Context: an optimization exercise on an open-source flow, tuned for small area and a short achievable clock period. The choices shown serve that exercise and are no tape-out recipe. Where RTL was checked, it was by simulation tests only, not by an equivalence proof against the original. The series may have gaps, and a smaller design here may also do less where the tests do not look. Function not checked in runs 2, 3 and 7 to 10: the RTL went through the layout flow alone. Power figures rest on the tool's default switching activity, not on a simulated workload.

==> design.v <==
`timescale 1ns / 1ps
module ID(
    input [31:0] instr,
    output reg [6:0] op,
    output reg [2:0] fun,
    output reg [4:0] rs2,
    output reg [4:0] rs1,
    output reg [4:0] rd,
    output reg [31:0] outIns  
    );
always @(*)
begin
    op <= {instr[6:0]};
    fun <= {instr[14:12]};
    rs2 <= {instr[24:20]};
    rs1 <= {instr[19:15]};
    rd <= {instr[11:7]};
    outIns <= instr;
end
endmodule
`timescale 1ns / 1ps
module controller(
    input [6:0] op,   
    input [2:0] fun,   
    output reg Branch,
    output reg Jump,
    output reg ALUAsrc,
    output reg[1:0] ALUBsrc,
    output reg[3:0] ALUctr,
    output reg MemtoReg,
    output reg RegWr,
    output reg MemWr,
    output reg[2:0] ExtOp
    );
    reg Rtype;
    reg Itype;
    reg lui;
    reg load;
    reg store;
    reg Btype;
    reg Jtype;
always @ (*)
begin
    Rtype = ~op[6] && op[5] && op[4] && ~op[3] && ~op[2] && op[1] && op[0];
    Itype = ~op[6] && ~op[5] && op[4] && ~op[3] && ~op[2] && op[1] && op[0];
    lui = ~op[6] && op[5] && op[4] && ~op[3] && op[2] && op[1] && op[0];
    load = ~op[6] && ~op[5] && ~op[4] && ~op[3] && ~op[2] && op[1] && op[0];
    store = ~op[6] && op[5] && ~op[4] && ~op[3] && ~op[2] && op[1] && op[0];
    Btype = op[6] && op[5] && ~op[4] && ~op[3] && ~op[2] && op[1] && op[0];
    Jtype = op[6] && op[5] && ~op[4] && op[3] && op[2] && op[1] && op[0];
end
always @ (*)
begin
    RegWr <= Rtype || Itype || lui || load || Jtype;
    MemWr <= store;
    MemtoReg <= load;
    ALUctr <= {{lui || Btype}, {((Rtype || Itype) && fun[2]) || lui}, {((Rtype || Itype) && fun[1]) || lui}, {((Rtype || Itype) && fun[0]) || lui}};
    ALUBsrc <= {{Itype || lui || load || store}, {Jtype}};
    ExtOp <= {{Jtype}, {store || Btype}, {lui || Btype}};
    Branch <= Btype;
    Jump <= Jtype;
    ALUAsrc <= Jtype;
end
endmodule
`timescale 1ns / 1ps
module extender(
    input [31:0] instr,
    input [2:0] ExtOp,
    output reg[31:0] imm
    );
reg[31:0] imms[0:4];   
always @ (*)
begin
    imms[0] <= {{20{instr[31]}}, instr[31:20]};   
    imms[1] <= {instr[31:12], 12'b0};   
    imms[2] <= {{20{instr[31]}}, instr[31:25], instr[11:7]};   
    imms[3] <= {{20{instr[31]}}, instr[7], instr[30:25], instr[11:8], 1'b0};   
    imms[4] <= {{12{instr[31]}}, instr[19:12], instr[20], instr[30:21], 1'b0};   
end
always @ (*)
begin
    if(ExtOp <= 4 )
        imm <= imms[ExtOp]; 
    else
        imm <= 32'b0;
end
endmodule
`timescale 1ns / 1ps
module register_set_32(
    input rst_n,   
    input clk,   
    input [4:0] waddr,   
    input [31:0] wdata,   
    input we,   
    input [4:0] raddr1,   
    output reg[31:0] rdata1,   
    input [4:0] raddr2,   
    output reg[31:0] rdata2   
    );
reg[31:0] mem_r[0:31];   
always @ (posedge clk) 
begin
    if(rst_n)   
       begin
            if((waddr != 5'b0) && (we))   
                mem_r[waddr] <= wdata;    
       end
end
always @(*)      
begin   
    if(~rst_n)   
        rdata1 <= 32'b0;
    else
        if(raddr1 == 5'b0)   
            rdata1 <= 32'b0;
        else
            rdata1 <= mem_r[raddr1];
end
always @(*)
begin
    if(~rst_n)   
        rdata2 <= 32'b0;
    else
        if(raddr2 == 5'b0)   
            rdata2 <= 32'b0;
        else
            rdata2 <= mem_r[raddr2];
end
endmodule
`timescale 1ns / 1ps
module MUX2in(
        input  select,   
        input [31:0] in0,
        input [31:0] in1,
        output reg[31:0] out
        );
    always @(*) begin
        if(select == 1'b0)
            out <= in0;
        else
            out <= in1;
    end
endmodule
`timescale 1ns / 1ps
module MUX(
    input [1:0] select,   
    input [31:0] in0,
    input [31:0] in1,
    input [31:0] in2,
    input [31:0] in3,
    output reg[31:0] out
    );
always @(*) begin
    if(select == 2'b00)
        out = in0;
    else
        if(select == 2'b01)
            out = 32'h00000004;   
        else
            if(select == 2'b10)
                out = in2;
            else
                out = in3;
end
endmodule
`timescale 1ns / 1ps
module ALU(
    input [31:0] in_A,
    input [31:0] in_B,
    input [3:0] ALUctr,
    output reg ZERO,   
    output reg[31:0]Result
    );
reg [32:0] temp_add;
reg [32:0] temp_sub;
reg AltB;    
reg overflow;
reg AltuB;   
always @ (*)
begin
    temp_sub = in_A + ((~in_B)+1'b1);
    temp_add = in_A + in_B;
    overflow = (temp_sub[32]^((in_A[31]^in_B[31]) != temp_sub[31]));   
    AltB = (overflow^temp_sub[31]);  
    AltuB = (in_A < in_B);  
    if(ALUctr == 4'b0000)   
        Result = temp_add[31:0];
    else 
        if(ALUctr == 4'b0010)   
            Result = {31'b0, {AltB}};
        else
            if(ALUctr == 4'b0011)   
                Result = {31'b0, {AltuB}};
            else
                if(ALUctr == 4'b0110)   
                    Result = in_A | in_B;
                else
                    if(ALUctr == 4'b1000)   
                        Result = temp_sub[31:0];
                    else
                        if(ALUctr == 4'b1111)   
                            Result = in_B;
                        else
                            Result = 32'h00000000;   
    if(Result == 32'h00000000)
        ZERO = 1;
    else
        ZERO = 0;
end
endmodule
`timescale 1ns / 1ps
module next_addr(
    input [31:0]imm,
    input [31:0]addr,
    input ZERO,
    input Branch,
    input Jump,
    output reg [31:0]next_addr
    );
    reg [31:0] offset;
always @(*)
begin
    if((ZERO && Branch) || Jump)
        offset = imm;
    else
        offset = 32'h00000004;
    next_addr = addr + offset;
end
endmodule
`timescale 1ns / 1ps
module pc(
    input clk,
    input rst_n,   
    input [31:0]next_addr,
    output reg[31:0] addr
    );
always @(posedge clk)
begin
    if(~rst_n)
        addr <= 32'h00000000;
    else
        addr <= next_addr;
end
endmodule
`timescale 1ns / 1ps
module rv_core(
    input clk,
    input rst_n,                 
    output [31:0] imem_addr,     
    input  [31:0] imem_rdata,    
    output [31:0] dmem_addr,     
    output [31:0] dmem_wdata,    
    output        dmem_we,       
    input  [31:0] dmem_rdata     
    );
wire [31:0] addr;
wire [31:0] next;
wire [6:0]  op;
wire [2:0]  fun;
wire [4:0]  rs1, rs2, rd;
wire [31:0] instr;
wire Branch, Jump, ALUAsrc, MemtoReg, RegWr, MemWr;
wire [1:0] ALUBsrc;
wire [3:0] ALUctr;
wire [2:0] ExtOp;
wire [31:0] imm;
wire [31:0] rdata1, rdata2;
wire [31:0] in_A, in_B;
wire [31:0] Result;
wire ZERO;
wire [31:0] wdata;
pc pc_0(.clk(clk), .rst_n(rst_n), .next_addr(next), .addr(addr));
next_addr next_addr_0(.imm(imm), .addr(addr), .ZERO(ZERO), .Branch(Branch),
                      .Jump(Jump), .next_addr(next));
ID ID_0(.instr(imem_rdata), .op(op), .fun(fun), .rs2(rs2), .rs1(rs1), .rd(rd),
        .outIns(instr));
controller controller_0(.op(op), .fun(fun), .Branch(Branch), .Jump(Jump),
                        .ALUAsrc(ALUAsrc), .ALUBsrc(ALUBsrc), .ALUctr(ALUctr),
                        .MemtoReg(MemtoReg), .RegWr(RegWr), .MemWr(MemWr),
                        .ExtOp(ExtOp));
extender extender_0(.instr(instr), .ExtOp(ExtOp), .imm(imm));
register_set_32 register_set_32_0(.rst_n(rst_n), .clk(clk), .waddr(rd),
                                  .wdata(wdata), .we(RegWr), .raddr1(rs1),
                                  .rdata1(rdata1), .raddr2(rs2), .rdata2(rdata2));
MUX2in MUX2in_1(.select(ALUAsrc), .in0(rdata1), .in1(addr), .out(in_A));
MUX MUX_0(.select(ALUBsrc), .in0(rdata2), .in1(32'h00000000), .in2(imm),
          .in3(32'h00000000), .out(in_B));
ALU ALU_0(.in_A(in_A), .in_B(in_B), .ALUctr(ALUctr), .ZERO(ZERO), .Result(Result));
MUX2in MUX2in_0(.select(MemtoReg), .in0(Result), .in1(dmem_rdata), .out(wdata));
assign imem_addr  = addr;
assign dmem_addr  = Result;
assign dmem_wdata = rdata2;
assign dmem_we    = MemWr & rst_n;
endmodule
==> run.sh <==
#!/bin/bash
# synth_recipe.tcl (not shown) runs the flow's synth.tcl, then flattens the netlist and writes it again
# the make line also repeats each setting of config.mk as NAME=value (left out here)
make -C /OpenROAD-flow-scripts/flow DESIGN_CONFIG=/design/flow/config.mk WORK_HOME=/design/flow/orfs CLKGATE_MAP_FILE= SYNTH_SCRIPT=/design/flow/synth_recipe.tcl finish
==> config.mk <==
export PLATFORM = sky130hd
export DESIGN_NAME = rv_core
export DESIGN_NICKNAME = rv_core
export VERILOG_FILES = /design/flow/design.v
export SDC_FILE = /design/flow/constraint.sdc
export NUM_CORES = 4
export LEC_CHECK = 0
export CAP_MARGIN = 20
export CORE_MARGIN = 2
export CORE_UTILIZATION = 40
export SLEW_MARGIN = 20
==> constraint.sdc <==
create_clock -name core_clock -period 12.5 [get_ports {clk}]
set_input_delay 2.5000 -clock core_clock [delete_from_list [all_inputs] [get_ports {clk}]]
set_output_delay 2.5000 -clock core_clock [all_outputs]
set_load 0.01 [all_outputs]
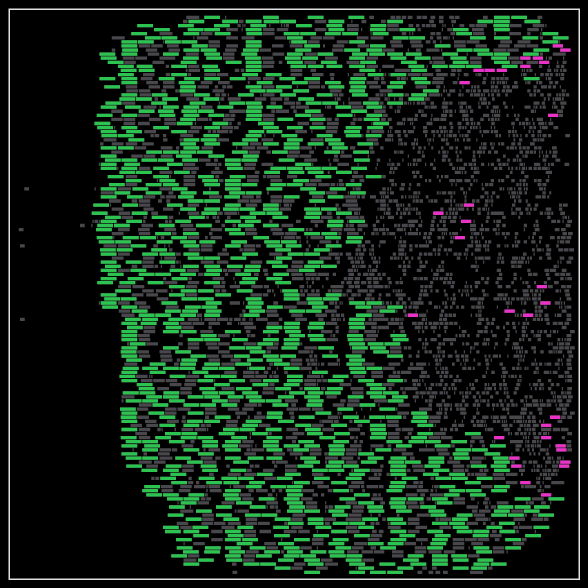
run_1/blocks.png
Drawn at 1.5 px/um. Other cells in gray.
legend:
  magenta:
    scope: `pc_0`
    sequential_cells: 32
    where: a vertical strip on the right
  green:
    scope: `register_set_32_0`
    sequential_cells: 1024

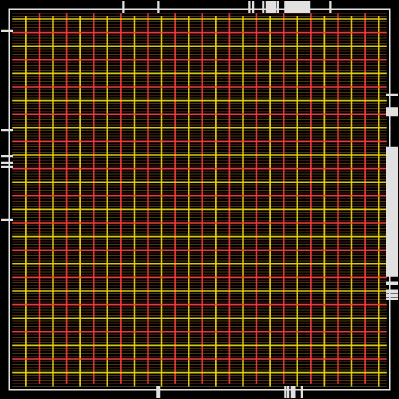
run_1/floorplan.png
Drawn at 1 px/um. Pins as bars on the die edge.
legend:
  red:
    net: VDD
  yellow:
    net: VSS
signal pins: 163
met5 straps: 27

==> results.cfg, run 1 <==
[synth]
muxShareOfSynthArea = 0.251
synthCells = 3607
synth_xor_area_frac = 0.00570
synth.distinct_cells = 88
ys.warnings.count = 10
synth_edf_count = 1024
synth_compound_area_frac = 0.0727
ys_ff_latch = 1056
yosys.area_share.simple = 0.0576
avgSynthCellArea_um2 = 15.6
ys_seq_area_frac = 0.558
async_reset_ff_frac = 0
synth_top_family_by_area = multiplexers

[sta]
max_freq_ghz = 0.0833
setup_viol = 0
hold_slack_ns = 0.769
fin_crit_sh = 0.960
finalMaxSlewViolations = 0
rsz0062_at_grt = false
fin_crit_ns = 12.00
maxSlewHeadroom = 0.256
fin_tns_setup_ns = 0
clock_skew_ns = 0.0390

[routing]
dr_total_vias = 38520
ant_nets = 0
avgRoutedWirePerCell_um = 34.1
wl_um = 206000

[setup_path]
path_max_fanout = 47
path_class = input port to flop
critPathBufInv = 5
slowest_delay_ns = 0.65
crit_end = pc_0.addr[30]$_SDFF_PN0_
reg2reg_from = register_set_32_0.mem_r[23][2]$_DFFE_PP_
crit_top_cell = o21ai_0
end_kind = flop
cp_slowest_cell = a311oi_1
rrSetupSlack_ns = 2.55
start_kind = input port
r2r_end = pc_0.addr[30]$_SDFF_PN0_

[run]
cap_viol_max_count = 0

[finish]
syn2layout_area_growth_pct = 18.5
finalInstanceArea_um2 = 66600
stdcell_count = 6053
layout-drive-gt1-share = 0.305

[clock_tree]
holdBufCountCts = 0
cts-root-buf = clkbuf_16
clkTransAtPathRegs_ns = 0.08
cts_sinks = 1056
htree_levels = 3
numCtsBuffers = 107
cts_max_path_buffers = 3

[placement]
placed_area_um2 = 63300
port_buffers = 162
dp_hpwl_um = 133000
place.gp.congestion = 1.01

[floorplanning]
die_x_um = 379
initial_utilization = 0.403
fp.dieH_um = 379
ios = 163
rows = 137

[global_routing]
grt_pass1_wl_um = 286000
overflow = 0
grt_antenna_before_repair = 5
grt_max_degree = 76
grt_usage = 0.286

[outcome]
outcome = complete, no violations

[min_path]
hold_depth = 3
hold_path.startpoint = pc_0.addr[1]$_SDFF_PN0_
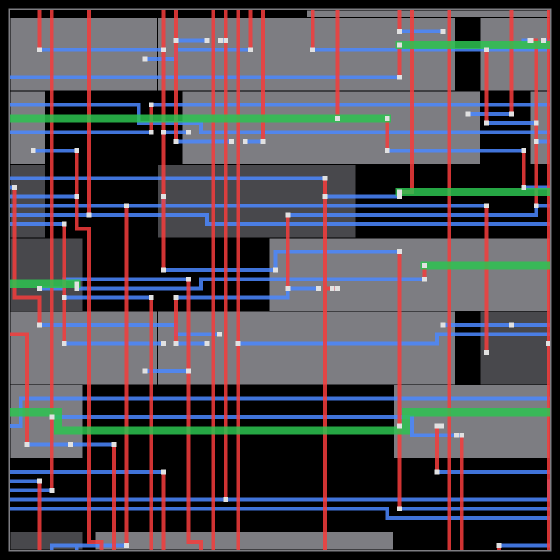
run_1/closeup.png
Window x 179 to 199, y 255 to 275 um. Cells in gray, sequential cells in the stronger gray; small squares are vias.
legend:
  green:
    layer: M3
  blue:
    layer: M1
  red:
    layer: M2
sequential cells in the window: 5
most frequent: edfxtp_1 (5), buf_12 (1)
netlist names of flops here include: `register_set_32_0.mem_r` (5)
cells with their middle in the window: 6

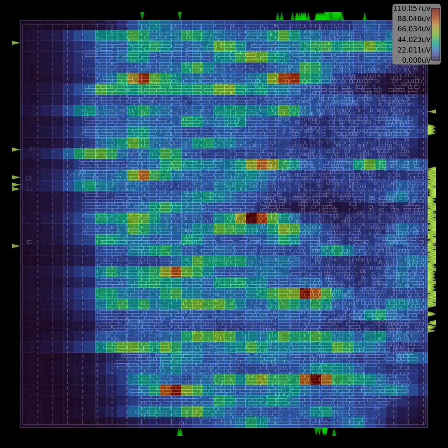
run_1/ir_map.png
Power Dens Cells: 135 nW/um2
overall power: 8.98 mW
sw power: 2.44 mW
internal power: 6.54 mW

==> run 1: cell usage after synthesis (15+ instances only) <==
master	count	area, um2
nand3_1	33	165
o22ai_1	30	188
mux4_2	551	12400
edfxtp_1	1024	30700
ha_1	126	1580
a21o_1	40	300
xnor2_1	19	166
buf_1	87	327
a22o_1	16	140
dfxtp_1	32	641
xor2_1	15	131
nor2_1	308	1160
clkbuf_1	163	612
nand2b_1	43	269
a22oi_1	27	203
a21oi_1	133	666
nand2_1	145	544
nor3_1	42	210
o31ai_1	17	128
o21a_1	22	165
o211ai_1	27	203
mux2_2	35	394
o21ai_0	83	415
and3_1	16	100
inv_1	111	417
a221oi_1	19	166
a211oi_1	34	255
nor2b_1	30	188
mux2i_1	132	1320
o221ai_1	28	245
==> run 1: routing by layer <==
metal | share of wire | global-route usage | wire length, um | vias to the layer above
met5 | 0.00016 | 0 | 32 | -
met4 | 0.036 | 0.0995 | 7390 | 4
met1 | 0.41 | 0.411 | 84100 | 20225
met3 | 0.11 | 0.0578 | 22100 | 328
li1 | - | - | - | 15687
met2 | 0.45 | 0.433 | 92800 | 2276
==> run 1: registers in the layout, summed over array words and instances (netlist names) <==
name	cells
pc_0.addr	32
register_set_32_0.mem_r	1024
==> run 1: cell usage in the layout, fill, tap and decap left out, types with 40 or more instances in the layout <==
| cell type | netlist | layout |
|---|---|---|
| a21o_1 | 40 | 40 |
| a21oi_1 | 133 | 130 |
| buf_4 | 1 | 420 |
| clkbuf_16 | 0 | 109 |
| clkdlybuf4s50_1 | 0 | 152 |
| edfxtp_1 | 1024 | 1024 |
| ha_1 | 126 | 126 |
| inv_1 | 111 | 111 |
| mux2i_1 | 132 | 131 |
| mux4_2 | 551 | 551 |
| nand2_1 | 145 | 141 |
| nand2b_1 | 43 | 43 |
| nor2_1 | 308 | 264 |
| nor3_1 | 42 | 41 |
| o21ai_0 | 83 | 82 |
==> run 1: metrics by stage <==
step / util / worst slack [ns]
2_1_floorplan: - / 0.161
3_3_place_gp: 0.453 / -0.300
3_5_place_dp: 0.453 / -0.334
4_1_cts: 0.477 / 0.440
5_1_grt: 0.478 / 0.0583
6_report: 0.478 / 0.498
==> run 1: report_power, final <==
| group | switching [mW] | total [mW] | leakage, nW | internal (mW) |
|---|---|---|---|---|
| registers | 0.0147 | 4.15 | 9.55 | 4.14 |
| clock network | 1.39 | 3.13 | 1.62 | 1.74 |
| logic | 1.04 | 1.70 | 11.8 | 0.661 |
==> run 1: worst min-delay path by stage <==
| stage | endpoint | slack [ns] |
|---|---|---|
| 2_1_floorplan | pc_0.addr[0]$_SDFF_PN0_ | 0.65 |
| 3_3_place_gp | pc_0.addr[1]$_SDFF_PN0_ | 0.76 |
| 3_5_place_dp | pc_0.addr[1]$_SDFF_PN0_ | 0.75 |
| 4_1_cts | pc_0.addr[1]$_SDFF_PN0_ | 0.76 |
| 5_1_grt | pc_0.addr[1]$_SDFF_PN0_ | 0.82 |
| 6_report | pc_0.addr[1]$_SDFF_PN0_ | 0.77 |
==> run 1: area by class of cell <==
cell class / count / area (um2)
Multi-Input combinational cell: 2209 / 23900
Clock inverter: 66 / 552
Tap cell: 1876 / 2350
Timing Repair Buffer: 602 / 5240
Clock buffer: 131 / 2810
Sequential cell: 1056 / 31400
Fill cell: 11989 / 72900
Inverter: 113 / 424
==> run 1: worst min-delay path: cells and delay by family, from the launching register on <==
kind                     cells  cell delay (ns)
flip-flops                   1             0.37
buffers and inverters        1             0.13
AND/OR/NAND/NOR              1             0.04
adder cells (fa/ha/maj)      1             0.18
==> run 1: cell families after synthesis <==
group | Yosys count
DFF | 1056
AOI/OAI and AO/OA | 591
adders and majority gates | 129
and+or+nand+nor | 703
buffers and inverters | 374
other | 1
muxes | 718
xor gates and xnor gates | 35
==> run 1: timing repair <==
action | CTS | global route
endpoints found under the setup margin | 0 | 3
resized for setup | 0 | 2
setup buffers | 0 | 0
## Run 2: files that changed since run 1, shown whole
==> design.v <==
module xor32(input [31:0] a, input [31:0] b, output [31:0] y);
assign y = a ^ b;
endmodule
module add_ks_cy(input [31:0] a, input [31:0] b, input [31:0] p, input cin, output [31:0] c);
wire [31:0] g = a & b;
wire g_0 = g[0] | (p[0] & cin);
wire G0_1 = g[1] | (p[1] & g_0);
wire G0_2 = g[2] | (p[2] & g[1]);
wire P0_2 = p[2] & p[1];
wire G0_3 = g[3] | (p[3] & g[2]);
wire P0_3 = p[3] & p[2];
wire G0_4 = g[4] | (p[4] & g[3]);
wire P0_4 = p[4] & p[3];
wire G0_5 = g[5] | (p[5] & g[4]);
wire P0_5 = p[5] & p[4];
wire G0_6 = g[6] | (p[6] & g[5]);
wire P0_6 = p[6] & p[5];
wire G0_7 = g[7] | (p[7] & g[6]);
wire P0_7 = p[7] & p[6];
wire G0_8 = g[8] | (p[8] & g[7]);
wire P0_8 = p[8] & p[7];
wire G0_9 = g[9] | (p[9] & g[8]);
wire P0_9 = p[9] & p[8];
wire G0_10 = g[10] | (p[10] & g[9]);
wire P0_10 = p[10] & p[9];
wire G0_11 = g[11] | (p[11] & g[10]);
wire P0_11 = p[11] & p[10];
wire G0_12 = g[12] | (p[12] & g[11]);
wire P0_12 = p[12] & p[11];
wire G0_13 = g[13] | (p[13] & g[12]);
wire P0_13 = p[13] & p[12];
wire G0_14 = g[14] | (p[14] & g[13]);
wire P0_14 = p[14] & p[13];
wire G0_15 = g[15] | (p[15] & g[14]);
wire P0_15 = p[15] & p[14];
wire G0_16 = g[16] | (p[16] & g[15]);
wire P0_16 = p[16] & p[15];
wire G0_17 = g[17] | (p[17] & g[16]);
wire P0_17 = p[17] & p[16];
wire G0_18 = g[18] | (p[18] & g[17]);
wire P0_18 = p[18] & p[17];
wire G0_19 = g[19] | (p[19] & g[18]);
wire P0_19 = p[19] & p[18];
wire G0_20 = g[20] | (p[20] & g[19]);
wire P0_20 = p[20] & p[19];
wire G0_21 = g[21] | (p[21] & g[20]);
wire P0_21 = p[21] & p[20];
wire G0_22 = g[22] | (p[22] & g[21]);
wire P0_22 = p[22] & p[21];
wire G0_23 = g[23] | (p[23] & g[22]);
wire P0_23 = p[23] & p[22];
wire G0_24 = g[24] | (p[24] & g[23]);
wire P0_24 = p[24] & p[23];
wire G0_25 = g[25] | (p[25] & g[24]);
wire P0_25 = p[25] & p[24];
wire G0_26 = g[26] | (p[26] & g[25]);
wire P0_26 = p[26] & p[25];
wire G0_27 = g[27] | (p[27] & g[26]);
wire P0_27 = p[27] & p[26];
wire G0_28 = g[28] | (p[28] & g[27]);
wire P0_28 = p[28] & p[27];
wire G0_29 = g[29] | (p[29] & g[28]);
wire P0_29 = p[29] & p[28];
wire G0_30 = g[30] | (p[30] & g[29]);
wire P0_30 = p[30] & p[29];
wire G0_31 = g[31] | (p[31] & g[30]);
wire P0_31 = p[31] & p[30];
wire G1_2 = G0_2 | (P0_2 & g_0);
wire G1_3 = G0_3 | (P0_3 & G0_1);
wire G1_4 = G0_4 | (P0_4 & G0_2);
wire P1_4 = P0_4 & P0_2;
wire G1_5 = G0_5 | (P0_5 & G0_3);
wire P1_5 = P0_5 & P0_3;
wire G1_6 = G0_6 | (P0_6 & G0_4);
wire P1_6 = P0_6 & P0_4;
wire G1_7 = G0_7 | (P0_7 & G0_5);
wire P1_7 = P0_7 & P0_5;
wire G1_8 = G0_8 | (P0_8 & G0_6);
wire P1_8 = P0_8 & P0_6;
wire G1_9 = G0_9 | (P0_9 & G0_7);
wire P1_9 = P0_9 & P0_7;
wire G1_10 = G0_10 | (P0_10 & G0_8);
wire P1_10 = P0_10 & P0_8;
wire G1_11 = G0_11 | (P0_11 & G0_9);
wire P1_11 = P0_11 & P0_9;
wire G1_12 = G0_12 | (P0_12 & G0_10);
wire P1_12 = P0_12 & P0_10;
wire G1_13 = G0_13 | (P0_13 & G0_11);
wire P1_13 = P0_13 & P0_11;
wire G1_14 = G0_14 | (P0_14 & G0_12);
wire P1_14 = P0_14 & P0_12;
wire G1_15 = G0_15 | (P0_15 & G0_13);
wire P1_15 = P0_15 & P0_13;
wire G1_16 = G0_16 | (P0_16 & G0_14);
wire P1_16 = P0_16 & P0_14;
wire G1_17 = G0_17 | (P0_17 & G0_15);
wire P1_17 = P0_17 & P0_15;
wire G1_18 = G0_18 | (P0_18 & G0_16);
wire P1_18 = P0_18 & P0_16;
wire G1_19 = G0_19 | (P0_19 & G0_17);
wire P1_19 = P0_19 & P0_17;
wire G1_20 = G0_20 | (P0_20 & G0_18);
wire P1_20 = P0_20 & P0_18;
wire G1_21 = G0_21 | (P0_21 & G0_19);
wire P1_21 = P0_21 & P0_19;
wire G1_22 = G0_22 | (P0_22 & G0_20);
wire P1_22 = P0_22 & P0_20;
wire G1_23 = G0_23 | (P0_23 & G0_21);
wire P1_23 = P0_23 & P0_21;
wire G1_24 = G0_24 | (P0_24 & G0_22);
wire P1_24 = P0_24 & P0_22;
wire G1_25 = G0_25 | (P0_25 & G0_23);
wire P1_25 = P0_25 & P0_23;
wire G1_26 = G0_26 | (P0_26 & G0_24);
wire P1_26 = P0_26 & P0_24;
wire G1_27 = G0_27 | (P0_27 & G0_25);
wire P1_27 = P0_27 & P0_25;
wire G1_28 = G0_28 | (P0_28 & G0_26);
wire P1_28 = P0_28 & P0_26;
wire G1_29 = G0_29 | (P0_29 & G0_27);
wire P1_29 = P0_29 & P0_27;
wire G1_30 = G0_30 | (P0_30 & G0_28);
wire P1_30 = P0_30 & P0_28;
wire G1_31 = G0_31 | (P0_31 & G0_29);
wire P1_31 = P0_31 & P0_29;
wire G2_4 = G1_4 | (P1_4 & g_0);
wire G2_5 = G1_5 | (P1_5 & G0_1);
wire G2_6 = G1_6 | (P1_6 & G1_2);
wire G2_7 = G1_7 | (P1_7 & G1_3);
wire G2_8 = G1_8 | (P1_8 & G1_4);
wire P2_8 = P1_8 & P1_4;
wire G2_9 = G1_9 | (P1_9 & G1_5);
wire P2_9 = P1_9 & P1_5;
wire G2_10 = G1_10 | (P1_10 & G1_6);
wire P2_10 = P1_10 & P1_6;
wire G2_11 = G1_11 | (P1_11 & G1_7);
wire P2_11 = P1_11 & P1_7;
wire G2_12 = G1_12 | (P1_12 & G1_8);
wire P2_12 = P1_12 & P1_8;
wire G2_13 = G1_13 | (P1_13 & G1_9);
wire P2_13 = P1_13 & P1_9;
wire G2_14 = G1_14 | (P1_14 & G1_10);
wire P2_14 = P1_14 & P1_10;
wire G2_15 = G1_15 | (P1_15 & G1_11);
wire P2_15 = P1_15 & P1_11;
wire G2_16 = G1_16 | (P1_16 & G1_12);
wire P2_16 = P1_16 & P1_12;
wire G2_17 = G1_17 | (P1_17 & G1_13);
wire P2_17 = P1_17 & P1_13;
wire G2_18 = G1_18 | (P1_18 & G1_14);
wire P2_18 = P1_18 & P1_14;
wire G2_19 = G1_19 | (P1_19 & G1_15);
wire P2_19 = P1_19 & P1_15;
wire G2_20 = G1_20 | (P1_20 & G1_16);
wire P2_20 = P1_20 & P1_16;
wire G2_21 = G1_21 | (P1_21 & G1_17);
wire P2_21 = P1_21 & P1_17;
wire G2_22 = G1_22 | (P1_22 & G1_18);
wire P2_22 = P1_22 & P1_18;
wire G2_23 = G1_23 | (P1_23 & G1_19);
wire P2_23 = P1_23 & P1_19;
wire G2_24 = G1_24 | (P1_24 & G1_20);
wire P2_24 = P1_24 & P1_20;
wire G2_25 = G1_25 | (P1_25 & G1_21);
wire P2_25 = P1_25 & P1_21;
wire G2_26 = G1_26 | (P1_26 & G1_22);
wire P2_26 = P1_26 & P1_22;
wire G2_27 = G1_27 | (P1_27 & G1_23);
wire P2_27 = P1_27 & P1_23;
wire G2_28 = G1_28 | (P1_28 & G1_24);
wire P2_28 = P1_28 & P1_24;
wire G2_29 = G1_29 | (P1_29 & G1_25);
wire P2_29 = P1_29 & P1_25;
wire G2_30 = G1_30 | (P1_30 & G1_26);
wire P2_30 = P1_30 & P1_26;
wire G2_31 = G1_31 | (P1_31 & G1_27);
wire P2_31 = P1_31 & P1_27;
wire G3_8 = G2_8 | (P2_8 & g_0);
wire G3_9 = G2_9 | (P2_9 & G0_1);
wire G3_10 = G2_10 | (P2_10 & G1_2);
wire G3_11 = G2_11 | (P2_11 & G1_3);
wire G3_12 = G2_12 | (P2_12 & G2_4);
wire G3_13 = G2_13 | (P2_13 & G2_5);
wire G3_14 = G2_14 | (P2_14 & G2_6);
wire G3_15 = G2_15 | (P2_15 & G2_7);
wire G3_16 = G2_16 | (P2_16 & G2_8);
wire P3_16 = P2_16 & P2_8;
wire G3_17 = G2_17 | (P2_17 & G2_9);
wire P3_17 = P2_17 & P2_9;
wire G3_18 = G2_18 | (P2_18 & G2_10);
wire P3_18 = P2_18 & P2_10;
wire G3_19 = G2_19 | (P2_19 & G2_11);
wire P3_19 = P2_19 & P2_11;
wire G3_20 = G2_20 | (P2_20 & G2_12);
wire P3_20 = P2_20 & P2_12;
wire G3_21 = G2_21 | (P2_21 & G2_13);
wire P3_21 = P2_21 & P2_13;
wire G3_22 = G2_22 | (P2_22 & G2_14);
wire P3_22 = P2_22 & P2_14;
wire G3_23 = G2_23 | (P2_23 & G2_15);
wire P3_23 = P2_23 & P2_15;
wire G3_24 = G2_24 | (P2_24 & G2_16);
wire P3_24 = P2_24 & P2_16;
wire G3_25 = G2_25 | (P2_25 & G2_17);
wire P3_25 = P2_25 & P2_17;
wire G3_26 = G2_26 | (P2_26 & G2_18);
wire P3_26 = P2_26 & P2_18;
wire G3_27 = G2_27 | (P2_27 & G2_19);
wire P3_27 = P2_27 & P2_19;
wire G3_28 = G2_28 | (P2_28 & G2_20);
wire P3_28 = P2_28 & P2_20;
wire G3_29 = G2_29 | (P2_29 & G2_21);
wire P3_29 = P2_29 & P2_21;
wire G3_30 = G2_30 | (P2_30 & G2_22);
wire P3_30 = P2_30 & P2_22;
wire G3_31 = G2_31 | (P2_31 & G2_23);
wire P3_31 = P2_31 & P2_23;
wire G4_16 = G3_16 | (P3_16 & g_0);
wire G4_17 = G3_17 | (P3_17 & G0_1);
wire G4_18 = G3_18 | (P3_18 & G1_2);
wire G4_19 = G3_19 | (P3_19 & G1_3);
wire G4_20 = G3_20 | (P3_20 & G2_4);
wire G4_21 = G3_21 | (P3_21 & G2_5);
wire G4_22 = G3_22 | (P3_22 & G2_6);
wire G4_23 = G3_23 | (P3_23 & G2_7);
wire G4_24 = G3_24 | (P3_24 & G3_8);
wire G4_25 = G3_25 | (P3_25 & G3_9);
wire G4_26 = G3_26 | (P3_26 & G3_10);
wire G4_27 = G3_27 | (P3_27 & G3_11);
wire G4_28 = G3_28 | (P3_28 & G3_12);
wire G4_29 = G3_29 | (P3_29 & G3_13);
wire G4_30 = G3_30 | (P3_30 & G3_14);
wire G4_31 = G3_31 | (P3_31 & G3_15);
assign c[0] = g_0;
assign c[1] = G0_1;
assign c[2] = G1_2;
assign c[3] = G1_3;
assign c[4] = G2_4;
assign c[5] = G2_5;
assign c[6] = G2_6;
assign c[7] = G2_7;
assign c[8] = G3_8;
assign c[9] = G3_9;
assign c[10] = G3_10;
assign c[11] = G3_11;
assign c[12] = G3_12;
assign c[13] = G3_13;
assign c[14] = G3_14;
assign c[15] = G3_15;
assign c[16] = G4_16;
assign c[17] = G4_17;
assign c[18] = G4_18;
assign c[19] = G4_19;
assign c[20] = G4_20;
assign c[21] = G4_21;
assign c[22] = G4_22;
assign c[23] = G4_23;
assign c[24] = G4_24;
assign c[25] = G4_25;
assign c[26] = G4_26;
assign c[27] = G4_27;
assign c[28] = G4_28;
assign c[29] = G4_29;
assign c[30] = G4_30;
assign c[31] = G4_31;
endmodule
module add_ks(input [31:0] a, input [31:0] b, input cin, output [31:0] s, output [31:0] p, output cout);
wire [31:0] c;
xor32 u_p(.a(a), .b(b), .y(p));
add_ks_cy u_c(.a(a), .b(b), .p(p), .cin(cin), .c(c));
xor32 u_s(.a(p), .b({c[30:0], cin}), .y(s));
assign cout = c[31];
endmodule
module add_sk_cy(input [31:0] a, input [31:0] b, input [31:0] p, input cin, output [31:0] c);
wire [31:0] g = a & b;
wire g_0 = g[0] | (p[0] & cin);
wire G0_1 = g[1] | (p[1] & g_0);
wire G0_3 = g[3] | (p[3] & g[2]);
wire P0_3 = p[3] & p[2];
wire G0_5 = g[5] | (p[5] & g[4]);
wire P0_5 = p[5] & p[4];
wire G0_7 = g[7] | (p[7] & g[6]);
wire P0_7 = p[7] & p[6];
wire G0_9 = g[9] | (p[9] & g[8]);
wire P0_9 = p[9] & p[8];
wire G0_11 = g[11] | (p[11] & g[10]);
wire P0_11 = p[11] & p[10];
wire G0_13 = g[13] | (p[13] & g[12]);
wire P0_13 = p[13] & p[12];
wire G0_15 = g[15] | (p[15] & g[14]);
wire P0_15 = p[15] & p[14];
wire G0_17 = g[17] | (p[17] & g[16]);
wire P0_17 = p[17] & p[16];
wire G0_19 = g[19] | (p[19] & g[18]);
wire P0_19 = p[19] & p[18];
wire G0_21 = g[21] | (p[21] & g[20]);
wire P0_21 = p[21] & p[20];
wire G0_23 = g[23] | (p[23] & g[22]);
wire P0_23 = p[23] & p[22];
wire G0_25 = g[25] | (p[25] & g[24]);
wire P0_25 = p[25] & p[24];
wire G0_27 = g[27] | (p[27] & g[26]);
wire P0_27 = p[27] & p[26];
wire G0_29 = g[29] | (p[29] & g[28]);
wire P0_29 = p[29] & p[28];
wire G0_31 = g[31] | (p[31] & g[30]);
wire P0_31 = p[31] & p[30];
wire G1_2 = g[2] | (p[2] & G0_1);
wire G1_3 = G0_3 | (P0_3 & G0_1);
wire G1_6 = g[6] | (p[6] & G0_5);
wire P1_6 = p[6] & P0_5;
wire G1_7 = G0_7 | (P0_7 & G0_5);
wire P1_7 = P0_7 & P0_5;
wire G1_10 = g[10] | (p[10] & G0_9);
wire P1_10 = p[10] & P0_9;
wire G1_11 = G0_11 | (P0_11 & G0_9);
wire P1_11 = P0_11 & P0_9;
wire G1_14 = g[14] | (p[14] & G0_13);
wire P1_14 = p[14] & P0_13;
wire G1_15 = G0_15 | (P0_15 & G0_13);
wire P1_15 = P0_15 & P0_13;
wire G1_18 = g[18] | (p[18] & G0_17);
wire P1_18 = p[18] & P0_17;
wire G1_19 = G0_19 | (P0_19 & G0_17);
wire P1_19 = P0_19 & P0_17;
wire G1_22 = g[22] | (p[22] & G0_21);
wire P1_22 = p[22] & P0_21;
wire G1_23 = G0_23 | (P0_23 & G0_21);
wire P1_23 = P0_23 & P0_21;
wire G1_26 = g[26] | (p[26] & G0_25);
wire P1_26 = p[26] & P0_25;
wire G1_27 = G0_27 | (P0_27 & G0_25);
wire P1_27 = P0_27 & P0_25;
wire G1_30 = g[30] | (p[30] & G0_29);
wire P1_30 = p[30] & P0_29;
wire G1_31 = G0_31 | (P0_31 & G0_29);
wire P1_31 = P0_31 & P0_29;
wire G2_4 = g[4] | (p[4] & G1_3);
wire G2_5 = G0_5 | (P0_5 & G1_3);
wire G2_6 = G1_6 | (P1_6 & G1_3);
wire G2_7 = G1_7 | (P1_7 & G1_3);
wire G2_12 = g[12] | (p[12] & G1_11);
wire P2_12 = p[12] & P1_11;
wire G2_13 = G0_13 | (P0_13 & G1_11);
wire P2_13 = P0_13 & P1_11;
wire G2_14 = G1_14 | (P1_14 & G1_11);
wire P2_14 = P1_14 & P1_11;
wire G2_15 = G1_15 | (P1_15 & G1_11);
wire P2_15 = P1_15 & P1_11;
wire G2_20 = g[20] | (p[20] & G1_19);
wire P2_20 = p[20] & P1_19;
wire G2_21 = G0_21 | (P0_21 & G1_19);
wire P2_21 = P0_21 & P1_19;
wire G2_22 = G1_22 | (P1_22 & G1_19);
wire P2_22 = P1_22 & P1_19;
wire G2_23 = G1_23 | (P1_23 & G1_19);
wire P2_23 = P1_23 & P1_19;
wire G2_28 = g[28] | (p[28] & G1_27);
wire P2_28 = p[28] & P1_27;
wire G2_29 = G0_29 | (P0_29 & G1_27);
wire P2_29 = P0_29 & P1_27;
wire G2_30 = G1_30 | (P1_30 & G1_27);
wire P2_30 = P1_30 & P1_27;
wire G2_31 = G1_31 | (P1_31 & G1_27);
wire P2_31 = P1_31 & P1_27;
wire G3_8 = g[8] | (p[8] & G2_7);
wire G3_9 = G0_9 | (P0_9 & G2_7);
wire G3_10 = G1_10 | (P1_10 & G2_7);
wire G3_11 = G1_11 | (P1_11 & G2_7);
wire G3_12 = G2_12 | (P2_12 & G2_7);
wire G3_13 = G2_13 | (P2_13 & G2_7);
wire G3_14 = G2_14 | (P2_14 & G2_7);
wire G3_15 = G2_15 | (P2_15 & G2_7);
wire G3_24 = g[24] | (p[24] & G2_23);
wire P3_24 = p[24] & P2_23;
wire G3_25 = G0_25 | (P0_25 & G2_23);
wire P3_25 = P0_25 & P2_23;
wire G3_26 = G1_26 | (P1_26 & G2_23);
wire P3_26 = P1_26 & P2_23;
wire G3_27 = G1_27 | (P1_27 & G2_23);
wire P3_27 = P1_27 & P2_23;
wire G3_28 = G2_28 | (P2_28 & G2_23);
wire P3_28 = P2_28 & P2_23;
wire G3_29 = G2_29 | (P2_29 & G2_23);
wire P3_29 = P2_29 & P2_23;
wire G3_30 = G2_30 | (P2_30 & G2_23);
wire P3_30 = P2_30 & P2_23;
wire G3_31 = G2_31 | (P2_31 & G2_23);
wire P3_31 = P2_31 & P2_23;
wire G4_16 = g[16] | (p[16] & G3_15);
wire G4_17 = G0_17 | (P0_17 & G3_15);
wire G4_18 = G1_18 | (P1_18 & G3_15);
wire G4_19 = G1_19 | (P1_19 & G3_15);
wire G4_20 = G2_20 | (P2_20 & G3_15);
wire G4_21 = G2_21 | (P2_21 & G3_15);
wire G4_22 = G2_22 | (P2_22 & G3_15);
wire G4_23 = G2_23 | (P2_23 & G3_15);
wire G4_24 = G3_24 | (P3_24 & G3_15);
wire G4_25 = G3_25 | (P3_25 & G3_15);
wire G4_26 = G3_26 | (P3_26 & G3_15);
wire G4_27 = G3_27 | (P3_27 & G3_15);
wire G4_28 = G3_28 | (P3_28 & G3_15);
wire G4_29 = G3_29 | (P3_29 & G3_15);
wire G4_30 = G3_30 | (P3_30 & G3_15);
wire G4_31 = G3_31 | (P3_31 & G3_15);
assign c[0] = g_0;
assign c[1] = G0_1;
assign c[2] = G1_2;
assign c[3] = G1_3;
assign c[4] = G2_4;
assign c[5] = G2_5;
assign c[6] = G2_6;
assign c[7] = G2_7;
assign c[8] = G3_8;
assign c[9] = G3_9;
assign c[10] = G3_10;
assign c[11] = G3_11;
assign c[12] = G3_12;
assign c[13] = G3_13;
assign c[14] = G3_14;
assign c[15] = G3_15;
assign c[16] = G4_16;
assign c[17] = G4_17;
assign c[18] = G4_18;
assign c[19] = G4_19;
assign c[20] = G4_20;
assign c[21] = G4_21;
assign c[22] = G4_22;
assign c[23] = G4_23;
assign c[24] = G4_24;
assign c[25] = G4_25;
assign c[26] = G4_26;
assign c[27] = G4_27;
assign c[28] = G4_28;
assign c[29] = G4_29;
assign c[30] = G4_30;
assign c[31] = G4_31;
endmodule
module add_sk(input [31:0] a, input [31:0] b, input cin, output [31:0] s, output [31:0] p, output cout);
wire [31:0] c;
xor32 u_p(.a(a), .b(b), .y(p));
add_sk_cy u_c(.a(a), .b(b), .p(p), .cin(cin), .c(c));
xor32 u_s(.a(p), .b({c[30:0], cin}), .y(s));
assign cout = c[31];
endmodule
module ltu32(input [31:0] a, input [31:0] b, input [31:0] p, output lt);
wire [31:0] g = a & ~b;
wire [31:0] q = ~p;
wire G0_0 = g[1] | (q[1] & (g[0] | q[0]));
wire G0_2 = g[3] | (q[3] & g[2]);
wire P0_2 = q[3] & q[2];
wire G0_4 = g[5] | (q[5] & g[4]);
wire P0_4 = q[5] & q[4];
wire G0_6 = g[7] | (q[7] & g[6]);
wire P0_6 = q[7] & q[6];
wire G0_8 = g[9] | (q[9] & g[8]);
wire P0_8 = q[9] & q[8];
wire G0_10 = g[11] | (q[11] & g[10]);
wire P0_10 = q[11] & q[10];
wire G0_12 = g[13] | (q[13] & g[12]);
wire P0_12 = q[13] & q[12];
wire G0_14 = g[15] | (q[15] & g[14]);
wire P0_14 = q[15] & q[14];
wire G0_16 = g[17] | (q[17] & g[16]);
wire P0_16 = q[17] & q[16];
wire G0_18 = g[19] | (q[19] & g[18]);
wire P0_18 = q[19] & q[18];
wire G0_20 = g[21] | (q[21] & g[20]);
wire P0_20 = q[21] & q[20];
wire G0_22 = g[23] | (q[23] & g[22]);
wire P0_22 = q[23] & q[22];
wire G0_24 = g[25] | (q[25] & g[24]);
wire P0_24 = q[25] & q[24];
wire G0_26 = g[27] | (q[27] & g[26]);
wire P0_26 = q[27] & q[26];
wire G0_28 = g[29] | (q[29] & g[28]);
wire P0_28 = q[29] & q[28];
wire G0_30 = g[31] | (q[31] & g[30]);
wire P0_30 = q[31] & q[30];
wire G1_0 = G0_2 | (P0_2 & G0_0);
wire G1_2 = G0_6 | (P0_6 & G0_4);
wire P1_2 = P0_6 & P0_4;
wire G1_4 = G0_10 | (P0_10 & G0_8);
wire P1_4 = P0_10 & P0_8;
wire G1_6 = G0_14 | (P0_14 & G0_12);
wire P1_6 = P0_14 & P0_12;
wire G1_8 = G0_18 | (P0_18 & G0_16);
wire P1_8 = P0_18 & P0_16;
wire G1_10 = G0_22 | (P0_22 & G0_20);
wire P1_10 = P0_22 & P0_20;
wire G1_12 = G0_26 | (P0_26 & G0_24);
wire P1_12 = P0_26 & P0_24;
wire G1_14 = G0_30 | (P0_30 & G0_28);
wire P1_14 = P0_30 & P0_28;
wire G2_0 = G1_2 | (P1_2 & G1_0);
wire G2_2 = G1_6 | (P1_6 & G1_4);
wire P2_2 = P1_6 & P1_4;
wire G2_4 = G1_10 | (P1_10 & G1_8);
wire P2_4 = P1_10 & P1_8;
wire G2_6 = G1_14 | (P1_14 & G1_12);
wire P2_6 = P1_14 & P1_12;
wire G3_0 = G2_2 | (P2_2 & G2_0);
wire G3_2 = G2_6 | (P2_6 & G2_4);
wire P3_2 = P2_6 & P2_4;
wire G4_0 = G3_2 | (P3_2 & G3_0);
assign lt = ~G4_0;
endmodule
`timescale 1ns / 1ps
module rv_core(
    input clk,
    input rst_n,                 
    output [31:0] imem_addr,
    input  [31:0] imem_rdata,
    output [31:0] dmem_addr,
    output [31:0] dmem_wdata,
    output        dmem_we,
    input  [31:0] dmem_rdata
    );
wire [31:0] ins = imem_rdata;
wire [6:0]  op  = ins[6:0];
wire [2:0]  f3  = ins[14:12];
wire [4:0]  rd  = ins[11:7];
wire [4:0]  rs1 = ins[19:15];
wire [4:0]  rs2 = ins[24:20];
wire is_op    = (op == 7'b0110011);
wire is_opimm = (op == 7'b0010011);
wire is_lui   = (op == 7'b0110111);
wire is_load  = (op == 7'b0000011);
wire is_store = (op == 7'b0100011);
wire is_br    = (op == 7'b1100011);
wire is_jal   = (op == 7'b1101111);
reg  [31:1] pc_q;
wire [31:0] pc  = {pc_q, 1'b0};
wire [31:0] pc4 = {pc[31:2] + 30'd1, pc[1:0]};
reg  [31:0] rf [1:31];
wire        wen = rst_n & (is_op | is_opimm | is_lui | is_load | is_jal);
reg  [31:0] wdata;
integer k;
always @(posedge clk)
    for (k = 1; k < 32; k = k + 1)
        if (wen && rd == k)
            rf[k] <= wdata;
reg [31:1] sel1, sel2;
always @(*)
    for (k = 1; k < 32; k = k + 1) begin
        sel1[k] = (rs1 == k);
        sel2[k] = (rs2 == k);
    end
wire [31:0] r1, r2;
genvar i, j;
generate
    for (i = 0; i < 32; i = i + 1) begin : g_rd
        wire [31:1] col;
        for (j = 1; j < 32; j = j + 1) begin : g_c
            assign col[j] = rf[j][i];
        end
        rf_rdbit u_r1(.sel(sel1), .d(col), .q(r1[i]));
        rf_rdbit u_r2(.sel(sel2), .d(col), .q(r2[i]));
    end
endgenerate
wire [31:0] imm_is = {{21{ins[31]}}, ins[30:25], (ins[5] ? ins[11:7] : ins[24:20])};
wire        b_reg  = ins[5] & (ins[4] | ins[6]);
wire [31:0] b      = b_reg ? r2 : imm_is;
wire [31:0] sum;
wire [31:0] p;               
wire        unused_cout;
add_ks u_add(.a(r1), .b(b), .cin(1'b0), .s(sum), .p(p), .cout(unused_cout));
wire        ltu;
ltu32 u_ltu(.a(r1), .b(b), .p(p), .lt(ltu));
wire        lts    = (r1[31] ^ b[31]) ? r1[31] : ltu;
wire        eq     = ~|p;        
reg [31:0] alu;
always @(*)
    case (f3)
        3'b000:  alu = sum;
        3'b010:  alu = {31'd0, lts};
        3'b011:  alu = {31'd0, ltu};
        3'b110:  alu = r1 | b;
        default: alu = 32'd0;
    endcase
always @(*)
    if (ins[2])
        wdata = ins[3] ? pc4 : {ins[31:12], 12'd0};
    else
        wdata = ins[4] ? alu : dmem_rdata;
wire [31:0] imm_bj = ins[3] ? {{12{ins[31]}}, ins[19:12], ins[20], ins[30:21], 1'b0}
                            : {{20{ins[31]}}, ins[7], ins[30:25], ins[11:8], 1'b0};
wire [31:0] target;
wire [31:0] unused_p;
wire        unused_c;
add_sk u_tgt(.a(pc), .b(imm_bj), .cin(1'b0), .s(target), .p(unused_p), .cout(unused_c));
wire        taken  = (is_br & eq) | is_jal;
always @(posedge clk)
    if (~rst_n)
        pc_q <= 31'd0;
    else
        pc_q <= taken ? target[31:1] : pc4[31:1];
assign imem_addr  = pc;
assign dmem_addr  = sum;
assign dmem_wdata = r2;
assign dmem_we    = is_store & rst_n;
endmodule
module rf_rdbit(
    input  [31:1] sel,
    input  [31:1] d,
    output        q
    );
assign q = |(sel & d);
endmodule
==> config.mk <==
export PLATFORM = sky130hd
export DESIGN_NAME = rv_core
export DESIGN_NICKNAME = rv_core
export VERILOG_FILES = /design/flow/design.v
export SDC_FILE = /design/flow/constraint.sdc
export NUM_CORES = 4
export LEC_CHECK = 0
export CAP_MARGIN = 20
export CORE_MARGIN = 2
export CORE_UTILIZATION = 55
export SETUP_SLACK_MARGIN = 3
export SLEW_MARGIN = 20
export SYNTH_HIERARCHICAL = 1
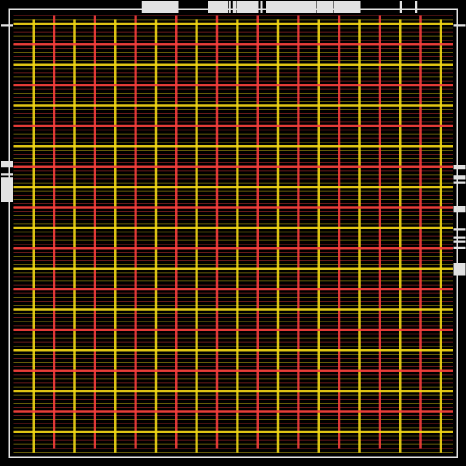
run_2/floorplan.png
Drawn at 1.5 px/um. Pins as bars on the die edge.
legend:
  red:
    net: VDD
  yellow:
    net: VSS
met4 straps: 21
signal pins: 163
rows: 107

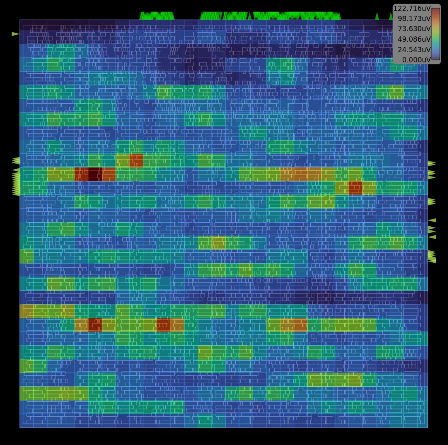
run_2/ir_map.png
Power Dens Cells: 140 nW/um2
internal power: 6.09 mW
sw power: 2.17 mW
overall power: 8.26 mW

==> run 2 against run 1 <==
Still clean. Utilization grew 22 points. Sequential power is 8.2% lower. Sequential share of layout area up 4.3 points. Sequential cell count down 33. Synthesized cell count decreased by 5.4%. Critical path type is now input port to primary output. Critical endpoint is now dmem_addr[27].
==> results.cfg, run 2 <==
[min_path]
min_to = pc_q[1]$_SDFFE_PN0P_
hold_path.startpoint = pc_q[1]$_SDFFE_PN0P_
hp-class = flop to flop
hold_depth = 2

[sta]
hold_violations = 0
fin_crit_sh = 0.764
setup_ws_ns = 2.95
maxSlewHeadroom = 0.187
fin_crit_ns = 9.55
finalMaxSlewViolations = 0
rsz0062_at_grt = false
fin_tns_setup_ns = 0
max_freq_ghz = 0.105
clock_skew_ns = 0.0593
setup_viol = 0

[setup_path]
r2r_cells = 18
crit_family = buffers and inverters
cp_slowest_cell = nor2_2
cp.depth = 21
r2r_end = rf[22][27]$_DFFE_PP_
path_class = input port to primary output
rrSetupSlack_ns = 6.82
start_kind = input port
reg2reg_from = rf[5][8]$_DFFE_PP_
end_kind = primary output
path_cells = buf_6 > buf_12 > buf_4 > nand2_2 > nor2_2 > buf_4 > a22oi_1 > nand4_1 > or4_4 > a21o_1 > xor2_4 > inv_1 > o21ai_1 > a22o_1 > and3_4 > a31oi_4 > buf_6 > o31ai_4 > a31o_1 > xor2_1 > buf_2
critPathBufInv = 7
slowest_delay_ns = 0.54
path_max_fanout = 20
cp.arrival_ns = 7.05
worstPathRequired_ns = 10.00

[routing]
avgRoutedWirePerCell_um = 38.0
wl_um = 196000
drc_errors = 0
via_per_inst = 7.71
ant_nets = 0
dr_total_vias = 39721
dr.first_iter.drc_count = 6901

[pwr]
power.share.clock = 0.382
vdd_drop_max_mv = 0.146
p_leak_nw = 19.6
seqPwrFrac = 0.461
p_sw_frac = 0.263
pwr-share-comb = 0.157

[clock_tree]
clkTransAtPathRegs_ns = 0.06
numCtsBuffers = 105
cts_sinks = 1023
cts_tree = yes
cts-root-buf = clkbuf_16
htree_levels = 3
cts_max_path_buffers = 3
holdBufCountCts = 0

[synth]
synthCells = 3412
ys.warnings.count = 8
netlist_area_um2 = 47400
avgSynthCellArea_um2 = 13.9

[finish]
most-common-layout-cells = 992 x edfxtp_1, 762 x a22oi_1, 273 x buf_4
regMostFlops = rf
syn2layout_area_growth_pct = 24.7
seqCellArea_um2 = 30400
fill_cells = 5804
layout-drive-gt1-share = 0.245
multi_input_area_um2 = 18600
largestRegisters = rf: 992 flops, pc_q: 31 flops
largest_reg_flops = 992
final_common_cell = edfxtp_1

[floorplanning]
rows = 107
initial_utilization = 0.556
dieArea_um2 = 88600
fp.dieH_um = 298
die_x_um = 298
ios = 163

[global_routing]
overflow = 0
grt_pass1_wl_um = 270000
grt_max_degree = 34
grt_antenna_before_repair = 4
grt_usage = 0.425

[placement]
place.gp.congestion = 1.04
port_buffers = 161
dp_hpwl_um = 121000
pre_cts_ws_ns = 1.04

[outcome]
outcome = complete, no violations

[run]
cap_viol_max_count = 0
## run 2: changes by cell type in the layout (fill, tap and decap cells not counted), moves of 129 or more
cell	delta
nand4_1	+146
nor2_1	-200
mux4_2	-551
a22oi_1	+735
buf_4	-147
mux2i_1	-129
## run 2: final cells by class
type                            instances  share of cell area
Inverter                               38             0.00241
Multi-Input combinational cell       2237               0.315
Clock inverter                         48             0.00910
Tap cell                             1144              0.0242
Timing Repair Buffer                  515              0.0856
Clock buffer                          144              0.0494
Sequential cell                      1023               0.514
Antenna cell                            1           0.0000423
## run 2: timing repair
action                     4_1_cts  5_1_grt
gates resized for setup        385      106
setup endpoints to repair       32       26
pin swaps                      124       85
setup buffers                  115       60
cloned                           8        8
## run 2: how the worst max path moves through the flow
stage                   startpoint       endpoint  slack, ns
floorplan           imem_rdata[24]  dmem_addr[27]       3.01
global placement    imem_rdata[23]  dmem_addr[27]       1.13
detailed placement  imem_rdata[23]  dmem_addr[27]       1.04
CTS                 imem_rdata[24]  dmem_addr[27]       3.00
global route        imem_rdata[23]  dmem_addr[31]       2.96
finish              imem_rdata[24]  dmem_addr[27]       2.95
## run 2: through the flow
step	utilization	cells	hold slack, ns	total power, mW	instance area, um2
after floorplan	-	3419	0.529	4.44	47700
after CTS	0.681	5079	0.592	8.16	58100
after detailed placement	0.608	4764	0.576	4.92	51900
after global placement	0.608	4762	0.565	4.90	51800
after global routing	0.693	5149	0.634	8.44	59100
final	0.693	5150	0.594	8.26	59100
## run 2: tightest hold or removal path: cells and delay by family, from the launching register on
kind             cells  cell delay [ns]
and+or+nand+nor      1             0.09
muxes                1             0.06
DFF                  1             0.39
## run 2: power groups by stage
stage	registers, mW	logic [mW]	clock network [mW]
2_1_floorplan	3.88	0.556	0
4_1_cts	3.81	1.20	3.16
3_3_place_gp	3.88	1.03	0
5_1_grt	3.81	1.33	3.30
3_5_place_dp	3.88	1.04	0
6_report	3.81	1.30	3.16
## run 2: layer usage
metal,track usage,vias up,wire (um)
met5,0,-,13
met4,0.307,2,17700
met3,0.0978,814,25900
met2,0.631,3471,85000
met1,0.552,19691,67200
li1,-,15743,-
==> inputs of run 3 (changes only) <==
--- a/config.mk
+++ b/config.mk
@@ -8,6 +8,6 @@
 export CAP_MARGIN = 20
 export CORE_MARGIN = 2
 export CORE_UTILIZATION = 55
-export SETUP_SLACK_MARGIN = 3
+export SETUP_SLACK_MARGIN = 4.2
 export SLEW_MARGIN = 20
 export SYNTH_HIERARCHICAL = 1
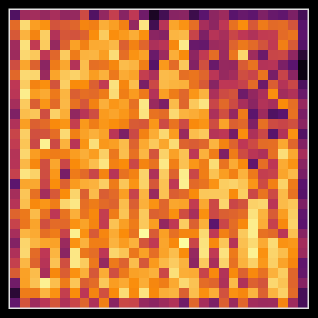
run_3/util_map.png
Drawn at 1 px/um. The die is cut into 30 by 30 equal tiles; black is low, pale yellow is high, 0 to 100% covered.
emptiest ninth of the die: north-east
mean over tiles: 66%
fullest tile: 99%

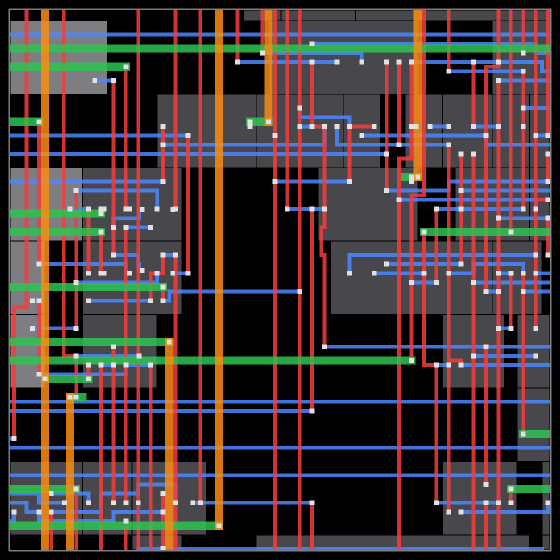
run_3/closeup.png
Window x 139 to 159, y 198 to 218 um. Cells in gray, sequential cells in the stronger gray; small squares are vias.
legend:
  orange:
    layer: M4
  green:
    layer: M3
  red:
    layer: M2
  blue:
    layer: M1
sequential cells in the window: 0
cells with their middle in the window: 20
most frequent: a22oi_1 (3)

==> run 3 against run 2 <==
Still clean on timing, DRC and antenna. Die area stayed put. Synthesized area unchanged. Worst setup slack improved by 0.25 ns. Clock power is essentially flat. Sequential share of layout area decreased by 0.38 points. Via count shrank 1.3%. Wire length fell by 0.94%. Utilization rose by 0.52 points. Global-route usage rose by 0.12 points. Register-to-register slack better by 0.32 ns. Synthesized cell count did not move. Highest routed layer unchanged.
==> results.cfg, run 3 <==
[outcome]
outcome = complete, no violations

[global_routing]
grt_util_met2 = 0.632
grt_usage = 0.426
met3_usage = 0.112
grt_max_degree = 34
grt_pass1_wl_um = 271000
grt_antenna_before_repair = 13
top_usage_layer = met2
overflow = 0
first_global_vias = 36730
grtUsageMet1 = 0.547

[sta]
fin_crit_sh = 0.744
max_freq_ghz = 0.107
worst_pin_slew_ns = 1.14
fin_crit_ns = 9.30
setup_ws_ns = 3.20
clock_skew_ns = 0.0833
maxSlewHeadroom = 0.232
setup_viol = 0
fin_tns_setup_ns = 0
finalMaxSlewViolations = 0
rsz0062_at_grt = true
hold_violations = 0

[placement]
place.gp.congestion = 0.976
port_buffers = 161
placed_area_um2 = 52500
pre_cts_ws_ns = 0.951
dp_hpwl_um = 125000
placed_cells = 4745

[setup_path]
r2r_cells = 17
slowest_delay_ns = 0.62
end_kind = primary output
start_kind = input port
crit_top_cell = buf_16
rrSetupSlack_ns = 7.14
r2r_end = rf[21][27]$_DFFE_PP_
cp_slowest_cell = or4_4
cp.arrival_ns = 6.80
reg2reg_from = rf[5][16]$_DFFE_PP_
path_max_fanout = 5
worstPathRequired_ns = 10.00
path_cells = buf_16 > buf_16 > nand2b_4 > nor3_4 > buf_12 > buf_16 > a22o_1 > a221oi_2 > nand3_2 > or4_4 > o211a_1 > or2_4 > xor2_4 > nand2_4 > nor4_4 > o21ai_2 > a21oi_4 > a21oi_4 > buf_4 > o21ai_4 > xor2_4 > buf_6
path_class = input port to primary output

[finish]
layout-drive-gt1-share = 0.264
nets = 3967
final_common_cell = edfxtp_1
stdcell_count = 5145
finalInstanceArea_um2 = 59600
largest_reg_flops = 992
most-common-layout-cells = 992 x edfxtp_1, 755 x a22oi_1, 265 x buf_4
regMostFlops = rf
syn2layout_area_growth_pct = 25.6
largestRegisters = rf: 992 flops, pc_q: 31 flops

[clock_tree]
cts_sinks = 1023
numCtsBuffers = 103
cts_max_path_buffers = 3
cts_tree = yes
cts-root-buf = clkbuf_16
htree_levels = 3
clk_latency_ns = 0.72
clkTransAtPathRegs_ns = 0.06

[pwr]
power.share.clock = 0.374
seqPwrFrac = 0.449
p_leak_nw = 19.5
vdd_drop_max_mv = 0.155
pwr-share-comb = 0.177
switchingPower_mw = 2.29
intPower_mw = 6.19
p_sw_frac = 0.270
powerDensity_nw_per_um2 = 142

[synth]
avgSynthCellArea_um2 = 13.9
ys.warnings.count = 8
netlist_area_um2 = 47400
synthCells = 3412

[routing]
via_per_inst = 7.62
ant_nets = 0
drt-pass1-iter-count = 10
dr_total_vias = 39214
wl_um = 194000
avgRoutedWirePerCell_um = 37.7
dr.first_iter.drc_count = 6831
drc_errors = 0

[min_path]
hold_path.startpoint = pc_q[1]$_SDFFE_PN0P_
hold_depth = 2
hp-class = flop to flop
min_to = pc_q[1]$_SDFFE_PN0P_

[floorplanning]
ios = 163
initial_utilization = 0.556
rows = 107
die_x_um = 298
dieArea_um2 = 88600
fp.dieH_um = 298
core_area_um2 = 85300

[run]
cap_viol_max_count = 0
## run 3: critical path, delay by kind of cell
kind	cells	cell delay [ns]
compound gates	7	1.29
xor+xnor	2	0.37
buf+inv	6	0.82
simple gates	7	1.77
## run 3: cell type report
class / instances / area, um2
Timing Repair Buffer: 497 / 4800
Sequential cell: 1023 / 30400
Antenna cell: 17 / 42.5
Multi-Input combinational cell: 2236 / 19300
Inverter: 38 / 150
Tap cell: 1144 / 1430
Clock inverter: 72 / 793
Fill cell: 5817 / 25700
Clock buffer: 118 / 2660
## run 3: layer usage
metal	part of all wire	up-vias
li1	-	15685
met1	0.34	19231
met2	0.44	3535
met3	0.14	757
met4	0.088	6
met5	0.00026	-
## run 3: stage by stage
stage / hold WS [ns] / power (mW) / utilization
after floorplan: 0.529 / 4.55 / -
after global placement: 0.528 / 5.03 / 0.615
after detailed placement: 0.551 / 5.04 / 0.616
after CTS: 0.560 / 8.34 / 0.688
after global routing: 0.572 / 8.66 / 0.698
final: 0.560 / 8.48 / 0.698
## run 3: power groups by stage
| stage | Sequential, mW | Combinational (mW) | Clock, mW |
|---|---|---|---|
| final | 3.81 | 1.50 | 3.17 |
| after global routing | 3.80 | 1.54 | 3.31 |
| after CTS | 3.81 | 1.36 | 3.18 |
| after detailed placement | 3.88 | 1.16 | 0 |
| after global placement | 3.88 | 1.15 | 0 |
| after floorplan | 3.88 | 0.664 | 0 |
## run 3: how the worst max path moves through the flow
stage	from	endpoint	cells after the start
after floorplan	imem_rdata[22]	dmem_addr[27]	18
after global placement	imem_rdata[22]	dmem_addr[27]	18
after detailed placement	imem_rdata[22]	dmem_addr[27]	19
after CTS	imem_rdata[19]	dmem_addr[27]	18
after global routing	imem_rdata[20]	dmem_addr[31]	21
final	imem_rdata[20]	dmem_addr[30]	22
## run 3: what timing repair did
item                                    4_1_cts  5_1_grt
hold buffers                                  0        0
setup buffers                               142       40
pin swaps                                   107       78
gates cloned                                  8        1
endpoints found under the setup margin      715       30
gates resized for setup                     446      109
==> run 4: too many edits to list; what changed since run 3 <==
design.v: 609 -> 1057 lines; modules unchanged: 4
  rf_rd8: new, 3 lines
  rf_rd7: new, 3 lines
  rf_rdbit: edited, 7 -> 15 lines
  g_inv: new, 3 lines
  g_nand2: new, 3 lines
  g_nor2: new, 3 lines
  g_nand4: new, 3 lines
  g_aoi21: new, 3 lines
  g_oai21: new, 3 lines
  g_aoi22: new, 3 lines
  g_xor2: new, 3 lines
  g_xnor2: new, 3 lines
  add_ksp: new, 678 lines
  rv_core: edited, 94 -> 93 lines
  removed: add_ks_cy, add_ks
==> module rf_rd8 as of run 4 <==
module rf_rd8(input [7:0] sel, input [7:0] d, output y);
assign y = |(sel & d);
endmodule
==> module g_oai21 as of run 4 <==
module g_oai21(input a, b, c, output y);
assign y = ~((a | b) & c);
endmodule
==> module g_nand2 as of run 4 <==
module g_nand2(input a, b, output y);
assign y = ~(a & b);
endmodule
==> module rv_core as of run 4 <==
module rv_core(
    input clk,
    input rst_n,                 
    output [31:0] imem_addr,
    input  [31:0] imem_rdata,
    output [31:0] dmem_addr,
    output [31:0] dmem_wdata,
    output        dmem_we,
    input  [31:0] dmem_rdata
    );
wire [31:0] ins = imem_rdata;
wire [6:0]  op  = ins[6:0];
wire [2:0]  f3  = ins[14:12];
wire [4:0]  rd  = ins[11:7];
wire [4:0]  rs1 = ins[19:15];
wire [4:0]  rs2 = ins[24:20];
wire is_op    = (op == 7'b0110011);
wire is_opimm = (op == 7'b0010011);
wire is_lui   = (op == 7'b0110111);
wire is_load  = (op == 7'b0000011);
wire is_store = (op == 7'b0100011);
wire is_br    = (op == 7'b1100011);
wire is_jal   = (op == 7'b1101111);
reg  [31:1] pc_q;
wire [31:0] pc  = {pc_q, 1'b0};
wire [31:0] pc4 = {pc[31:2] + 30'd1, pc[1:0]};
reg  [31:0] rf [1:31];
wire        wen = rst_n & (is_op | is_opimm | is_lui | is_load | is_jal);
reg  [31:0] wdata;
integer k;
always @(posedge clk)
    for (k = 1; k < 32; k = k + 1)
        if (wen && rd == k)
            rf[k] <= wdata;
reg [31:1] sel1, sel2;
always @(*)
    for (k = 1; k < 32; k = k + 1) begin
        sel1[k] = (rs1 == k);
        sel2[k] = (rs2 == k);
    end
wire [31:0] r1, r2;
genvar i, j;
generate
    for (i = 0; i < 32; i = i + 1) begin : g_rd
        wire [31:1] col;
        for (j = 1; j < 32; j = j + 1) begin : g_c
            assign col[j] = rf[j][i];
        end
        rf_rdbit u_r1(.sel(sel1), .d(col), .q(r1[i]));
        rf_rdbit u_r2(.sel(sel2), .d(col), .q(r2[i]));
    end
endgenerate
wire [31:0] imm_is = {{21{ins[31]}}, ins[30:25], (ins[5] ? ins[11:7] : ins[24:20])};
wire        b_reg  = ins[5] & (ins[4] | ins[6]);
wire [31:0] b      = b_reg ? r2 : imm_is;
wire [31:0] sum;
wire [31:0] p;               
add_ksp u_add(.a(r1), .b(b), .s(sum), .p(p));
wire        ltu;
ltu32 u_ltu(.a(r1), .b(b), .p(p), .lt(ltu));
wire        lts    = (r1[31] ^ b[31]) ? r1[31] : ltu;
wire        eq     = ~|p;        
reg [31:0] alu;
always @(*)
    case (f3)
        3'b000:  alu = sum;
        3'b010:  alu = {31'd0, lts};
        3'b011:  alu = {31'd0, ltu};
        3'b110:  alu = r1 | b;
        default: alu = 32'd0;
    endcase
always @(*)
    if (ins[2])
        wdata = ins[3] ? pc4 : {ins[31:12], 12'd0};
    else
        wdata = ins[4] ? alu : dmem_rdata;
wire [31:0] imm_bj = ins[3] ? {{12{ins[31]}}, ins[19:12], ins[20], ins[30:21], 1'b0}
                            : {{20{ins[31]}}, ins[7], ins[30:25], ins[11:8], 1'b0};
wire [31:0] target;
wire [31:0] unused_p;
wire        unused_c;
add_sk u_tgt(.a(pc), .b(imm_bj), .cin(1'b0), .s(target), .p(unused_p), .cout(unused_c));
wire        taken  = (is_br & eq) | is_jal;
always @(posedge clk)
    if (~rst_n)
        pc_q <= 31'd0;
    else
        pc_q <= taken ? target[31:1] : pc4[31:1];
assign imem_addr  = pc;
assign dmem_addr  = sum;
assign dmem_wdata = r2;
assign dmem_we    = is_store & rst_n;
endmodule
==> module rf_rdbit as of run 4 <==
module rf_rdbit(input [31:1] sel, input [31:1] d, output q);
wire n1;
wire n2;
wire n3;
wire n4;
wire n5;
wire n6;
rf_rd8 u1(.sel(sel[8:1]), .d(d[8:1]), .y(n1));
rf_rd8 u2(.sel(sel[16:9]), .d(d[16:9]), .y(n2));
rf_rd8 u3(.sel(sel[24:17]), .d(d[24:17]), .y(n3));
rf_rd7 u4(.sel(sel[31:25]), .d(d[31:25]), .y(n4));
g_nor2 u5(.a(n1), .b(n2), .y(n5));
g_nor2 u6(.a(n3), .b(n4), .y(n6));
g_nand2 u7(.a(n5), .b(n6), .y(q));
endmodule
==> module g_inv as of run 4 <==
module g_inv(input a, output y);
assign y = ~a;
endmodule
==> module g_xor2 as of run 4 <==
module g_xor2(input a, b, output y);
assign y = a ^ b;
endmodule
==> module g_nor2 as of run 4 <==
module g_nor2(input a, b, output y);
assign y = ~(a | b);
endmodule
==> module rf_rd7 as of run 4 <==
module rf_rd7(input [6:0] sel, input [6:0] d, output y);
assign y = |(sel & d);
endmodule
==> module g_xnor2 as of run 4 <==
module g_xnor2(input a, b, output y);
assign y = ~(a ^ b);
endmodule
==> module g_aoi21 as of run 4 <==
module g_aoi21(input a, b, c, output y);
assign y = ~((a & b) | c);
endmodule
==> module g_aoi22 as of run 4 <==
module g_aoi22(input a, b, c, d, output y);
assign y = ~((a & b) | (c & d));
endmodule
==> module g_nand4 as of run 4 <==
module g_nand4(input a, b, c, d, output y);
assign y = ~(a & b & c & d);
endmodule
--- a/config.mk
+++ b/config.mk
@@ -9,5 +9,6 @@
 export CORE_MARGIN = 2
 export CORE_UTILIZATION = 55
-export SETUP_SLACK_MARGIN = 4.2
+export CTS_BUF_LIST = sky130_fd_sc_hd__clkbuf_4 sky130_fd_sc_hd__clkbuf_8
+export SETUP_SLACK_MARGIN = 3.5
 export SLEW_MARGIN = 20
 export SYNTH_HIERARCHICAL = 1
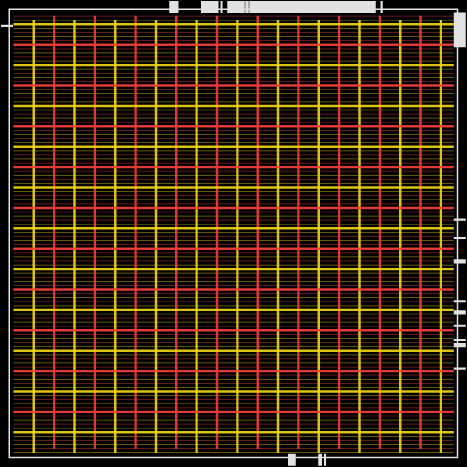
run_4/floorplan.png
Drawn at 1.5 px/um. Pins as bars on the die edge.
legend:
  red:
    net: VDD
  yellow:
    net: VSS
rows: 107
met4 straps: 21
signal pins: 163
met1 rails: 108

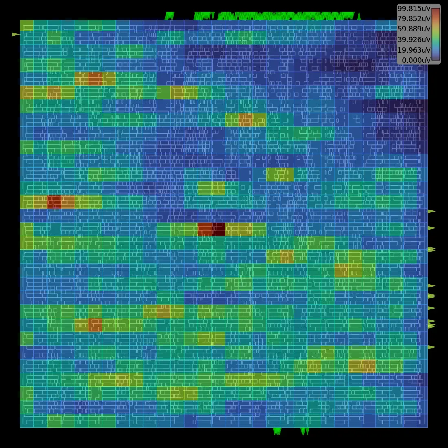
run_4/ir_map.png
Power Dens Cells: 138 nW/um2
sw power: 2.37 mW
internal power: 5.73 mW
overall power: 8.10 mW

==> run 4 against run 3 <==
Still clean on timing, DRC and antenna. Global-route usage is 2.2 points higher. First-iteration DRC count is 17% higher. Sequential power about the same.
==> results.cfg, run 4 <==
[finish]
fill_cells = 6138
most-common-layout-cells = 992 x edfxtp_1, 894 x a22oi_1, 275 x buf_4
regMostFlops = rf
nets = 4306
largest_reg_flops = 992
fin_util = 0.689
largestRegisters = rf: 992 flops, pc_q: 31 flops
layout-drive-gt1-share = 0.258
syn2layout_area_growth_pct = 23.8
finalInstanceArea_um2 = 58800
final_common_cell = edfxtp_1

[floorplanning]
die_x_um = 298
fp.dieH_um = 298
rows = 107
ios = 163
dieArea_um2 = 88700
initial_utilization = 0.556
core_area_um2 = 85400

[sta]
maxSlewHeadroom = 0.217
rsz0062_at_grt = true
max_freq_ghz = 0.108
clock_skew_ns = 0.0563
setup_viol = 0
finalMaxSlewViolations = 0
worst_pin_slew_ns = 1.18
fin_tns_setup_ns = 0
fin_crit_ns = 9.22
hold_violations = 0
setup_ws_ns = 3.28
fin_crit_sh = 0.737

[setup_path]
end_kind = primary output
path_max_fanout = 32
cp.arrival_ns = 6.72
path_class = input port to primary output
r2r_cells = 16
rrSetupSlack_ns = 7.48
start_kind = input port
worstPathRequired_ns = 10.00

[clock_tree]
cts_sinks = 1023
htree_levels = 4
holdBufCountCts = 0
cts_max_path_buffers = 3
clkTransAtPathRegs_ns = 0.06
clk_latency_ns = 0.89
numCtsBuffers = 162
cts_tree = yes
cts-root-buf = clkbuf_8

[routing]
wl_um = 208000
avgRoutedWirePerCell_um = 37.7
drc_errors = 0
dr_total_vias = 41776
ant_nets = 0
drt-pass1-iter-count = 8
via_per_inst = 7.59
dr.first_iter.drc_count = 7968

[global_routing]
overflow = 0
first_global_vias = 39801
grt_max_degree = 34
grt_usage = 0.448
grt_antenna_before_repair = 8
grt_pass1_wl_um = 283000

[min_path]
hold_depth = 2
hp-class = flop to flop

[synth]
synthCells = 3662
ys.warnings.count = 8
netlist_area_um2 = 47500
avgSynthCellArea_um2 = 13.0

[run]
cap_viol_max_count = 0

[outcome]
outcome = complete, no violations

[placement]
placed_area_um2 = 52100
port_buffers = 161
pre_cts_ws_ns = 1.74
place.gp.congestion = 1.12
dp_hpwl_um = 126000

[pwr]
p_leak_nw = 19.2
vdd_drop_max_mv = 0.113
-- run 4: path summary, 6_finish.rpt --
path | end | start
worst max register to register | rf[11][0]$_DFFE_PP_ | rf[6][25]$_DFFE_PP_
worst min register to register | pc_q[1]$_SDFFE_PN0P_ | pc_q[1]$_SDFFE_PN0P_
worst max-delay path | dmem_addr[29] | imem_rdata[19]
worst min-delay path | pc_q[1]$_SDFFE_PN0P_ | pc_q[1]$_SDFFE_PN0P_
-- run 4: what timing repair did --
action                     in CTS  in global routing
setup endpoints to repair      32                 28
buffers inserted              104                 51
resized for setup             377                232
cloned                          6                  8
pin swaps                      78                109
-- run 4: metal layers --
metal | up-vias | wire length, um | global-route usage
met4 | 4 | 16300 | 0.260
li1 | 16507 | - | -
met2 | 3998 | 90200 | 0.680
met1 | 20253 | 68100 | 0.548
met3 | 1014 | 32900 | 0.172
met5 | - | 21 | 0
-- run 4: power by group --
part / internal, mW / switching [mW]
clock network: 1.44 / 1.34
registers: 3.80 / 0.00464
logic: 0.490 / 1.02
total: 5.73 / 2.37
-- run 4: per-stage QoR --
step                      instances  hold WS (ns)  power (mW)
after floorplan                3667         0.529        4.47
final                          5506         0.580        8.10
after detailed placement       5049         0.559        5.10
after CTS                      5442         0.570        7.93
after global placement         5049         0.530        5.10
after global routing           5502         0.609        8.27
-- run 4: critical path, stage by stage --
cell and delay (ns):
clkdlybuf4s15_2 0.49, nand3b_1 0.18, buf_4 0.19, buf_4 0.13
nor2_2 0.03, buf_4 0.31, a22oi_1 0.25, nand4_1 0.11
nor2_1 0.45, nand2_1 0.32, nor2_4 0.29, nor2_4 0.10
a21oi_4 0.23, o21ai_2 0.10, buf_4 0.14, a21oi_2 0.22
o21ai_1 0.13, xor2_1 0.30, buf_2 0.20
-- run 4: area by class of cell --
cell class              count  area, um2  area share
multi-input cells        2513      19000       0.323
inverters                  42        158     0.00268
clock buffers             211       2630      0.0447
flip-flops and latches   1023      30400       0.517
well taps                1144       1430      0.0243
clock inverters            72        454     0.00772
repair buffers            496       4740      0.0806
diodes                      5       12.5    0.000213
==> inputs of run 5 (changes only) <==
--- a/config.mk
+++ b/config.mk
@@ -7,8 +7,8 @@
 export LEC_CHECK = 0
 export CAP_MARGIN = 20
 export CORE_MARGIN = 2
-export CORE_UTILIZATION = 55
+export CORE_UTILIZATION = 65
 export CTS_BUF_LIST = sky130_fd_sc_hd__clkbuf_4 sky130_fd_sc_hd__clkbuf_8
-export SETUP_SLACK_MARGIN = 3.5
+export SETUP_SLACK_MARGIN = 4
 export SLEW_MARGIN = 20
 export SYNTH_HIERARCHICAL = 1
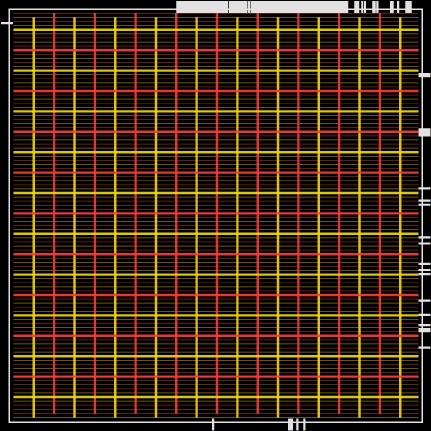
run_5/floorplan.png
Drawn at 1.5 px/um. Pins as bars on the die edge.
VDD IR max: 0.128 mV
core area: 72700 um2
Die W: 274 um
Die H: 274 um

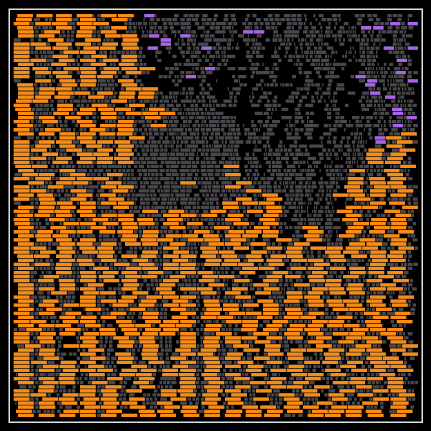
run_5/ff_map.png
Drawn at 1.5 px/um. Other cells in gray.
legend:
  orange:
    name_in_the_netlist: `rf`
    sequential_cells: 992
    where: all over the die
  purple:
    name_in_the_netlist: `pc_q`
    sequential_cells: 31

==> run 5 against run 4 <==
Still clean. Power rose by 0.55%. Count of clock-buffer cells in the layout increased by 1. Register-to-register slack improved by 0.12 ns. Via count up 2.9%. Combinational power about the same. Cell area decreased by 0.44%. Wire length down 2.0%. Critical path type unchanged. Largest power group unchanged.
==> results.cfg, run 5 <==
[sta]
hold_slack_ns = 0.553
finalMaxSlewViolations = 0
hold_violations = 0
rsz0062_at_grt = true
setup_ws_ns = 3.81
setup_viol = 0
maxSlewHeadroom = 0.177
fin_crit_sh = 0.696
max_freq_ghz = 0.115
clock_skew_ns = 0.0654
worst_pin_slew_ns = 1.23
fin_tns_setup_ns = 0
fin_crit_ns = 8.69

[clock_tree]
clk_latency_ns = 0.92
cts_sinks = 1023
clkTransAtPathRegs_ns = 0.06
holdBufCountCts = 0
numCtsBuffers = 158
cts_tree = yes
htree_levels = 4
cts_max_path_buffers = 3
cts-root-buf = clkbuf_8

[pwr]
powerDensity_nw_per_um2 = 139
p_leak_nw = 19.0

[routing]
via_per_inst = 8.16
dr.first_iter.drc_count = 9950
avgRoutedWirePerCell_um = 38.6
dr_total_vias = 42969
drt-pass1-iter-count = 14
ant_nets = 0
wl_um = 203000
drc_errors = 0

[setup_path]
path_class = input port to primary output
worstPathRequired_ns = 10.00
cp.arrival_ns = 6.19
start_kind = input port
path_max_fanout = 24
end_kind = primary output

[global_routing]
grt_antenna_before_repair = 7
grt_max_degree = 34
first_global_vias = 41303
grt_usage = 0.528
overflow = 0
grt_pass1_wl_um = 280000

[synth]
avgSynthCellArea_um2 = 13.0
netlist_area_um2 = 47500
synthCells = 3662
ys.warnings.count = 8

[placement]
dp_hpwl_um = 120000
port_buffers = 161
place.gp.congestion = 1.07
pre_cts_ws_ns = 1.74

[finish]
largestRegisters = rf: 992 flops, pc_q: 31 flops
nets = 4247
regMostFlops = rf
layout-drive-gt1-share = 0.261
fin_util = 0.805
most-common-layout-cells = 992 x edfxtp_1, 893 x a22oi_1, 213 x nand4_1
largest_reg_flops = 992
final_common_cell = edfxtp_1
syn2layout_area_growth_pct = 23.3
fill_cells = 3929

[outcome]
outcome = complete, no violations

[floorplanning]
dieArea_um2 = 75300
ios = 163
initial_utilization = 0.653
rows = 99

[min_path]
hp-class = flop to flop

[run]
cap_viol_max_count = 0
[run 5: per-stage QoR]
stage / instances / area [um2] / power, mW
6_report: 5264 / 58600 / 8.14
5_1_grt: 5259 / 58500 / 8.27
4_1_cts: 5216 / 57100 / 7.90
3_5_place_dp: 4839 / 51800 / 5.05
3_3_place_gp: 4836 / 51700 / 5.04
2_1_floorplan: 3667 / 47800 / 4.47
[run 5: layer usage]
layer  share of wire  wire, um  track usage
met5         0.00089       181            0
met2            0.42     85500        0.757
met1            0.30     60200        0.610
met3            0.18     37100        0.250
met4            0.10     20400        0.414
[run 5: critical path, cell delays in order]
cell and delay, ns:
buf_2 0.31, nand2b_4 0.32, buf_12 0.15, nor2_4 0.05
buf_6 0.22, a22oi_1 0.23, nand4_1 0.15, nor2_1 0.46
nand2_1 0.34, nor2_1 0.32, nor2_1 0.12, a21oi_2 0.15
o21ai_1 0.09, a21oi_2 0.14, o21ai_2 0.09, xor2_2 0.30
buf_2 0.20
[run 5: repair_timing]
| item | 4_1_cts | 5_1_grt |
|---|---|---|
| cloned | 4 | 1 |
| resized for setup | 484 | 247 |
| setup buffers | 93 | 39 |
| setup endpoints to repair | 64 | 30 |
| hold endpoints to repair | 0 | 0 |
| pin swaps | 77 | 117 |
[run 5: worst paths after layout]
path                         from  depth (start not counted)                   end  slack (ns)
max reg2reg   rf[25][1]$_DFFE_PP_                         18   rf[31][0]$_DFFE_PP_        7.60
max                imem_rdata[18]                         17         dmem_addr[30]        3.81
min          pc_q[1]$_SDFFE_PN0P_                          2  pc_q[1]$_SDFFE_PN0P_        0.55
min reg2reg  pc_q[1]$_SDFFE_PN0P_                          2  pc_q[1]$_SDFFE_PN0P_        0.55
[run 5: where the power goes]
group | switching [mW] | internal, mW | leakage [nW]
clock | 1.39 | 1.43 | 1.64
sequential | 0.00456 | 3.80 | 9.32
combinational | 1.03 | 0.485 | 8.07
total | 2.42 | 5.72 | 19.0
[run 5: area by class of cell]
class | instances | area (um2) | share of cell area
Timing Repair Buffer | 443 | 4330 | 0.0740
Tap cell | 959 | 1200 | 0.0205
Antenna cell | 6 | 15.0 | 0.000256
Sequential cell | 1023 | 30400 | 0.519
Clock inverter | 68 | 519 | 0.00887
Multi-Input combinational cell | 2511 | 19300 | 0.330
Inverter | 42 | 158 | 0.00269
Clock buffer | 212 | 2590 | 0.0442
==> inputs of run 6 (changes only) <==
==> flow/run.sh (new file) <==
#!/bin/bash
# Layout flow: the standard layout (standard.sh: ORFS synthesis to final
# layout), run unchanged for synthesis, then with these differences:
#  * port buffers are buf_2 cells instead of ORFS's default choice (a
#    clkdlybuf4s50_1 delay cell); every port still gets its buffer;
#  * CTS builds its tree from clkbuf_8/clkbuf_16 with larger sink clusters and
#    no dummy loads.
# Each tool's full output goes to a log in this folder (and ORFS's own per-step
# logs under orfs/logs/).
set -euo pipefail
bash standard.sh synth > synth.log 2>&1
export BUFFER_PORTS_ARGS="-buffer_cell sky130_fd_sc_hd__buf_2"
export CTS_ARGS="-sink_clustering_enable -repair_clock_nets -dont_use_dummy_load -sink_clustering_size 20 -sink_clustering_max_diameter 80 -buf_list {sky130_fd_sc_hd__clkbuf_8 sky130_fd_sc_hd__clkbuf_16}"
bash standard.sh > layout.log 2>&1
==> standard.sh (new file) <==
#!/bin/bash
# synth_recipe.tcl (not shown) runs the flow's synth.tcl, then flattens the netlist and writes it again
# the make line also repeats each setting of config.mk as NAME=value (left out here)
make -C /OpenROAD-flow-scripts/flow DESIGN_CONFIG=/design/flow/config.mk WORK_HOME=/design/flow/orfs CLKGATE_MAP_FILE= SYNTH_SCRIPT=/design/flow/synth_recipe.tcl "${@:-finish}"
--- a/config.mk
+++ b/config.mk
@@ -8,7 +8,6 @@
 export CAP_MARGIN = 20
 export CORE_MARGIN = 2
 export CORE_UTILIZATION = 65
-export CTS_BUF_LIST = sky130_fd_sc_hd__clkbuf_4 sky130_fd_sc_hd__clkbuf_8
 export SETUP_SLACK_MARGIN = 4
 export SLEW_MARGIN = 20
 export SYNTH_HIERARCHICAL = 1
removed: run.sh
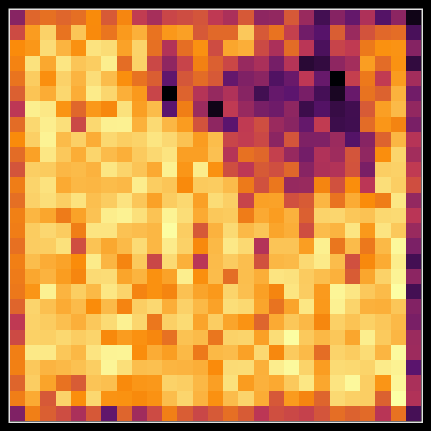
run_6/util_map.png
Drawn at 1.5 px/um. The die is cut into 27 by 27 equal tiles; black is low, pale yellow is high, 0 to 100% covered.
tiles over 75% full: 58%
mean over tiles: 72%
fullest tile: 100%

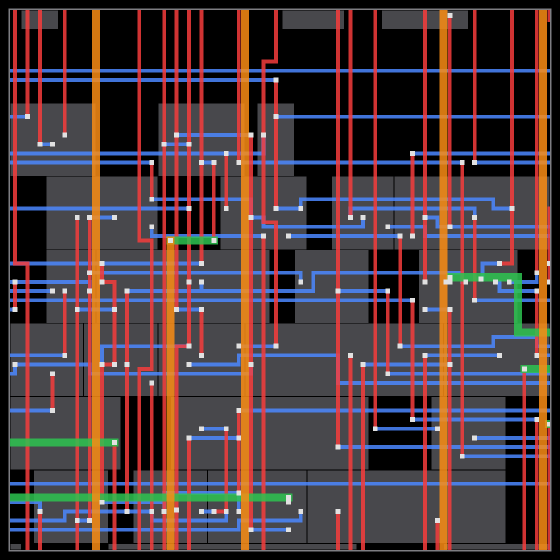
run_6/closeup.png
Window x 127 to 147, y 182 to 202 um. Cells in gray, sequential cells in the stronger gray; small squares are vias.

==> run 6 against run 5 <==
Via count decreased by 3.1%. Still clean. Hold slack improved by 0.0096 ns. Largest power group unchanged. Sequential cell count unchanged. Clock power decreased by 33%. Sequential share of layout area increased by 2.7 points. Combinational power decreased by 9%. Sequential power about the same. Worst setup slack improved by 0.10 ns. Non-clock buffer count decreased by 29. Final cell count decreased by 4.7%. Wire length decreased by 1.4%. Power decreased by 13%.
==> results.cfg, run 6 <==
[outcome]
outcome = complete, no violations

[sta]
hold_slack_ns = 0.562
maxSlewHeadroom = 0.221
rsz0062_at_grt = true
finalMaxSlewViolations = 0
hold_violations = 0
fin_crit_ns = 8.59
max_freq_ghz = 0.116
setup_ws_ns = 3.91
setup_viol = 0
worst_pin_slew_ns = 1.17
fin_tns_setup_ns = 0
clock_skew_ns = 0.116
fin_crit_sh = 0.688

[routing]
via_per_inst = 8.30
drt-pass1-iter-count = 13
avgRoutedWirePerCell_um = 40.0
wl_um = 201000
ant_nets = 0
drc_errors = 0
dr.first_iter.drc_count = 8979
dr_total_vias = 41637

[setup_path]
path_class = input port to primary output
path_cells = buf_12 > nand2b_4 > buf_12 > buf_12 > nor3_4 > buf_4 > clkbuf_16 > a22oi_1 > nand4_1 > nor2_2 > nand2_1 > a21oi_1 > inv_1 > xor2_2 > xor2_1 > buf_4 > buf_2
slowest_delay_ns = 0.50
worstPathRequired_ns = 10.00
start_kind = input port
crit_top_cell = buf_12
cp.arrival_ns = 6.09
path_max_fanout = 16
cp_slowest_cell = a21oi_1
end_kind = primary output

[global_routing]
grt_usage = 0.520
first_global_vias = 39112
grt_antenna_before_repair = 8
overflow = 0
grt_max_degree = 34
grt_pass1_wl_um = 275000

[clock_tree]
cts_sinks = 1023
clk_latency_ns = 0.71
numCtsBuffers = 60
cts-root-buf = clkbuf_16
cts_max_path_buffers = 3
holdBufCountCts = 0
clkTransAtPathRegs_ns = 0.08
cts_tree = yes
htree_levels = 2

[floorplanning]
ios = 163
initial_utilization = 0.653
die_x_um = 274
rows = 99
fp.dieH_um = 274
core_area_um2 = 72700
dieArea_um2 = 75300

[finish]
syn2layout_area_growth_pct = 17.1
regMostFlops = rf
nets = 4124
final_common_cell = edfxtp_1
layout-drive-gt1-share = 0.243
fin_util = 0.765
largest_reg_flops = 992
stdcell_count = 5017
most-common-layout-cells = 992 x edfxtp_1, 890 x a22oi_1, 213 x nand4_1
largestRegisters = rf: 992 flops, pc_q: 31 flops

[placement]
dp_hpwl_um = 118000
pre_cts_ws_ns = 2.41
port_buffers = 161
place.gp.congestion = 1.08
placed_cells = 4827

[min_path]
hp-class = flop to flop

[run]
cap_viol_max_count = 0

[synth]
netlist_area_um2 = 47500
ys.warnings.count = 8
synthCells = 3662
avgSynthCellArea_um2 = 13.0

[pwr]
p_leak_nw = 17.9
powerDensity_nw_per_um2 = 127
vdd_drop_max_mv = 0.124
[run 6: area by class of cell]
cell class / count / area [um2]
Antenna cell: 4 / 10.0
Clock buffer: 60 / 1500
Fill cell: 4305 / 17100
Inverter: 42 / 158
Multi-Input combinational cell: 2515 / 18800
Sequential cell: 1023 / 30400
Tap cell: 959 / 1200
Timing Repair Buffer: 414 / 3550
[run 6: worst paths after layout]
check	startpoint	end	slack, ns	cells past startpoint
worst max-delay path	imem_rdata[22]	dmem_addr[31]	3.91	17
worst min-delay path	pc_q[1]$_SDFFE_PN0P_	pc_q[1]$_SDFFE_PN0P_	0.56	2
worst max register to register	rf[25][0]$_DFFE_PP_	rf[28][0]$_DFFE_PP_	7.05	16
worst min register to register	pc_q[1]$_SDFFE_PN0P_	pc_q[1]$_SDFFE_PN0P_	0.56	2
[run 6: stage by stage]
step | total power, mW | instance area, um2
final | 7.06 | 55600
after global routing | 7.17 | 55600
after CTS | 6.84 | 54200
after detailed placement | 4.97 | 50800
after global placement | 4.96 | 50800
after floorplan | 4.47 | 47800
[run 6: repair_timing]
item / in CTS / in global routing
endpoints found under the setup margin: 32 / 29
pin swaps: 52 / 93
setup buffers: 68 / 45
gates cloned: 10 / 2
gates resized for setup: 249 / 252
[run 6: power breakdown]
part	leakage (nW)	total (mW)	switching (mW)	internal, mW
clock network	0.739	1.89	1.04	0.844
registers	9.32	3.80	0.00449	3.80
logic	7.88	1.38	0.976	0.402
total	17.9	7.06	2.02	5.04
[run 6: critical path: cells and delay by family]
kind	cells	cell delay (ns)
AOI/OAI and AO/OA	2	0.69
and+or+nand+nor	5	1.07
buffers and inverters	8	1.24
xor gates and xnor gates	2	0.56
[run 6: layer usage]
metal | vias up | routed length [um] | GRT usage
li1 | 16009 | - | -
met1 | 19533 | 58500 | 0.617
met2 | 4679 | 85300 | 0.774
met3 | 1408 | 37300 | 0.231
met4 | 8 | 19300 | 0.328
met5 | - | 192 | 0
==> inputs of run 7 (changes only) <==
--- a/design.v
+++ b/design.v
@@ -4,6 +4,9 @@
 module rf_rd7(input [6:0] sel, input [6:0] d, output y);
 assign y = |(sel & d);
 endmodule
+module rf_rd4(input [3:0] sel, input [3:0] d, output y);
+assign y = |(sel & d);
+endmodule
 module rf_rdbit(input [31:1] sel, input [31:1] d, output q);
 wire n1;
 wire n2;
@@ -19,6 +22,17 @@
 g_nor2 u6(.a(n3), .b(n4), .y(n6));
 g_nand2 u7(.a(n5), .b(n6), .y(q));
 endmodule
+module rf_rdbit_pd(input [7:0] lo, input [3:0] hi, input [31:1] d, output q);
+wire n1;
+wire n2;
+wire n3;
+wire n4;
+rf_rd7 u1(.sel(lo[7:1]), .d(d[7:1]), .y(n1));
+rf_rd8 u2(.sel(lo), .d(d[15:8]), .y(n2));
+rf_rd8 u3(.sel(lo), .d(d[23:16]), .y(n3));
+rf_rd8 u4(.sel(lo), .d(d[31:24]), .y(n4));
+rf_rd4 u5(.sel(hi), .d({n4, n3, n2, n1}), .y(q));
+endmodule
 module g_inv(input a, output y);
 assign y = ~a;
 endmodule
@@ -996,12 +1010,18 @@
     for (k = 1; k < 32; k = k + 1)
         if (wen && rd == k)
             rf[k] <= wdata;
-reg [31:1] sel1, sel2;
-always @(*)
-    for (k = 1; k < 32; k = k + 1) begin
-        sel1[k] = (rs1 == k);
-        sel2[k] = (rs2 == k);
+reg [7:0] lo1, lo2;
+reg [3:0] hi1, hi2;
+always @(*) begin
+    for (k = 0; k < 8; k = k + 1) begin
+        lo1[k] = (rs1[2:0] == k);
+        lo2[k] = (rs2[2:0] == k);
+    end
+    for (k = 0; k < 4; k = k + 1) begin
+        hi1[k] = (rs1[4:3] == k);
+        hi2[k] = (rs2[4:3] == k);
     end
+end
 wire [31:0] r1, r2;
 genvar i, j;
 generate
@@ -1010,8 +1030,8 @@
         for (j = 1; j < 32; j = j + 1) begin : g_c
             assign col[j] = rf[j][i];
         end
-        rf_rdbit u_r1(.sel(sel1), .d(col), .q(r1[i]));
-        rf_rdbit u_r2(.sel(sel2), .d(col), .q(r2[i]));
+        rf_rdbit_pd u_r1(.lo(lo1), .hi(hi1), .d(col), .q(r1[i]));
+        rf_rdbit_pd u_r2(.lo(lo2), .hi(hi2), .d(col), .q(r2[i]));
     end
 endgenerate
 wire [31:0] imm_is = {{21{ins[31]}}, ins[30:25], (ins[5] ? ins[11:7] : ins[24:20])};
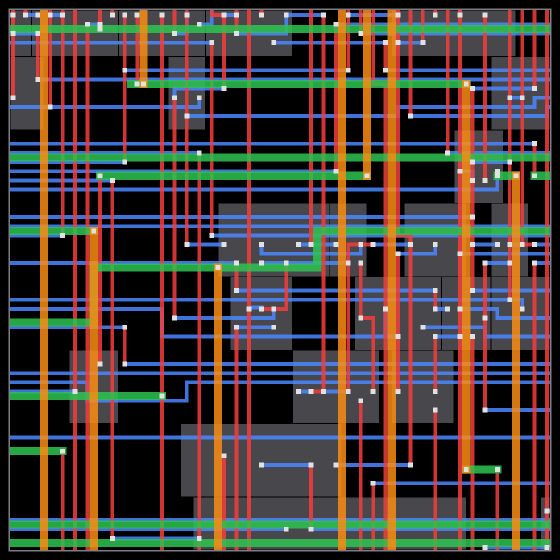
run_7/closeup.png
Window x 128 to 148, y 183 to 203 um. Cells in gray, sequential cells in the stronger gray; small squares are vias.
legend:
  blue:
    layer: M1
  orange:
    layer: M4
  green:
    layer: M3
  red:
    layer: M2
most frequent: o21ai_2 (4), nor2_2 (4)
sequential cells in the window: 0
cells with their middle in the window: 21

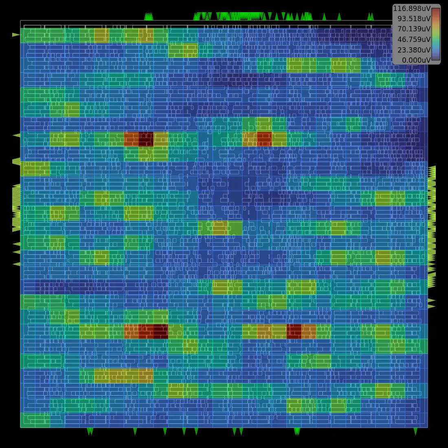
run_7/ir_map.png
internal power: 5.05 mW
overall power: 7.14 mW
sw power: 2.10 mW
Power Dens Cells: 129 nW/um2

==> run 7 against run 6 <==
Largest power group unchanged. Clock power about the same. Critical path depth decreased by 5. Fmax decreased by 0.81%. Synthesized cell count decreased by 1.7%. Worst setup slack got worse by 0.070 ns. First-iteration DRC count increased by 12%. Cell area decreased by 0.69%. Still clean. Via count increased by 3.0%. Count of clock-buffer cells in the layout decreased by 2. Hold slack improved by 0.049 ns. Sequential power about the same. Sequential share of layout area increased by 0.38 points.
==> results.cfg, run 7 <==
[placement]
port_buffers = 161
place.gp.congestion = 1.01
pre_cts_ws_ns = 2.84
placed_cells = 4729
dp_hpwl_um = 108000

[floorplanning]
rows = 99
die_x_um = 275
initial_utilization = 0.655
dieArea_um2 = 75800
fp.dieH_um = 275
core_area_um2 = 73000
ios = 163

[clock_tree]
htree_levels = 2
clk_latency_ns = 0.69
numCtsBuffers = 58
cts_max_path_buffers = 3
cts_sinks = 1023
cts-root-buf = clkbuf_16
clkTransAtPathRegs_ns = 0.05
cts_tree = yes

[min_path]
hp-class = flop to flop
hold_depth = 2

[routing]
dr.first_iter.drc_count = 10029
dr_total_vias = 42871
avgRoutedWirePerCell_um = 44.2
drc_errors = 0
ant_nets = 0
drt-pass1-iter-count = 14
via_per_inst = 8.75
wl_um = 217000

[synth]
netlist_area_um2 = 47800
avgSynthCellArea_um2 = 13.3
synthCells = 3599
ys.warnings.count = 8

[sta]
finalMaxSlewViolations = 0
fin_crit_ns = 8.66
max_freq_ghz = 0.115
maxSlewHeadroom = 0.0561
rsz0062_at_grt = true
hold_violations = 0
fin_tns_setup_ns = 0
clock_skew_ns = 0.107
worst_pin_slew_ns = 1.42
setup_viol = 0
fin_crit_sh = 0.693
setup_ws_ns = 3.84

[setup_path]
start_kind = input port
cp.arrival_ns = 6.16
r2r_cells = 17
slowest_delay_ns = 0.73
worstPathRequired_ns = 10.00
path_cells = buf_2 > nor2b_4 > buf_4 > a22oi_1 > nand2_1 > nand2_1 > o21ai_4 > a21oi_4 > o21ai_2 > a21oi_4 > xnor2_1 > buf_2
end_kind = primary output
path_max_fanout = 32
cp_slowest_cell = buf_4
path_class = input port to primary output

[pwr]
p_leak_nw = 17.7
vdd_drop_max_mv = 0.147

[global_routing]
grt_usage = 0.543
first_global_vias = 40164
grt_antenna_before_repair = 6
grt_max_degree = 97
grt_pass1_wl_um = 286000
overflow = 0

[finish]
regMostFlops = rf
most-common-layout-cells = 1017 x a22oi_1, 992 x edfxtp_1, 214 x nand4_1
layout-drive-gt1-share = 0.201
multi_input_area_um2 = 18600
final_common_cell = a22oi_1
largestRegisters = rf: 992 flops, pc_q: 31 flops
stdcell_count = 4898
nets = 3998
largest_reg_flops = 992
fill_cells = 4449
syn2layout_area_growth_pct = 15.5
seqCellArea_um2 = 30400

[outcome]
outcome = complete, no violations

[run]
cap_viol_max_count = 0
[run 7: cell types whose count changed in the layout (fill, tap and decap cells not counted), moves of 12 or more]
| cell | previous run | this run |
|---|---|---|
| nor2_4 | 132 | 57 |
| a21oi_1 | 47 | 35 |
| nor2_1 | 125 | 64 |
| buf_12 | 36 | 23 |
| buf_16 | 3 | 22 |
| buf_6 | 26 | 14 |
| a22oi_1 | 890 | 1017 |
| xor2_1 | 117 | 103 |
| buf_4 | 176 | 108 |
| nor2_2 | 96 | 43 |
| o221ai_2 | 20 | 3 |
[run 7: cell type report]
cell class	count	area share
timing repair buffer	343	0.0616
antenna	11	0.000498
clock buffer	58	0.0263
sequential	1023	0.550
multi-input combinational	2459	0.336
tap	959	0.0217
inverter	45	0.00306
[run 7: worst max-delay path, delay by kind of cell]
family,cells,cell delay [ns]
AOI/OAI and AO/OA,5,1.00
xor gates and xnor gates,1,0.54
buffers and inverters,3,1.35
and+or+nand+nor,3,0.75
[run 7: what timing repair did]
item,CTS,global route
resized for setup,132,148
hold buffers,0,0
setup endpoints to repair,30,26
pin swaps,31,36
cloned,22,14
setup buffers,44,16
[run 7: final timing paths]
path	startpoint	end	slack, ns
min reg2reg	pc_q[1]$_SDFFE_PN0P_	pc_q[1]$_SDFFE_PN0P_	0.61
max	imem_rdata[19]	dmem_addr[13]	3.84
max reg2reg	rf[1][0]$_DFFE_PP_	rf[2][0]$_DFFE_PP_	7.13
min	pc_q[1]$_SDFFE_PN0P_	pc_q[1]$_SDFFE_PN0P_	0.61
[run 7: where the power goes]
part	leakage, nW	switching, mW	total, mW	internal, mW
Combinational	7.68	1.03	1.46	0.434
Clock	0.715	1.06	1.88	0.819
Sequential	9.32	0.00534	3.80	3.79
Total	17.7	2.10	7.14	5.05
[run 7: metal layers]
layer | vias up | GRT usage | share of wire
met3 | 1641 | 0.269 | 0.21
met4 | 8 | 0.414 | 0.11
met1 | 19940 | 0.646 | 0.29
met5 | - | 0.00125 | 0.00058
met2 | 5293 | 0.757 | 0.40
li1 | 15989 | - | -
[run 7: through the flow]
step | hold WS [ns] | area [um2] | power (mW) | util
2_1_floorplan | 0.529 | 48300 | 4.55 | -
3_3_place_gp | 0.525 | 51000 | 5.00 | 0.699
3_5_place_dp | 0.574 | 51000 | 5.01 | 0.699
4_1_cts | 0.591 | 54000 | 6.89 | 0.740
5_1_grt | 0.612 | 55200 | 7.21 | 0.757
6_report | 0.611 | 55300 | 7.14 | 0.757
==> inputs of run 8 (changes only) <==
--- a/config.mk
+++ b/config.mk
@@ -7,7 +7,8 @@
 export LEC_CHECK = 0
 export CAP_MARGIN = 20
 export CORE_MARGIN = 2
-export CORE_UTILIZATION = 65
+export CORE_UTILIZATION = 75
+export PLACE_DENSITY = 0.85
 export SETUP_SLACK_MARGIN = 4
 export SLEW_MARGIN = 20
 export SYNTH_HIERARCHICAL = 1
==> run 8 against run 7 <==
The run now fails in global routing. Synthesized cell count is the same. Synthesized area is the same.
==> results.cfg, run 8 <==
[global_routing]
grt_usage = 0.879
overflow = 211
grt_max_degree = 65

[outcome]
error_line = [ERROR GRT-0232] Routing congestion too high. Check the congestion heatmap in the GUI.
outcome = aborted with a tool error
stop_stage = global routing

[synth]
ys.warnings.count = 8
avgSynthCellArea_um2 = 13.3
synthCells = 3599
netlist_area_um2 = 47800

[floorplanning]
initial_utilization = 0.758
rows = 92
die_x_um = 257
fp.dieH_um = 257
ios = 163

[placement]
place.gp.congestion = 1.12
port_buffers = 161
dp_hpwl_um = 116000

[clock_tree]
cts_max_path_buffers = 3
cts_sinks = 1023
cts-root-buf = clkbuf_16
holdBufCountCts = 0
htree_levels = 2
numCtsBuffers = 58
==> run 8: layer usage <==
metal | GRT overflow | GRT usage
met4 | 94 | 0.848
met1 | 10 | 0.881
met2 | 93 | 0.959
met5 | 4 | 0.658
met3 | 10 | 0.821
==> run 8: how the worst max path moves through the flow <==
| stage | startpoint | slack (ns) | to |
|---|---|---|---|
| 2_1_floorplan | imem_rdata[21] | 2.80 | dmem_addr[28] |
| 3_5_place_dp | imem_rdata[20] | 2.72 | dmem_addr[24] |
| 4_1_cts | imem_rdata[15] | 3.99 | dmem_addr[24] |
| 3_3_place_gp | imem_rdata[20] | 2.72 | dmem_addr[24] |
==> run 8: timing repair <==
| item | CTS |
|---|---|
| endpoints found under the setup margin | 32 |
| gates cloned | 39 |
| buffers inserted | 50 |
| resized for setup | 201 |
| pin swaps | 63 |
==> run 8: power by group through the flow <==
stage,clock (mW),combinational (mW),sequential [mW]
floorplan,0,0.667,3.88
global placement,0,1.12,3.88
detailed placement,0,1.15,3.88
CTS,1.86,1.32,3.80
==> run 8: through the flow <==
step | worst slack [ns] | utilization | std cells | hold slack (ns) | area (um2)
after global placement | 2.72 | 0.806 | 4608 | 0.527 | 50900
after CTS | 3.99 | 0.864 | 4758 | 0.580 | 54500
after detailed placement | 2.72 | 0.807 | 4611 | 0.570 | 50900
after floorplan | 2.80 | - | 3604 | 0.529 | 48300
==> inputs of run 9 (changes only) <==
--- a/design.v
+++ b/design.v
@@ -1010,18 +1010,15 @@
     for (k = 1; k < 32; k = k + 1)
         if (wen && rd == k)
             rf[k] <= wdata;
-reg [7:0] lo1, lo2;
-reg [3:0] hi1, hi2;
-always @(*) begin
-    for (k = 0; k < 8; k = k + 1) begin
-        lo1[k] = (rs1[2:0] == k);
-        lo2[k] = (rs2[2:0] == k);
-    end
-    for (k = 0; k < 4; k = k + 1) begin
-        hi1[k] = (rs1[4:3] == k);
-        hi2[k] = (rs2[4:3] == k);
+wire [31:0] lo1, lo2;        
+wire [15:0] hi1, hi2;        
+genvar c;
+generate
+    for (c = 0; c < 4; c = c + 1) begin : g_dec
+        rf_dec u_d1(.rs(rs1), .lo(lo1[8*c +: 8]), .hi(hi1[4*c +: 4]));
+        rf_dec u_d2(.rs(rs2), .lo(lo2[8*c +: 8]), .hi(hi2[4*c +: 4]));
     end
-end
+endgenerate
 wire [31:0] r1, r2;
 genvar i, j;
 generate
@@ -1030,8 +1027,8 @@
         for (j = 1; j < 32; j = j + 1) begin : g_c
             assign col[j] = rf[j][i];
         end
-        rf_rdbit_pd u_r1(.lo(lo1), .hi(hi1), .d(col), .q(r1[i]));
-        rf_rdbit_pd u_r2(.lo(lo2), .hi(hi2), .d(col), .q(r2[i]));
+        rf_rdbit_pd u_r1(.lo(lo1[8*(i/8) +: 8]), .hi(hi1[4*(i/8) +: 4]), .d(col), .q(r1[i]));
+        rf_rdbit_pd u_r2(.lo(lo2[8*(i/8) +: 8]), .hi(hi2[4*(i/8) +: 4]), .d(col), .q(r2[i]));
     end
 endgenerate
 wire [31:0] imm_is = {{21{ins[31]}}, ins[30:25], (ins[5] ? ins[11:7] : ins[24:20])};
@@ -1075,3 +1072,18 @@
 assign dmem_wdata = r2;
 assign dmem_we    = is_store & rst_n;
 endmodule
+module rf_dec(
+    input  [4:0] rs,
+    output [7:0] lo,
+    output [3:0] hi
+    );
+genvar k;
+generate
+    for (k = 0; k < 8; k = k + 1) begin : g_lo
+        assign lo[k] = (rs[2:0] == k);
+    end
+    for (k = 0; k < 4; k = k + 1) begin : g_hi
+        assign hi[k] = (rs[4:3] == k);
+    end
+endgenerate
+endmodule
--- a/config.mk
+++ b/config.mk
@@ -7,8 +7,7 @@
 export LEC_CHECK = 0
 export CAP_MARGIN = 20
 export CORE_MARGIN = 2
-export CORE_UTILIZATION = 75
-export PLACE_DENSITY = 0.85
+export CORE_UTILIZATION = 65
 export SETUP_SLACK_MARGIN = 4
 export SLEW_MARGIN = 20
 export SYNTH_HIERARCHICAL = 1
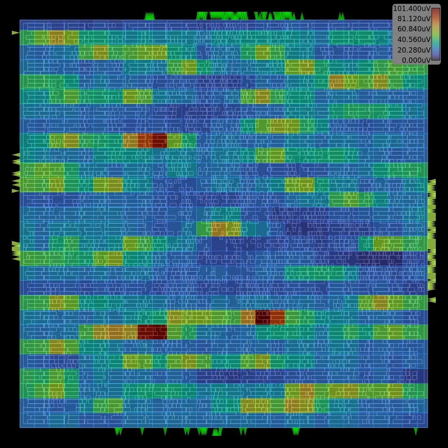
run_9/ir_map.png
Power Dens Cells: 127 nW/um2
overall power: 7.01 mW

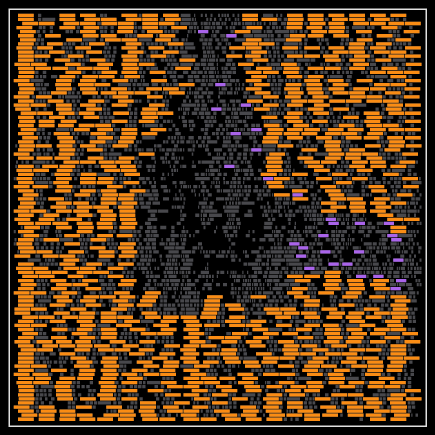
run_9/ff_map.png
Drawn at 1.5 px/um. Other cells in gray.
legend:
  orange:
    name_in_the_netlist: `rf`
    sequential_cells: 992
    where: all over the die
  purple:
    name_in_the_netlist: `pc_q`
    sequential_cells: 31

==> run 9 against run 8 <==
Synthesized cell count rose by 2.4%. Now clean on timing, DRC and antenna. Synthesized area up 1.2%.
==> results.cfg, run 9 <==
[sta]
fin_crit_ns = 8.68
clock_skew_ns = 0.0571
maxSlewHeadroom = 0.211
rsz0062_at_grt = true
setup_ws_ns = 3.82
worst_pin_slew_ns = 1.18
finalMaxSlewViolations = 0
max_freq_ghz = 0.115
setup_viol = 0
fin_tns_setup_ns = 0
hold_violations = 0
fin_crit_sh = 0.694

[pwr]
p_leak_nw = 17.7
intPower_mw = 5.01
vdd_drop_max_mv = 0.123
pwr-share-comb = 0.192
seqPwrFrac = 0.542
switchingPower_mw = 2.00
power.share.clock = 0.266
p_sw_frac = 0.285

[floorplanning]
dieArea_um2 = 76700
initial_utilization = 0.654
ios = 163
core_area_um2 = 74100
rows = 100
fp.dieH_um = 277
die_x_um = 277

[routing]
avgRoutedWirePerCell_um = 40.1
wl_um = 201000
drc_errors = 0
via_per_inst = 8.58
ant_nets = 0
dr_total_vias = 42955
drt-pass1-iter-count = 13
dr.first_iter.drc_count = 9391

[clock_tree]
holdBufCountCts = 0
cts-root-buf = clkbuf_16
cts_tree = yes
cts_max_path_buffers = 3
clkTransAtPathRegs_ns = 0.08
clk_latency_ns = 0.68
cts_sinks = 1023
numCtsBuffers = 58
htree_levels = 2

[global_routing]
grt_max_degree = 59
grt_pass1_wl_um = 272000
grt_usage = 0.492
grt_antenna_before_repair = 8
overflow = 0
first_global_vias = 39755

[setup_path]
cp.arrival_ns = 6.18
path_class = input port to primary output
worstPathRequired_ns = 10.00
path_max_fanout = 24
rrSetupSlack_ns = 7.61
start_kind = input port
end_kind = primary output

[placement]
pre_cts_ws_ns = 3.03
port_buffers = 161
place.gp.congestion = 1.05
dp_hpwl_um = 111000

[outcome]
outcome = complete, no violations

[synth]
ys.warnings.count = 8
avgSynthCellArea_um2 = 13.1
synthCells = 3684
netlist_area_um2 = 48400

[finish]
largest_reg_flops = 992
final_common_cell = a22oi_1
most-common-layout-cells = 1020 x a22oi_1, 992 x edfxtp_1, 214 x nand4_1
largestRegisters = rf: 992 flops, pc_q: 31 flops
nets = 4093
regMostFlops = rf
syn2layout_area_growth_pct = 13.7
layout-drive-gt1-share = 0.191

[min_path]
hp-class = flop to flop

[run]
cap_viol_max_count = 0
## run 9: critical path, stage by stage
cell and delay [ns]:
buf_6 0.19, clkbuf_16 0.25, nor3_2 0.06, buf_4 0.26, a22oi_1 0.28, nand4_1 0.17
a22oi_2 0.25, nand2_1 0.18, mux2_4 0.35, nor2_4 0.14, o21ai_1 0.12, a21oi_2 0.33
o21ai_4 0.18, a21oi_4 0.21, o21ai_1 0.13, xor2_2 0.32, buf_2 0.21
## run 9: worst paths after layout
kind,start,end,cells after the start
worst max-delay path,imem_rdata[20],dmem_addr[27],17
worst min-delay path,pc_q[1]$_SDFFE_PN0P_,pc_q[1]$_SDFFE_PN0P_,2
worst max register to register,rf[1][0]$_DFFE_PP_,rf[6][0]$_DFFE_PP_,15
worst min register to register,pc_q[1]$_SDFFE_PN0P_,pc_q[1]$_SDFFE_PN0P_,2
## run 9: area by class of cell
type	instances	area [um2]
Antenna cell	12	30.0
Sequential cell	1023	30400
Inverter	44	165
Tap cell	969	1210
Timing Repair Buffer	320	2620
Clock buffer	58	1450
Multi-Input combinational cell	2578	19200
Fill cell	4775	19000
## run 9: metrics by stage
stage	util	cells	cell area, um2	hold slack, ns
4_1_cts	0.726	4941	53800	0.653
3_3_place_gp	0.693	4834	51300	0.612
2_1_floorplan	-	3689	48500	0.583
3_5_place_dp	0.693	4834	51300	0.641
6_report	0.743	5004	55000	0.652
5_1_grt	0.743	4994	55000	0.681
## run 9: what timing repair did
item                       in CTS  in global routing
cloned                         31                 16
buffers inserted               18                 35
resized for setup             164                158
pin swaps                      23                 21
setup endpoints to repair      31                 27
## run 9: power groups by stage
| stage | Sequential, mW | Combinational, mW | Clock (mW) |
|---|---|---|---|
| finish | 3.80 | 1.35 | 1.86 |
| global route | 3.80 | 1.36 | 1.95 |
| CTS | 3.80 | 1.17 | 1.84 |
| detailed placement | 3.88 | 1.11 | 0 |
| global placement | 3.88 | 1.09 | 0 |
| floorplan | 3.88 | 0.638 | 0 |
## run 9: per-layer routing
metal	vias up	share of wire	global-route usage
li1	16330	-	-
met1	20050	0.30	0.630
met2	5218	0.40	0.698
met3	1353	0.19	0.186
met4	4	0.097	0.338
met5	-	0.00013	0
==> inputs of run 10 (changes only) <==
--- a/design.v
+++ b/design.v
@@ -60,7 +60,7 @@
 module g_xnor2(input a, b, output y);
 assign y = ~(a ^ b);
 endmodule
-module add_ksp(input [31:0] a, input [31:0] b, output [31:0] s, output [31:0] p);
+module add_ksp(input [31:0] a, input [31:0] b, output [31:0] s, output [31:0] s2, output [31:0] p);
 wire n1;
 wire n2;
 wire n3;
@@ -706,37 +706,69 @@
 g_oai21 u337(.a(n312), .b(n281), .c(n311), .y(n337));
 g_oai21 u338(.a(n314), .b(n282), .c(n313), .y(n338));
 g_xnor2 u339(.a(p[1]), .b(n315), .y(s[1]));
-g_xnor2 u340(.a(p[2]), .b(n316), .y(s[2]));
-g_xnor2 u341(.a(p[3]), .b(n317), .y(s[3]));
-g_xnor2 u342(.a(p[4]), .b(n318), .y(s[4]));
-g_xnor2 u343(.a(p[5]), .b(n319), .y(s[5]));
-g_xnor2 u344(.a(p[6]), .b(n320), .y(s[6]));
-g_xnor2 u345(.a(p[7]), .b(n321), .y(s[7]));
-g_xnor2 u346(.a(p[8]), .b(n322), .y(s[8]));
-g_xnor2 u347(.a(p[9]), .b(n275), .y(s[9]));
-g_xnor2 u348(.a(p[10]), .b(n276), .y(s[10]));
-g_xnor2 u349(.a(p[11]), .b(n277), .y(s[11]));
-g_xnor2 u350(.a(p[12]), .b(n278), .y(s[12]));
-g_xnor2 u351(.a(p[13]), .b(n279), .y(s[13]));
-g_xnor2 u352(.a(p[14]), .b(n280), .y(s[14]));
-g_xnor2 u353(.a(p[15]), .b(n281), .y(s[15]));
-g_xnor2 u354(.a(p[16]), .b(n282), .y(s[16]));
-g_xor2 u355(.a(p[17]), .b(n323), .y(s[17]));
-g_xor2 u356(.a(p[18]), .b(n324), .y(s[18]));
-g_xor2 u357(.a(p[19]), .b(n325), .y(s[19]));
-g_xor2 u358(.a(p[20]), .b(n326), .y(s[20]));
-g_xor2 u359(.a(p[21]), .b(n327), .y(s[21]));
-g_xor2 u360(.a(p[22]), .b(n328), .y(s[22]));
-g_xor2 u361(.a(p[23]), .b(n329), .y(s[23]));
-g_xor2 u362(.a(p[24]), .b(n330), .y(s[24]));
-g_xor2 u363(.a(p[25]), .b(n331), .y(s[25]));
-g_xor2 u364(.a(p[26]), .b(n332), .y(s[26]));
-g_xor2 u365(.a(p[27]), .b(n333), .y(s[27]));
-g_xor2 u366(.a(p[28]), .b(n334), .y(s[28]));
-g_xor2 u367(.a(p[29]), .b(n335), .y(s[29]));
-g_xor2 u368(.a(p[30]), .b(n336), .y(s[30]));
-g_xor2 u369(.a(p[31]), .b(n337), .y(s[31]));
+g_xnor2 u340(.a(p[1]), .b(n315), .y(s2[1]));
+g_xnor2 u341(.a(p[2]), .b(n316), .y(s[2]));
+g_xnor2 u342(.a(p[2]), .b(n316), .y(s2[2]));
+g_xnor2 u343(.a(p[3]), .b(n317), .y(s[3]));
+g_xnor2 u344(.a(p[3]), .b(n317), .y(s2[3]));
+g_xnor2 u345(.a(p[4]), .b(n318), .y(s[4]));
+g_xnor2 u346(.a(p[4]), .b(n318), .y(s2[4]));
+g_xnor2 u347(.a(p[5]), .b(n319), .y(s[5]));
+g_xnor2 u348(.a(p[5]), .b(n319), .y(s2[5]));
+g_xnor2 u349(.a(p[6]), .b(n320), .y(s[6]));
+g_xnor2 u350(.a(p[6]), .b(n320), .y(s2[6]));
+g_xnor2 u351(.a(p[7]), .b(n321), .y(s[7]));
+g_xnor2 u352(.a(p[7]), .b(n321), .y(s2[7]));
+g_xnor2 u353(.a(p[8]), .b(n322), .y(s[8]));
+g_xnor2 u354(.a(p[8]), .b(n322), .y(s2[8]));
+g_xnor2 u355(.a(p[9]), .b(n275), .y(s[9]));
+g_xnor2 u356(.a(p[9]), .b(n275), .y(s2[9]));
+g_xnor2 u357(.a(p[10]), .b(n276), .y(s[10]));
+g_xnor2 u358(.a(p[10]), .b(n276), .y(s2[10]));
+g_xnor2 u359(.a(p[11]), .b(n277), .y(s[11]));
+g_xnor2 u360(.a(p[11]), .b(n277), .y(s2[11]));
+g_xnor2 u361(.a(p[12]), .b(n278), .y(s[12]));
+g_xnor2 u362(.a(p[12]), .b(n278), .y(s2[12]));
+g_xnor2 u363(.a(p[13]), .b(n279), .y(s[13]));
+g_xnor2 u364(.a(p[13]), .b(n279), .y(s2[13]));
+g_xnor2 u365(.a(p[14]), .b(n280), .y(s[14]));
+g_xnor2 u366(.a(p[14]), .b(n280), .y(s2[14]));
+g_xnor2 u367(.a(p[15]), .b(n281), .y(s[15]));
+g_xnor2 u368(.a(p[15]), .b(n281), .y(s2[15]));
+g_xnor2 u369(.a(p[16]), .b(n282), .y(s[16]));
+g_xnor2 u370(.a(p[16]), .b(n282), .y(s2[16]));
+g_xor2 u371(.a(p[17]), .b(n323), .y(s[17]));
+g_xor2 u372(.a(p[17]), .b(n323), .y(s2[17]));
+g_xor2 u373(.a(p[18]), .b(n324), .y(s[18]));
+g_xor2 u374(.a(p[18]), .b(n324), .y(s2[18]));
+g_xor2 u375(.a(p[19]), .b(n325), .y(s[19]));
+g_xor2 u376(.a(p[19]), .b(n325), .y(s2[19]));
+g_xor2 u377(.a(p[20]), .b(n326), .y(s[20]));
+g_xor2 u378(.a(p[20]), .b(n326), .y(s2[20]));
+g_xor2 u379(.a(p[21]), .b(n327), .y(s[21]));
+g_xor2 u380(.a(p[21]), .b(n327), .y(s2[21]));
+g_xor2 u381(.a(p[22]), .b(n328), .y(s[22]));
+g_xor2 u382(.a(p[22]), .b(n328), .y(s2[22]));
+g_xor2 u383(.a(p[23]), .b(n329), .y(s[23]));
+g_xor2 u384(.a(p[23]), .b(n329), .y(s2[23]));
+g_xor2 u385(.a(p[24]), .b(n330), .y(s[24]));
+g_xor2 u386(.a(p[24]), .b(n330), .y(s2[24]));
+g_xor2 u387(.a(p[25]), .b(n331), .y(s[25]));
+g_xor2 u388(.a(p[25]), .b(n331), .y(s2[25]));
+g_xor2 u389(.a(p[26]), .b(n332), .y(s[26]));
+g_xor2 u390(.a(p[26]), .b(n332), .y(s2[26]));
+g_xor2 u391(.a(p[27]), .b(n333), .y(s[27]));
+g_xor2 u392(.a(p[27]), .b(n333), .y(s2[27]));
+g_xor2 u393(.a(p[28]), .b(n334), .y(s[28]));
+g_xor2 u394(.a(p[28]), .b(n334), .y(s2[28]));
+g_xor2 u395(.a(p[29]), .b(n335), .y(s[29]));
+g_xor2 u396(.a(p[29]), .b(n335), .y(s2[29]));
+g_xor2 u397(.a(p[30]), .b(n336), .y(s[30]));
+g_xor2 u398(.a(p[30]), .b(n336), .y(s2[30]));
+g_xor2 u399(.a(p[31]), .b(n337), .y(s[31]));
+g_xor2 u400(.a(p[31]), .b(n337), .y(s2[31]));
 assign s[0] = p[0];
+assign s2[0] = p[0];
 endmodule
 module xor32(input [31:0] a, input [31:0] b, output [31:0] y);
 assign y = a ^ b;
@@ -1034,9 +1066,10 @@
 wire [31:0] imm_is = {{21{ins[31]}}, ins[30:25], (ins[5] ? ins[11:7] : ins[24:20])};
 wire        b_reg  = ins[5] & (ins[4] | ins[6]);
 wire [31:0] b      = b_reg ? r2 : imm_is;
-wire [31:0] sum;
+wire [31:0] sum;             
+wire [31:0] sum_o;           
 wire [31:0] p;               
-add_ksp u_add(.a(r1), .b(b), .s(sum), .p(p));
+add_ksp u_add(.a(r1), .b(b), .s(sum_o), .s2(sum), .p(p));
 wire        ltu;
 ltu32 u_ltu(.a(r1), .b(b), .p(p), .lt(ltu));
 wire        lts    = (r1[31] ^ b[31]) ? r1[31] : ltu;
@@ -1068,7 +1101,7 @@
     else
         pc_q <= taken ? target[31:1] : pc4[31:1];
 assign imem_addr  = pc;
-assign dmem_addr  = sum;
+assign dmem_addr  = sum_o;
 assign dmem_wdata = r2;
 assign dmem_we    = is_store & rst_n;
 endmodule
==> flow/run.sh (replaced) <==
#!/bin/bash
# Layout flow: the standard layout (standard.sh: ORFS synthesis to final
# layout), run unchanged for synthesis, then with these differences:
#  * port buffers are buf_2 cells instead of ORFS's default choice (a
#    clkdlybuf4s50_1 delay cell); every port still gets its buffer;
#  * CTS builds its tree from clkbuf_16 with larger sink clusters and
#    no dummy loads.
# Each tool's full output goes to a log in this folder (and ORFS's own per-step
# logs under orfs/logs/).
set -euo pipefail
bash standard.sh synth > synth.log 2>&1
export BUFFER_PORTS_ARGS="-buffer_cell sky130_fd_sc_hd__buf_2"
export CTS_ARGS="-sink_clustering_enable -repair_clock_nets -dont_use_dummy_load -sink_clustering_size 30 -sink_clustering_max_diameter 100 -buf_list {sky130_fd_sc_hd__clkbuf_16}"
bash standard.sh > layout.log 2>&1
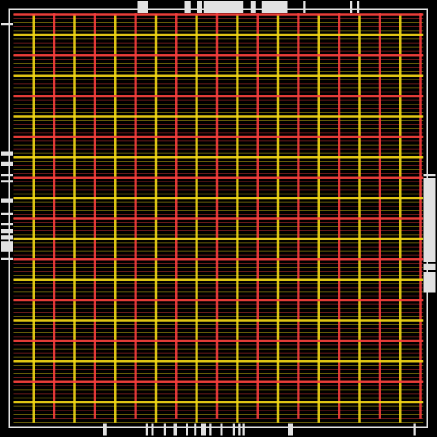
run_10/floorplan.png
Drawn at 1.5 px/um. Pins as bars on the die edge.
Die W: 278 um
Die H: 278 um

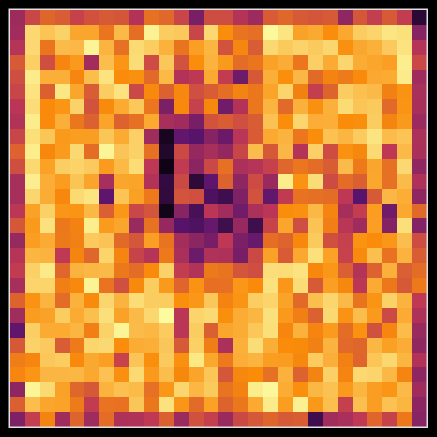
run_10/util_map.png
Drawn at 1.5 px/um. The die is cut into 28 by 28 equal tiles; black is low, pale yellow is high, 0 to 100% covered.
final core occ: 0.742
core area: 74300 um2

==> run 10 against run 9 <==
Sequential share of layout area decreased by 0.074 points. Sequential cell count unchanged. Non-clock buffer count unchanged. Final cell count about the same. Power decreased by 3.1%. Via count decreased by 0.97%. Clock power decreased by 15%. Critical path depth decreased by 1. Critical path type unchanged. Worst setup slack improved by 0.0054 ns. Count of clock-buffer cells in the layout decreased by 17. Largest cell class unchanged.
==> results.cfg, run 10 <==
[setup_path]
path_class = input port to primary output
end_kind = primary output
cp_slowest_cell = and3_2
start_kind = input port
worstPathRequired_ns = 10.00
path_cells = clkbuf_4 > buf_6 > and3_2 > a22oi_1 > nand4_1 > a22oi_1 > nand2_2 > a21o_1 > nor2_2 > nor2_1 > nand2_1 > nor2_1 > nand2_1 > o21ai_2 > xor2_2 > buf_2
rrSetupSlack_ns = 7.82
slowest_delay_ns = 0.65
cp.arrival_ns = 6.17
path_max_fanout = 16

[min_path]
hp-class = flop to flop

[sta]
hold_violations = 0
clock_skew_ns = 0.0759
max_freq_ghz = 0.115
fin_crit_sh = 0.694
maxSlewHeadroom = 0.132
worst_pin_slew_ns = 1.29
fin_crit_ns = 8.67
rsz0062_at_grt = true
setup_viol = 0
hold_slack_ns = 0.643
finalMaxSlewViolations = 0
fin_tns_setup_ns = 0

[pwr]
vdd_drop_max_mv = 0.188
powerDensity_nw_per_um2 = 123
finalPower_mw = 6.79
p_leak_nw = 17.6

[global_routing]
grt_pass1_wl_um = 276000
first_global_vias = 40486
grt_antenna_before_repair = 7
grt_max_degree = 59
overflow = 0
grt_usage = 0.496

[clock_tree]
cts_tree = yes
numCtsBuffers = 41
cts_max_path_buffers = 3
cts_sinks = 1023
cts-root-buf = clkbuf_16
clkTransAtPathRegs_ns = 0.11
htree_levels = 2
holdBufCountCts = 0
clk_latency_ns = 0.65

[run]
cap_viol_max_count = 0

[finish]
largestRegisters = rf: 992 flops, pc_q: 31 flops
largest_reg_flops = 992
syn2layout_area_growth_pct = 13.2
diodes = 0
layout-drive-gt1-share = 0.195
final_common_cell = a22oi_1
most-common-layout-cells = 1014 x a22oi_1, 992 x edfxtp_1, 214 x nand4_1
stdcell_count = 5008
finalInstanceArea_um2 = 55100
regMostFlops = rf
nets = 4109

[routing]
dr.first_iter.drc_count = 9345
wl_um = 200000
top_layer_used = met5
dr_total_vias = 42540
drc_errors = 0
via_per_inst = 8.49
ant_nets = 0
wl_met3_um = 38100
drt-pass1-iter-count = 13
avgRoutedWirePerCell_um = 40.0
wl_met1_um = 60600
route.met2.wl_um = 81800

[placement]
placed_cells = 4872
port_buffers = 161
placed_area_um2 = 51700
dp_hpwl_um = 113000
place.gp.congestion = 0.986

[floorplanning]
rows = 100
dieArea_um2 = 77100
ios = 163
initial_utilization = 0.655

[synth]
avgSynthCellArea_um2 = 13.1
netlist_area_um2 = 48700
ys.warnings.count = 8
synthCells = 3716

[outcome]
outcome = complete, no violations
## run 10: cell types whose count changed in the layout (fill, tap and decap cells not counted), moves of 7 or more
cell	change
nor2_1	-7
clkbuf_16	-22
xor2_1	+10
diode_2	-12
o21ai_1	-20
xnor2_1	+19
o21ai_2	+16
## run 10: worst max-delay path: cells and delay by family
kind | cells | cell delay (ns)
AOI/OAI and AO/OA | 4 | 0.82
buffers and inverters | 3 | 0.71
xor gates and xnor gates | 1 | 0.31
and+or+nand+nor | 8 | 1.82
## run 10: area by class of cell
cell class / instances / area [um2]
Sequential cell: 1023 / 30400
Inverter: 44 / 165
Clock buffer: 41 / 1030
Multi-Input combinational cell: 2611 / 19700
Fill cell: 4746 / 19200
Timing Repair Buffer: 320 / 2610
Tap cell: 969 / 1210
## run 10: metrics by stage
stage | utilization | setup WS (ns)
finish | 0.742 | 3.83
global route | 0.742 | 3.92
CTS | 0.724 | 3.93
detailed placement | 0.695 | 2.68
global placement | 0.695 | 2.77
floorplan | - | 4.00
## run 10: metal layers
metal | vias to the layer above | GRT usage
li1 | 16371 | -
met1 | 19815 | 0.632
met2 | 4992 | 0.707
met3 | 1356 | 0.184
met4 | 6 | 0.340
met5 | - | 0.00250
## run 10: final timing paths
path                         from              endpoint  depth (start not counted)
max                imem_rdata[22]         dmem_addr[30]                         16
min          pc_q[1]$_SDFFE_PN0P_  pc_q[1]$_SDFFE_PN0P_                          2
max reg2reg   rf[1][31]$_DFFE_PP_    rf[4][0]$_DFFE_PP_                         16
min reg2reg  pc_q[1]$_SDFFE_PN0P_  pc_q[1]$_SDFFE_PN0P_                          2
## run 10: repair_timing
item / CTS / global route
gates cloned: 27 / 13
pin swaps: 20 / 28
gates resized for setup: 178 / 195
endpoints found under the setup margin: 31 / 25
setup buffers: 25 / 29
## run 10: where the power goes
group / switching, mW / internal (mW) / total, mW
logic: 0.975 / 0.432 / 1.41
registers: 0.00529 / 3.79 / 3.80
clock network: 0.989 / 0.594 / 1.58
==> run 11: too many edits to list; what changed since run 10 <==
design.v: 1122 -> 1162 lines; modules unchanged: 19
  rf_rdbit3: new, 33 lines
  g_aoi222: new, 3 lines
  g_nand3: new, 3 lines
  g_nor3: new, 3 lines
  g_and3: new, 3 lines
  rv_core: edited, 97 -> 96 lines
  rf_dec: edited, 15 -> 11 lines
==> module g_nor3 as of run 11 <==
module g_nor3(input a, b, c, output y);
assign y = ~(a | b | c);
endmodule
==> module g_aoi222 as of run 11 <==
module g_aoi222(input a, b, c, d, e, f, output y);
assign y = ~((a & b) | (c & d) | (e & f));
endmodule
==> module g_nand3 as of run 11 <==
module g_nand3(input a, b, c, output y);
assign y = ~(a & b & c);
endmodule
==> module g_and3 as of run 11 <==
module g_and3(input a, b, c, output y);
assign y = a & b & c;
endmodule
==> module rf_dec as of run 11 <==
module rf_dec(
    input  [4:0]  rs,
    output [30:0] sel
    );
genvar k;
generate
    for (k = 1; k < 32; k = k + 1) begin : g_sel
        assign sel[k-1] = (rs == k);
    end
endgenerate
endmodule
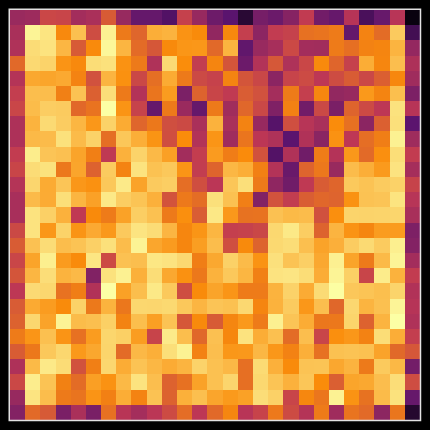
run_11/util_map.png
Drawn at 1.5 px/um. The die is cut into 27 by 27 equal tiles; black is low, pale yellow is high, 0 to 100% covered.
final core occ: 0.757
core area: 71600 um2
Initial Util: 0.658

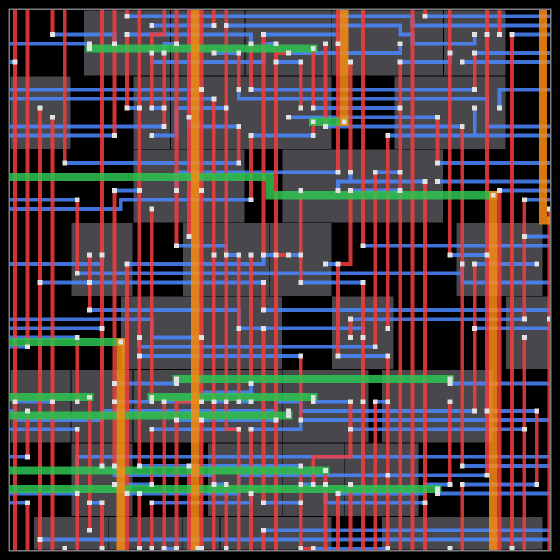
run_11/closeup.png
Window x 127 to 147, y 181 to 201 um. Cells in gray, sequential cells in the stronger gray; small squares are vias.

==> run 11 against run 10 <==
Sequential cell count unchanged. Sequential power barely moved. Worst setup slack got worse by 0.054 ns. Fmax is 0.62% lower. Critical path type unchanged. Largest power group unchanged.
==> results.cfg, run 11 <==
[floorplanning]
die_x_um = 273
fp.dieH_um = 273
rows = 98
dieArea_um2 = 74600
ios = 163

[placement]
port_buffers = 161
dp_hpwl_um = 115000
placed_area_um2 = 50200
place.gp.congestion = 1.08

[setup_path]
cp.arrival_ns = 6.23
start_kind = input port
path_max_fanout = 19
path_class = input port to primary output
r2r_end = rf[10][0]$_DFFE_PP_
worstPathRequired_ns = 10.00
reg2reg_from = rf[10][0]$_DFFE_PP_
startpoint = imem_rdata[22]
end_kind = primary output
r2r_cells = 16
rrSetupSlack_ns = 7.04
crit_end = dmem_addr[24]

[global_routing]
first_global_vias = 37431
grt_util_met2 = 0.699
met3_usage = 0.140
top_usage_layer = met2
grt_pass1_wl_um = 254000
grt_usage = 0.469
overflow = 0
grt_max_degree = 59
grt_antenna_before_repair = 1
grtUsageMet1 = 0.607

[finish]
nets = 3868
largestRegisters = rf: 992 flops, pc_q: 31 flops
finalInstanceArea_um2 = 54200
final_common_cell = edfxtp_1
syn2layout_area_growth_pct = 15.2
most-common-layout-cells = 992 x edfxtp_1, 644 x a222oi_1, 244 x nand2_1
regMostFlops = rf
largest_reg_flops = 992
layout-drive-gt1-share = 0.249

[clock_tree]
cts-root-buf = clkbuf_16
htree_levels = 2
clk_latency_ns = 0.67
cts_max_path_buffers = 3
cts_sinks = 1023
holdBufCountCts = 0
cts_tree = yes
numCtsBuffers = 42
clkTransAtPathRegs_ns = 0.08

[sta]
finalMaxSlewViolations = 0
worst_pin_slew_ns = 0.990
fin_crit_sh = 0.698
clock_skew_ns = 0.102
hold_slack_ns = 0.665
hold_violations = 0
fin_crit_ns = 8.73
fin_tns_setup_ns = 0
setup_viol = 0
max_freq_ghz = 0.115
maxSlewHeadroom = 0.340
rsz0062_at_grt = true

[routing]
avgRoutedWirePerCell_um = 38.4
ant_nets = 0
drt-pass1-iter-count = 22
drc_errors = 0
dr_total_vias = 40087
via_per_inst = 8.44
dr.first_iter.drc_count = 11029
wl_um = 182000

[outcome]
outcome = complete, no violations

[synth]
netlist_area_um2 = 47100
ys.warnings.count = 8
avgSynthCellArea_um2 = 13.8
synthCells = 3420

[pwr]
vdd_drop_max_mv = 0.167
p_leak_nw = 17.4
powerDensity_nw_per_um2 = 126

[min_path]
hp-class = flop to flop

[run]
cap_viol_max_count = 0
[run 11: metrics by stage]
| step | utilization | power (mW) | instances | setup WS [ns] |
|---|---|---|---|---|
| CTS | 0.737 | 6.65 | 4668 | 3.99 |
| detailed placement | 0.701 | 5.02 | 4578 | 2.90 |
| global placement | 0.700 | 5.01 | 4575 | 2.98 |
| finish | 0.757 | 6.83 | 4749 | 3.77 |
| global route | 0.757 | 6.96 | 4748 | 3.77 |
| floorplan | - | 4.53 | 3425 | 4.71 |
[run 11: worst max-delay path, cell delays in order]
cell and delay (ns):
buf_12 0.15, or3b_4 0.33, nor2_4 0.08, buf_12 0.16, a222oi_1 0.37, nand4_1 0.44, nor2_2 0.33, nand2_2 0.12
mux2_4 0.33, nor2_4 0.17, nor2_2 0.10, a21oi_4 0.23, o21ai_2 0.13, a21oi_2 0.16, o21ai_2 0.11, xor2_1 0.28
buf_2 0.19
[run 11: layer usage]
layer  routed length [um]  part of all wire
met1                56600              0.31
met2                78000              0.43
met3                31100              0.17
met4                16700             0.092
met5                    0                 0
[run 11: worst min-delay path by stage]
| stage | slack (ns) | start | endpoint | cells after the start |
|---|---|---|---|---|
| after floorplan | 0.58 | pc_q[1]$_SDFFE_PN0P_ | pc_q[1]$_SDFFE_PN0P_ | 2 |
| after global placement | 0.61 | pc_q[1]$_SDFFE_PN0P_ | pc_q[1]$_SDFFE_PN0P_ | 2 |
| after detailed placement | 0.64 | pc_q[1]$_SDFFE_PN0P_ | pc_q[1]$_SDFFE_PN0P_ | 2 |
| after CTS | 0.65 | pc_q[1]$_SDFFE_PN0P_ | pc_q[1]$_SDFFE_PN0P_ | 2 |
| after global routing | 0.69 | pc_q[1]$_SDFFE_PN0P_ | pc_q[1]$_SDFFE_PN0P_ | 2 |
| final | 0.67 | pc_q[1]$_SDFFE_PN0P_ | pc_q[1]$_SDFFE_PN0P_ | 2 |
[run 11: final cells by class]
cell class / instances / area, um2
flip-flops and latches: 1023 / 30400
inverters: 44 / 165
multi-input cells: 2270 / 18200
fillers: 4421 / 17400
clock buffers: 42 / 1050
well taps: 950 / 1190
repair buffers: 419 / 3270
diodes: 1 / 2.50
[run 11: report_power, final]
group	switching [mW]	total, mW	internal [mW]
sequential	0.00527	3.80	3.80
clock	0.990	1.60	0.607
combinational	0.981	1.44	0.454
total	1.98	6.83	4.86
[run 11: repair_timing]
item / 4_1_cts / 5_1_grt
endpoints found under the setup margin: 32 / 27
gates resized for setup: 277 / 166
setup buffers: 48 / 76
pin swaps: 86 / 115
gates cloned: 0 / 4

port drivers added, routing unchanged:
How much do the figures lean on ideal ports? The routed layouts below were timed once more, with nothing changed but the port constraints. Step 1: set_driving_cell puts a clkbuf_16 on clk and a buf_2 on each other input, an assumption about the parent block. Step 2 moves the port delays by t, midway between the first and last clock arrival at a register: inputs arrive t later, outputs are due t later. That takes back most of the time a late clock gives input paths. Three values: ideal, step 1, step 2; two values: the first two.
run | t, ns | setup slack, ns | latest minus earliest clock arrival (ns) | worst register clock-pin slew, ns | pins driven straight from the clock port
run 1 | 0.810 | 0.498 / 0.445 / -0.365 | 0.039 / 0.039 | 0.08 / 0.08 | 1
run 2 | 0.772 | 2.946 / 2.894 / 2.894 | 0.060 / 0.059 | 0.07 / 0.07 | 1
run 3 | 0.744 | 3.197 / 3.094 / 3.094 | 0.084 / 0.083 | 0.07 / 0.07 | 1
run 4 | 0.928 | 3.283 / 3.258 / 3.258 | 0.056 / 0.057 | 0.07 / 0.07 | 1
run 5 | 0.954 | 3.806 / 3.774 / 3.774 | 0.066 / 0.066 | 0.07 / 0.07 | 1
run 6 | 0.722 | 3.905 / 3.821 / 3.821 | 0.117 / 0.116 | 0.09 / 0.09 | 1
run 7 | 0.709 | 3.835 / 3.810 / 3.810 | 0.108 / 0.108 | 0.09 / 0.09 | 1
run 9 | 0.726 | 3.821 / 3.772 / 3.772 | 0.057 / 0.057 | 0.09 / 0.09 | 1
run 10 | 0.681 | 3.826 / 3.778 / 3.778 | 0.076 / 0.075 | 0.12 / 0.12 | 1
run 11 | 0.691 | 3.772 / 3.726 / 3.726 | 0.102 / 0.103 | 0.12 / 0.12 | 1
Met with ideal ports but missed after step 2: setup timing in run 1. The setup slack of run 1, which loses most, moves by -0.053 ns with the drivers and by -0.863 ns with both steps.
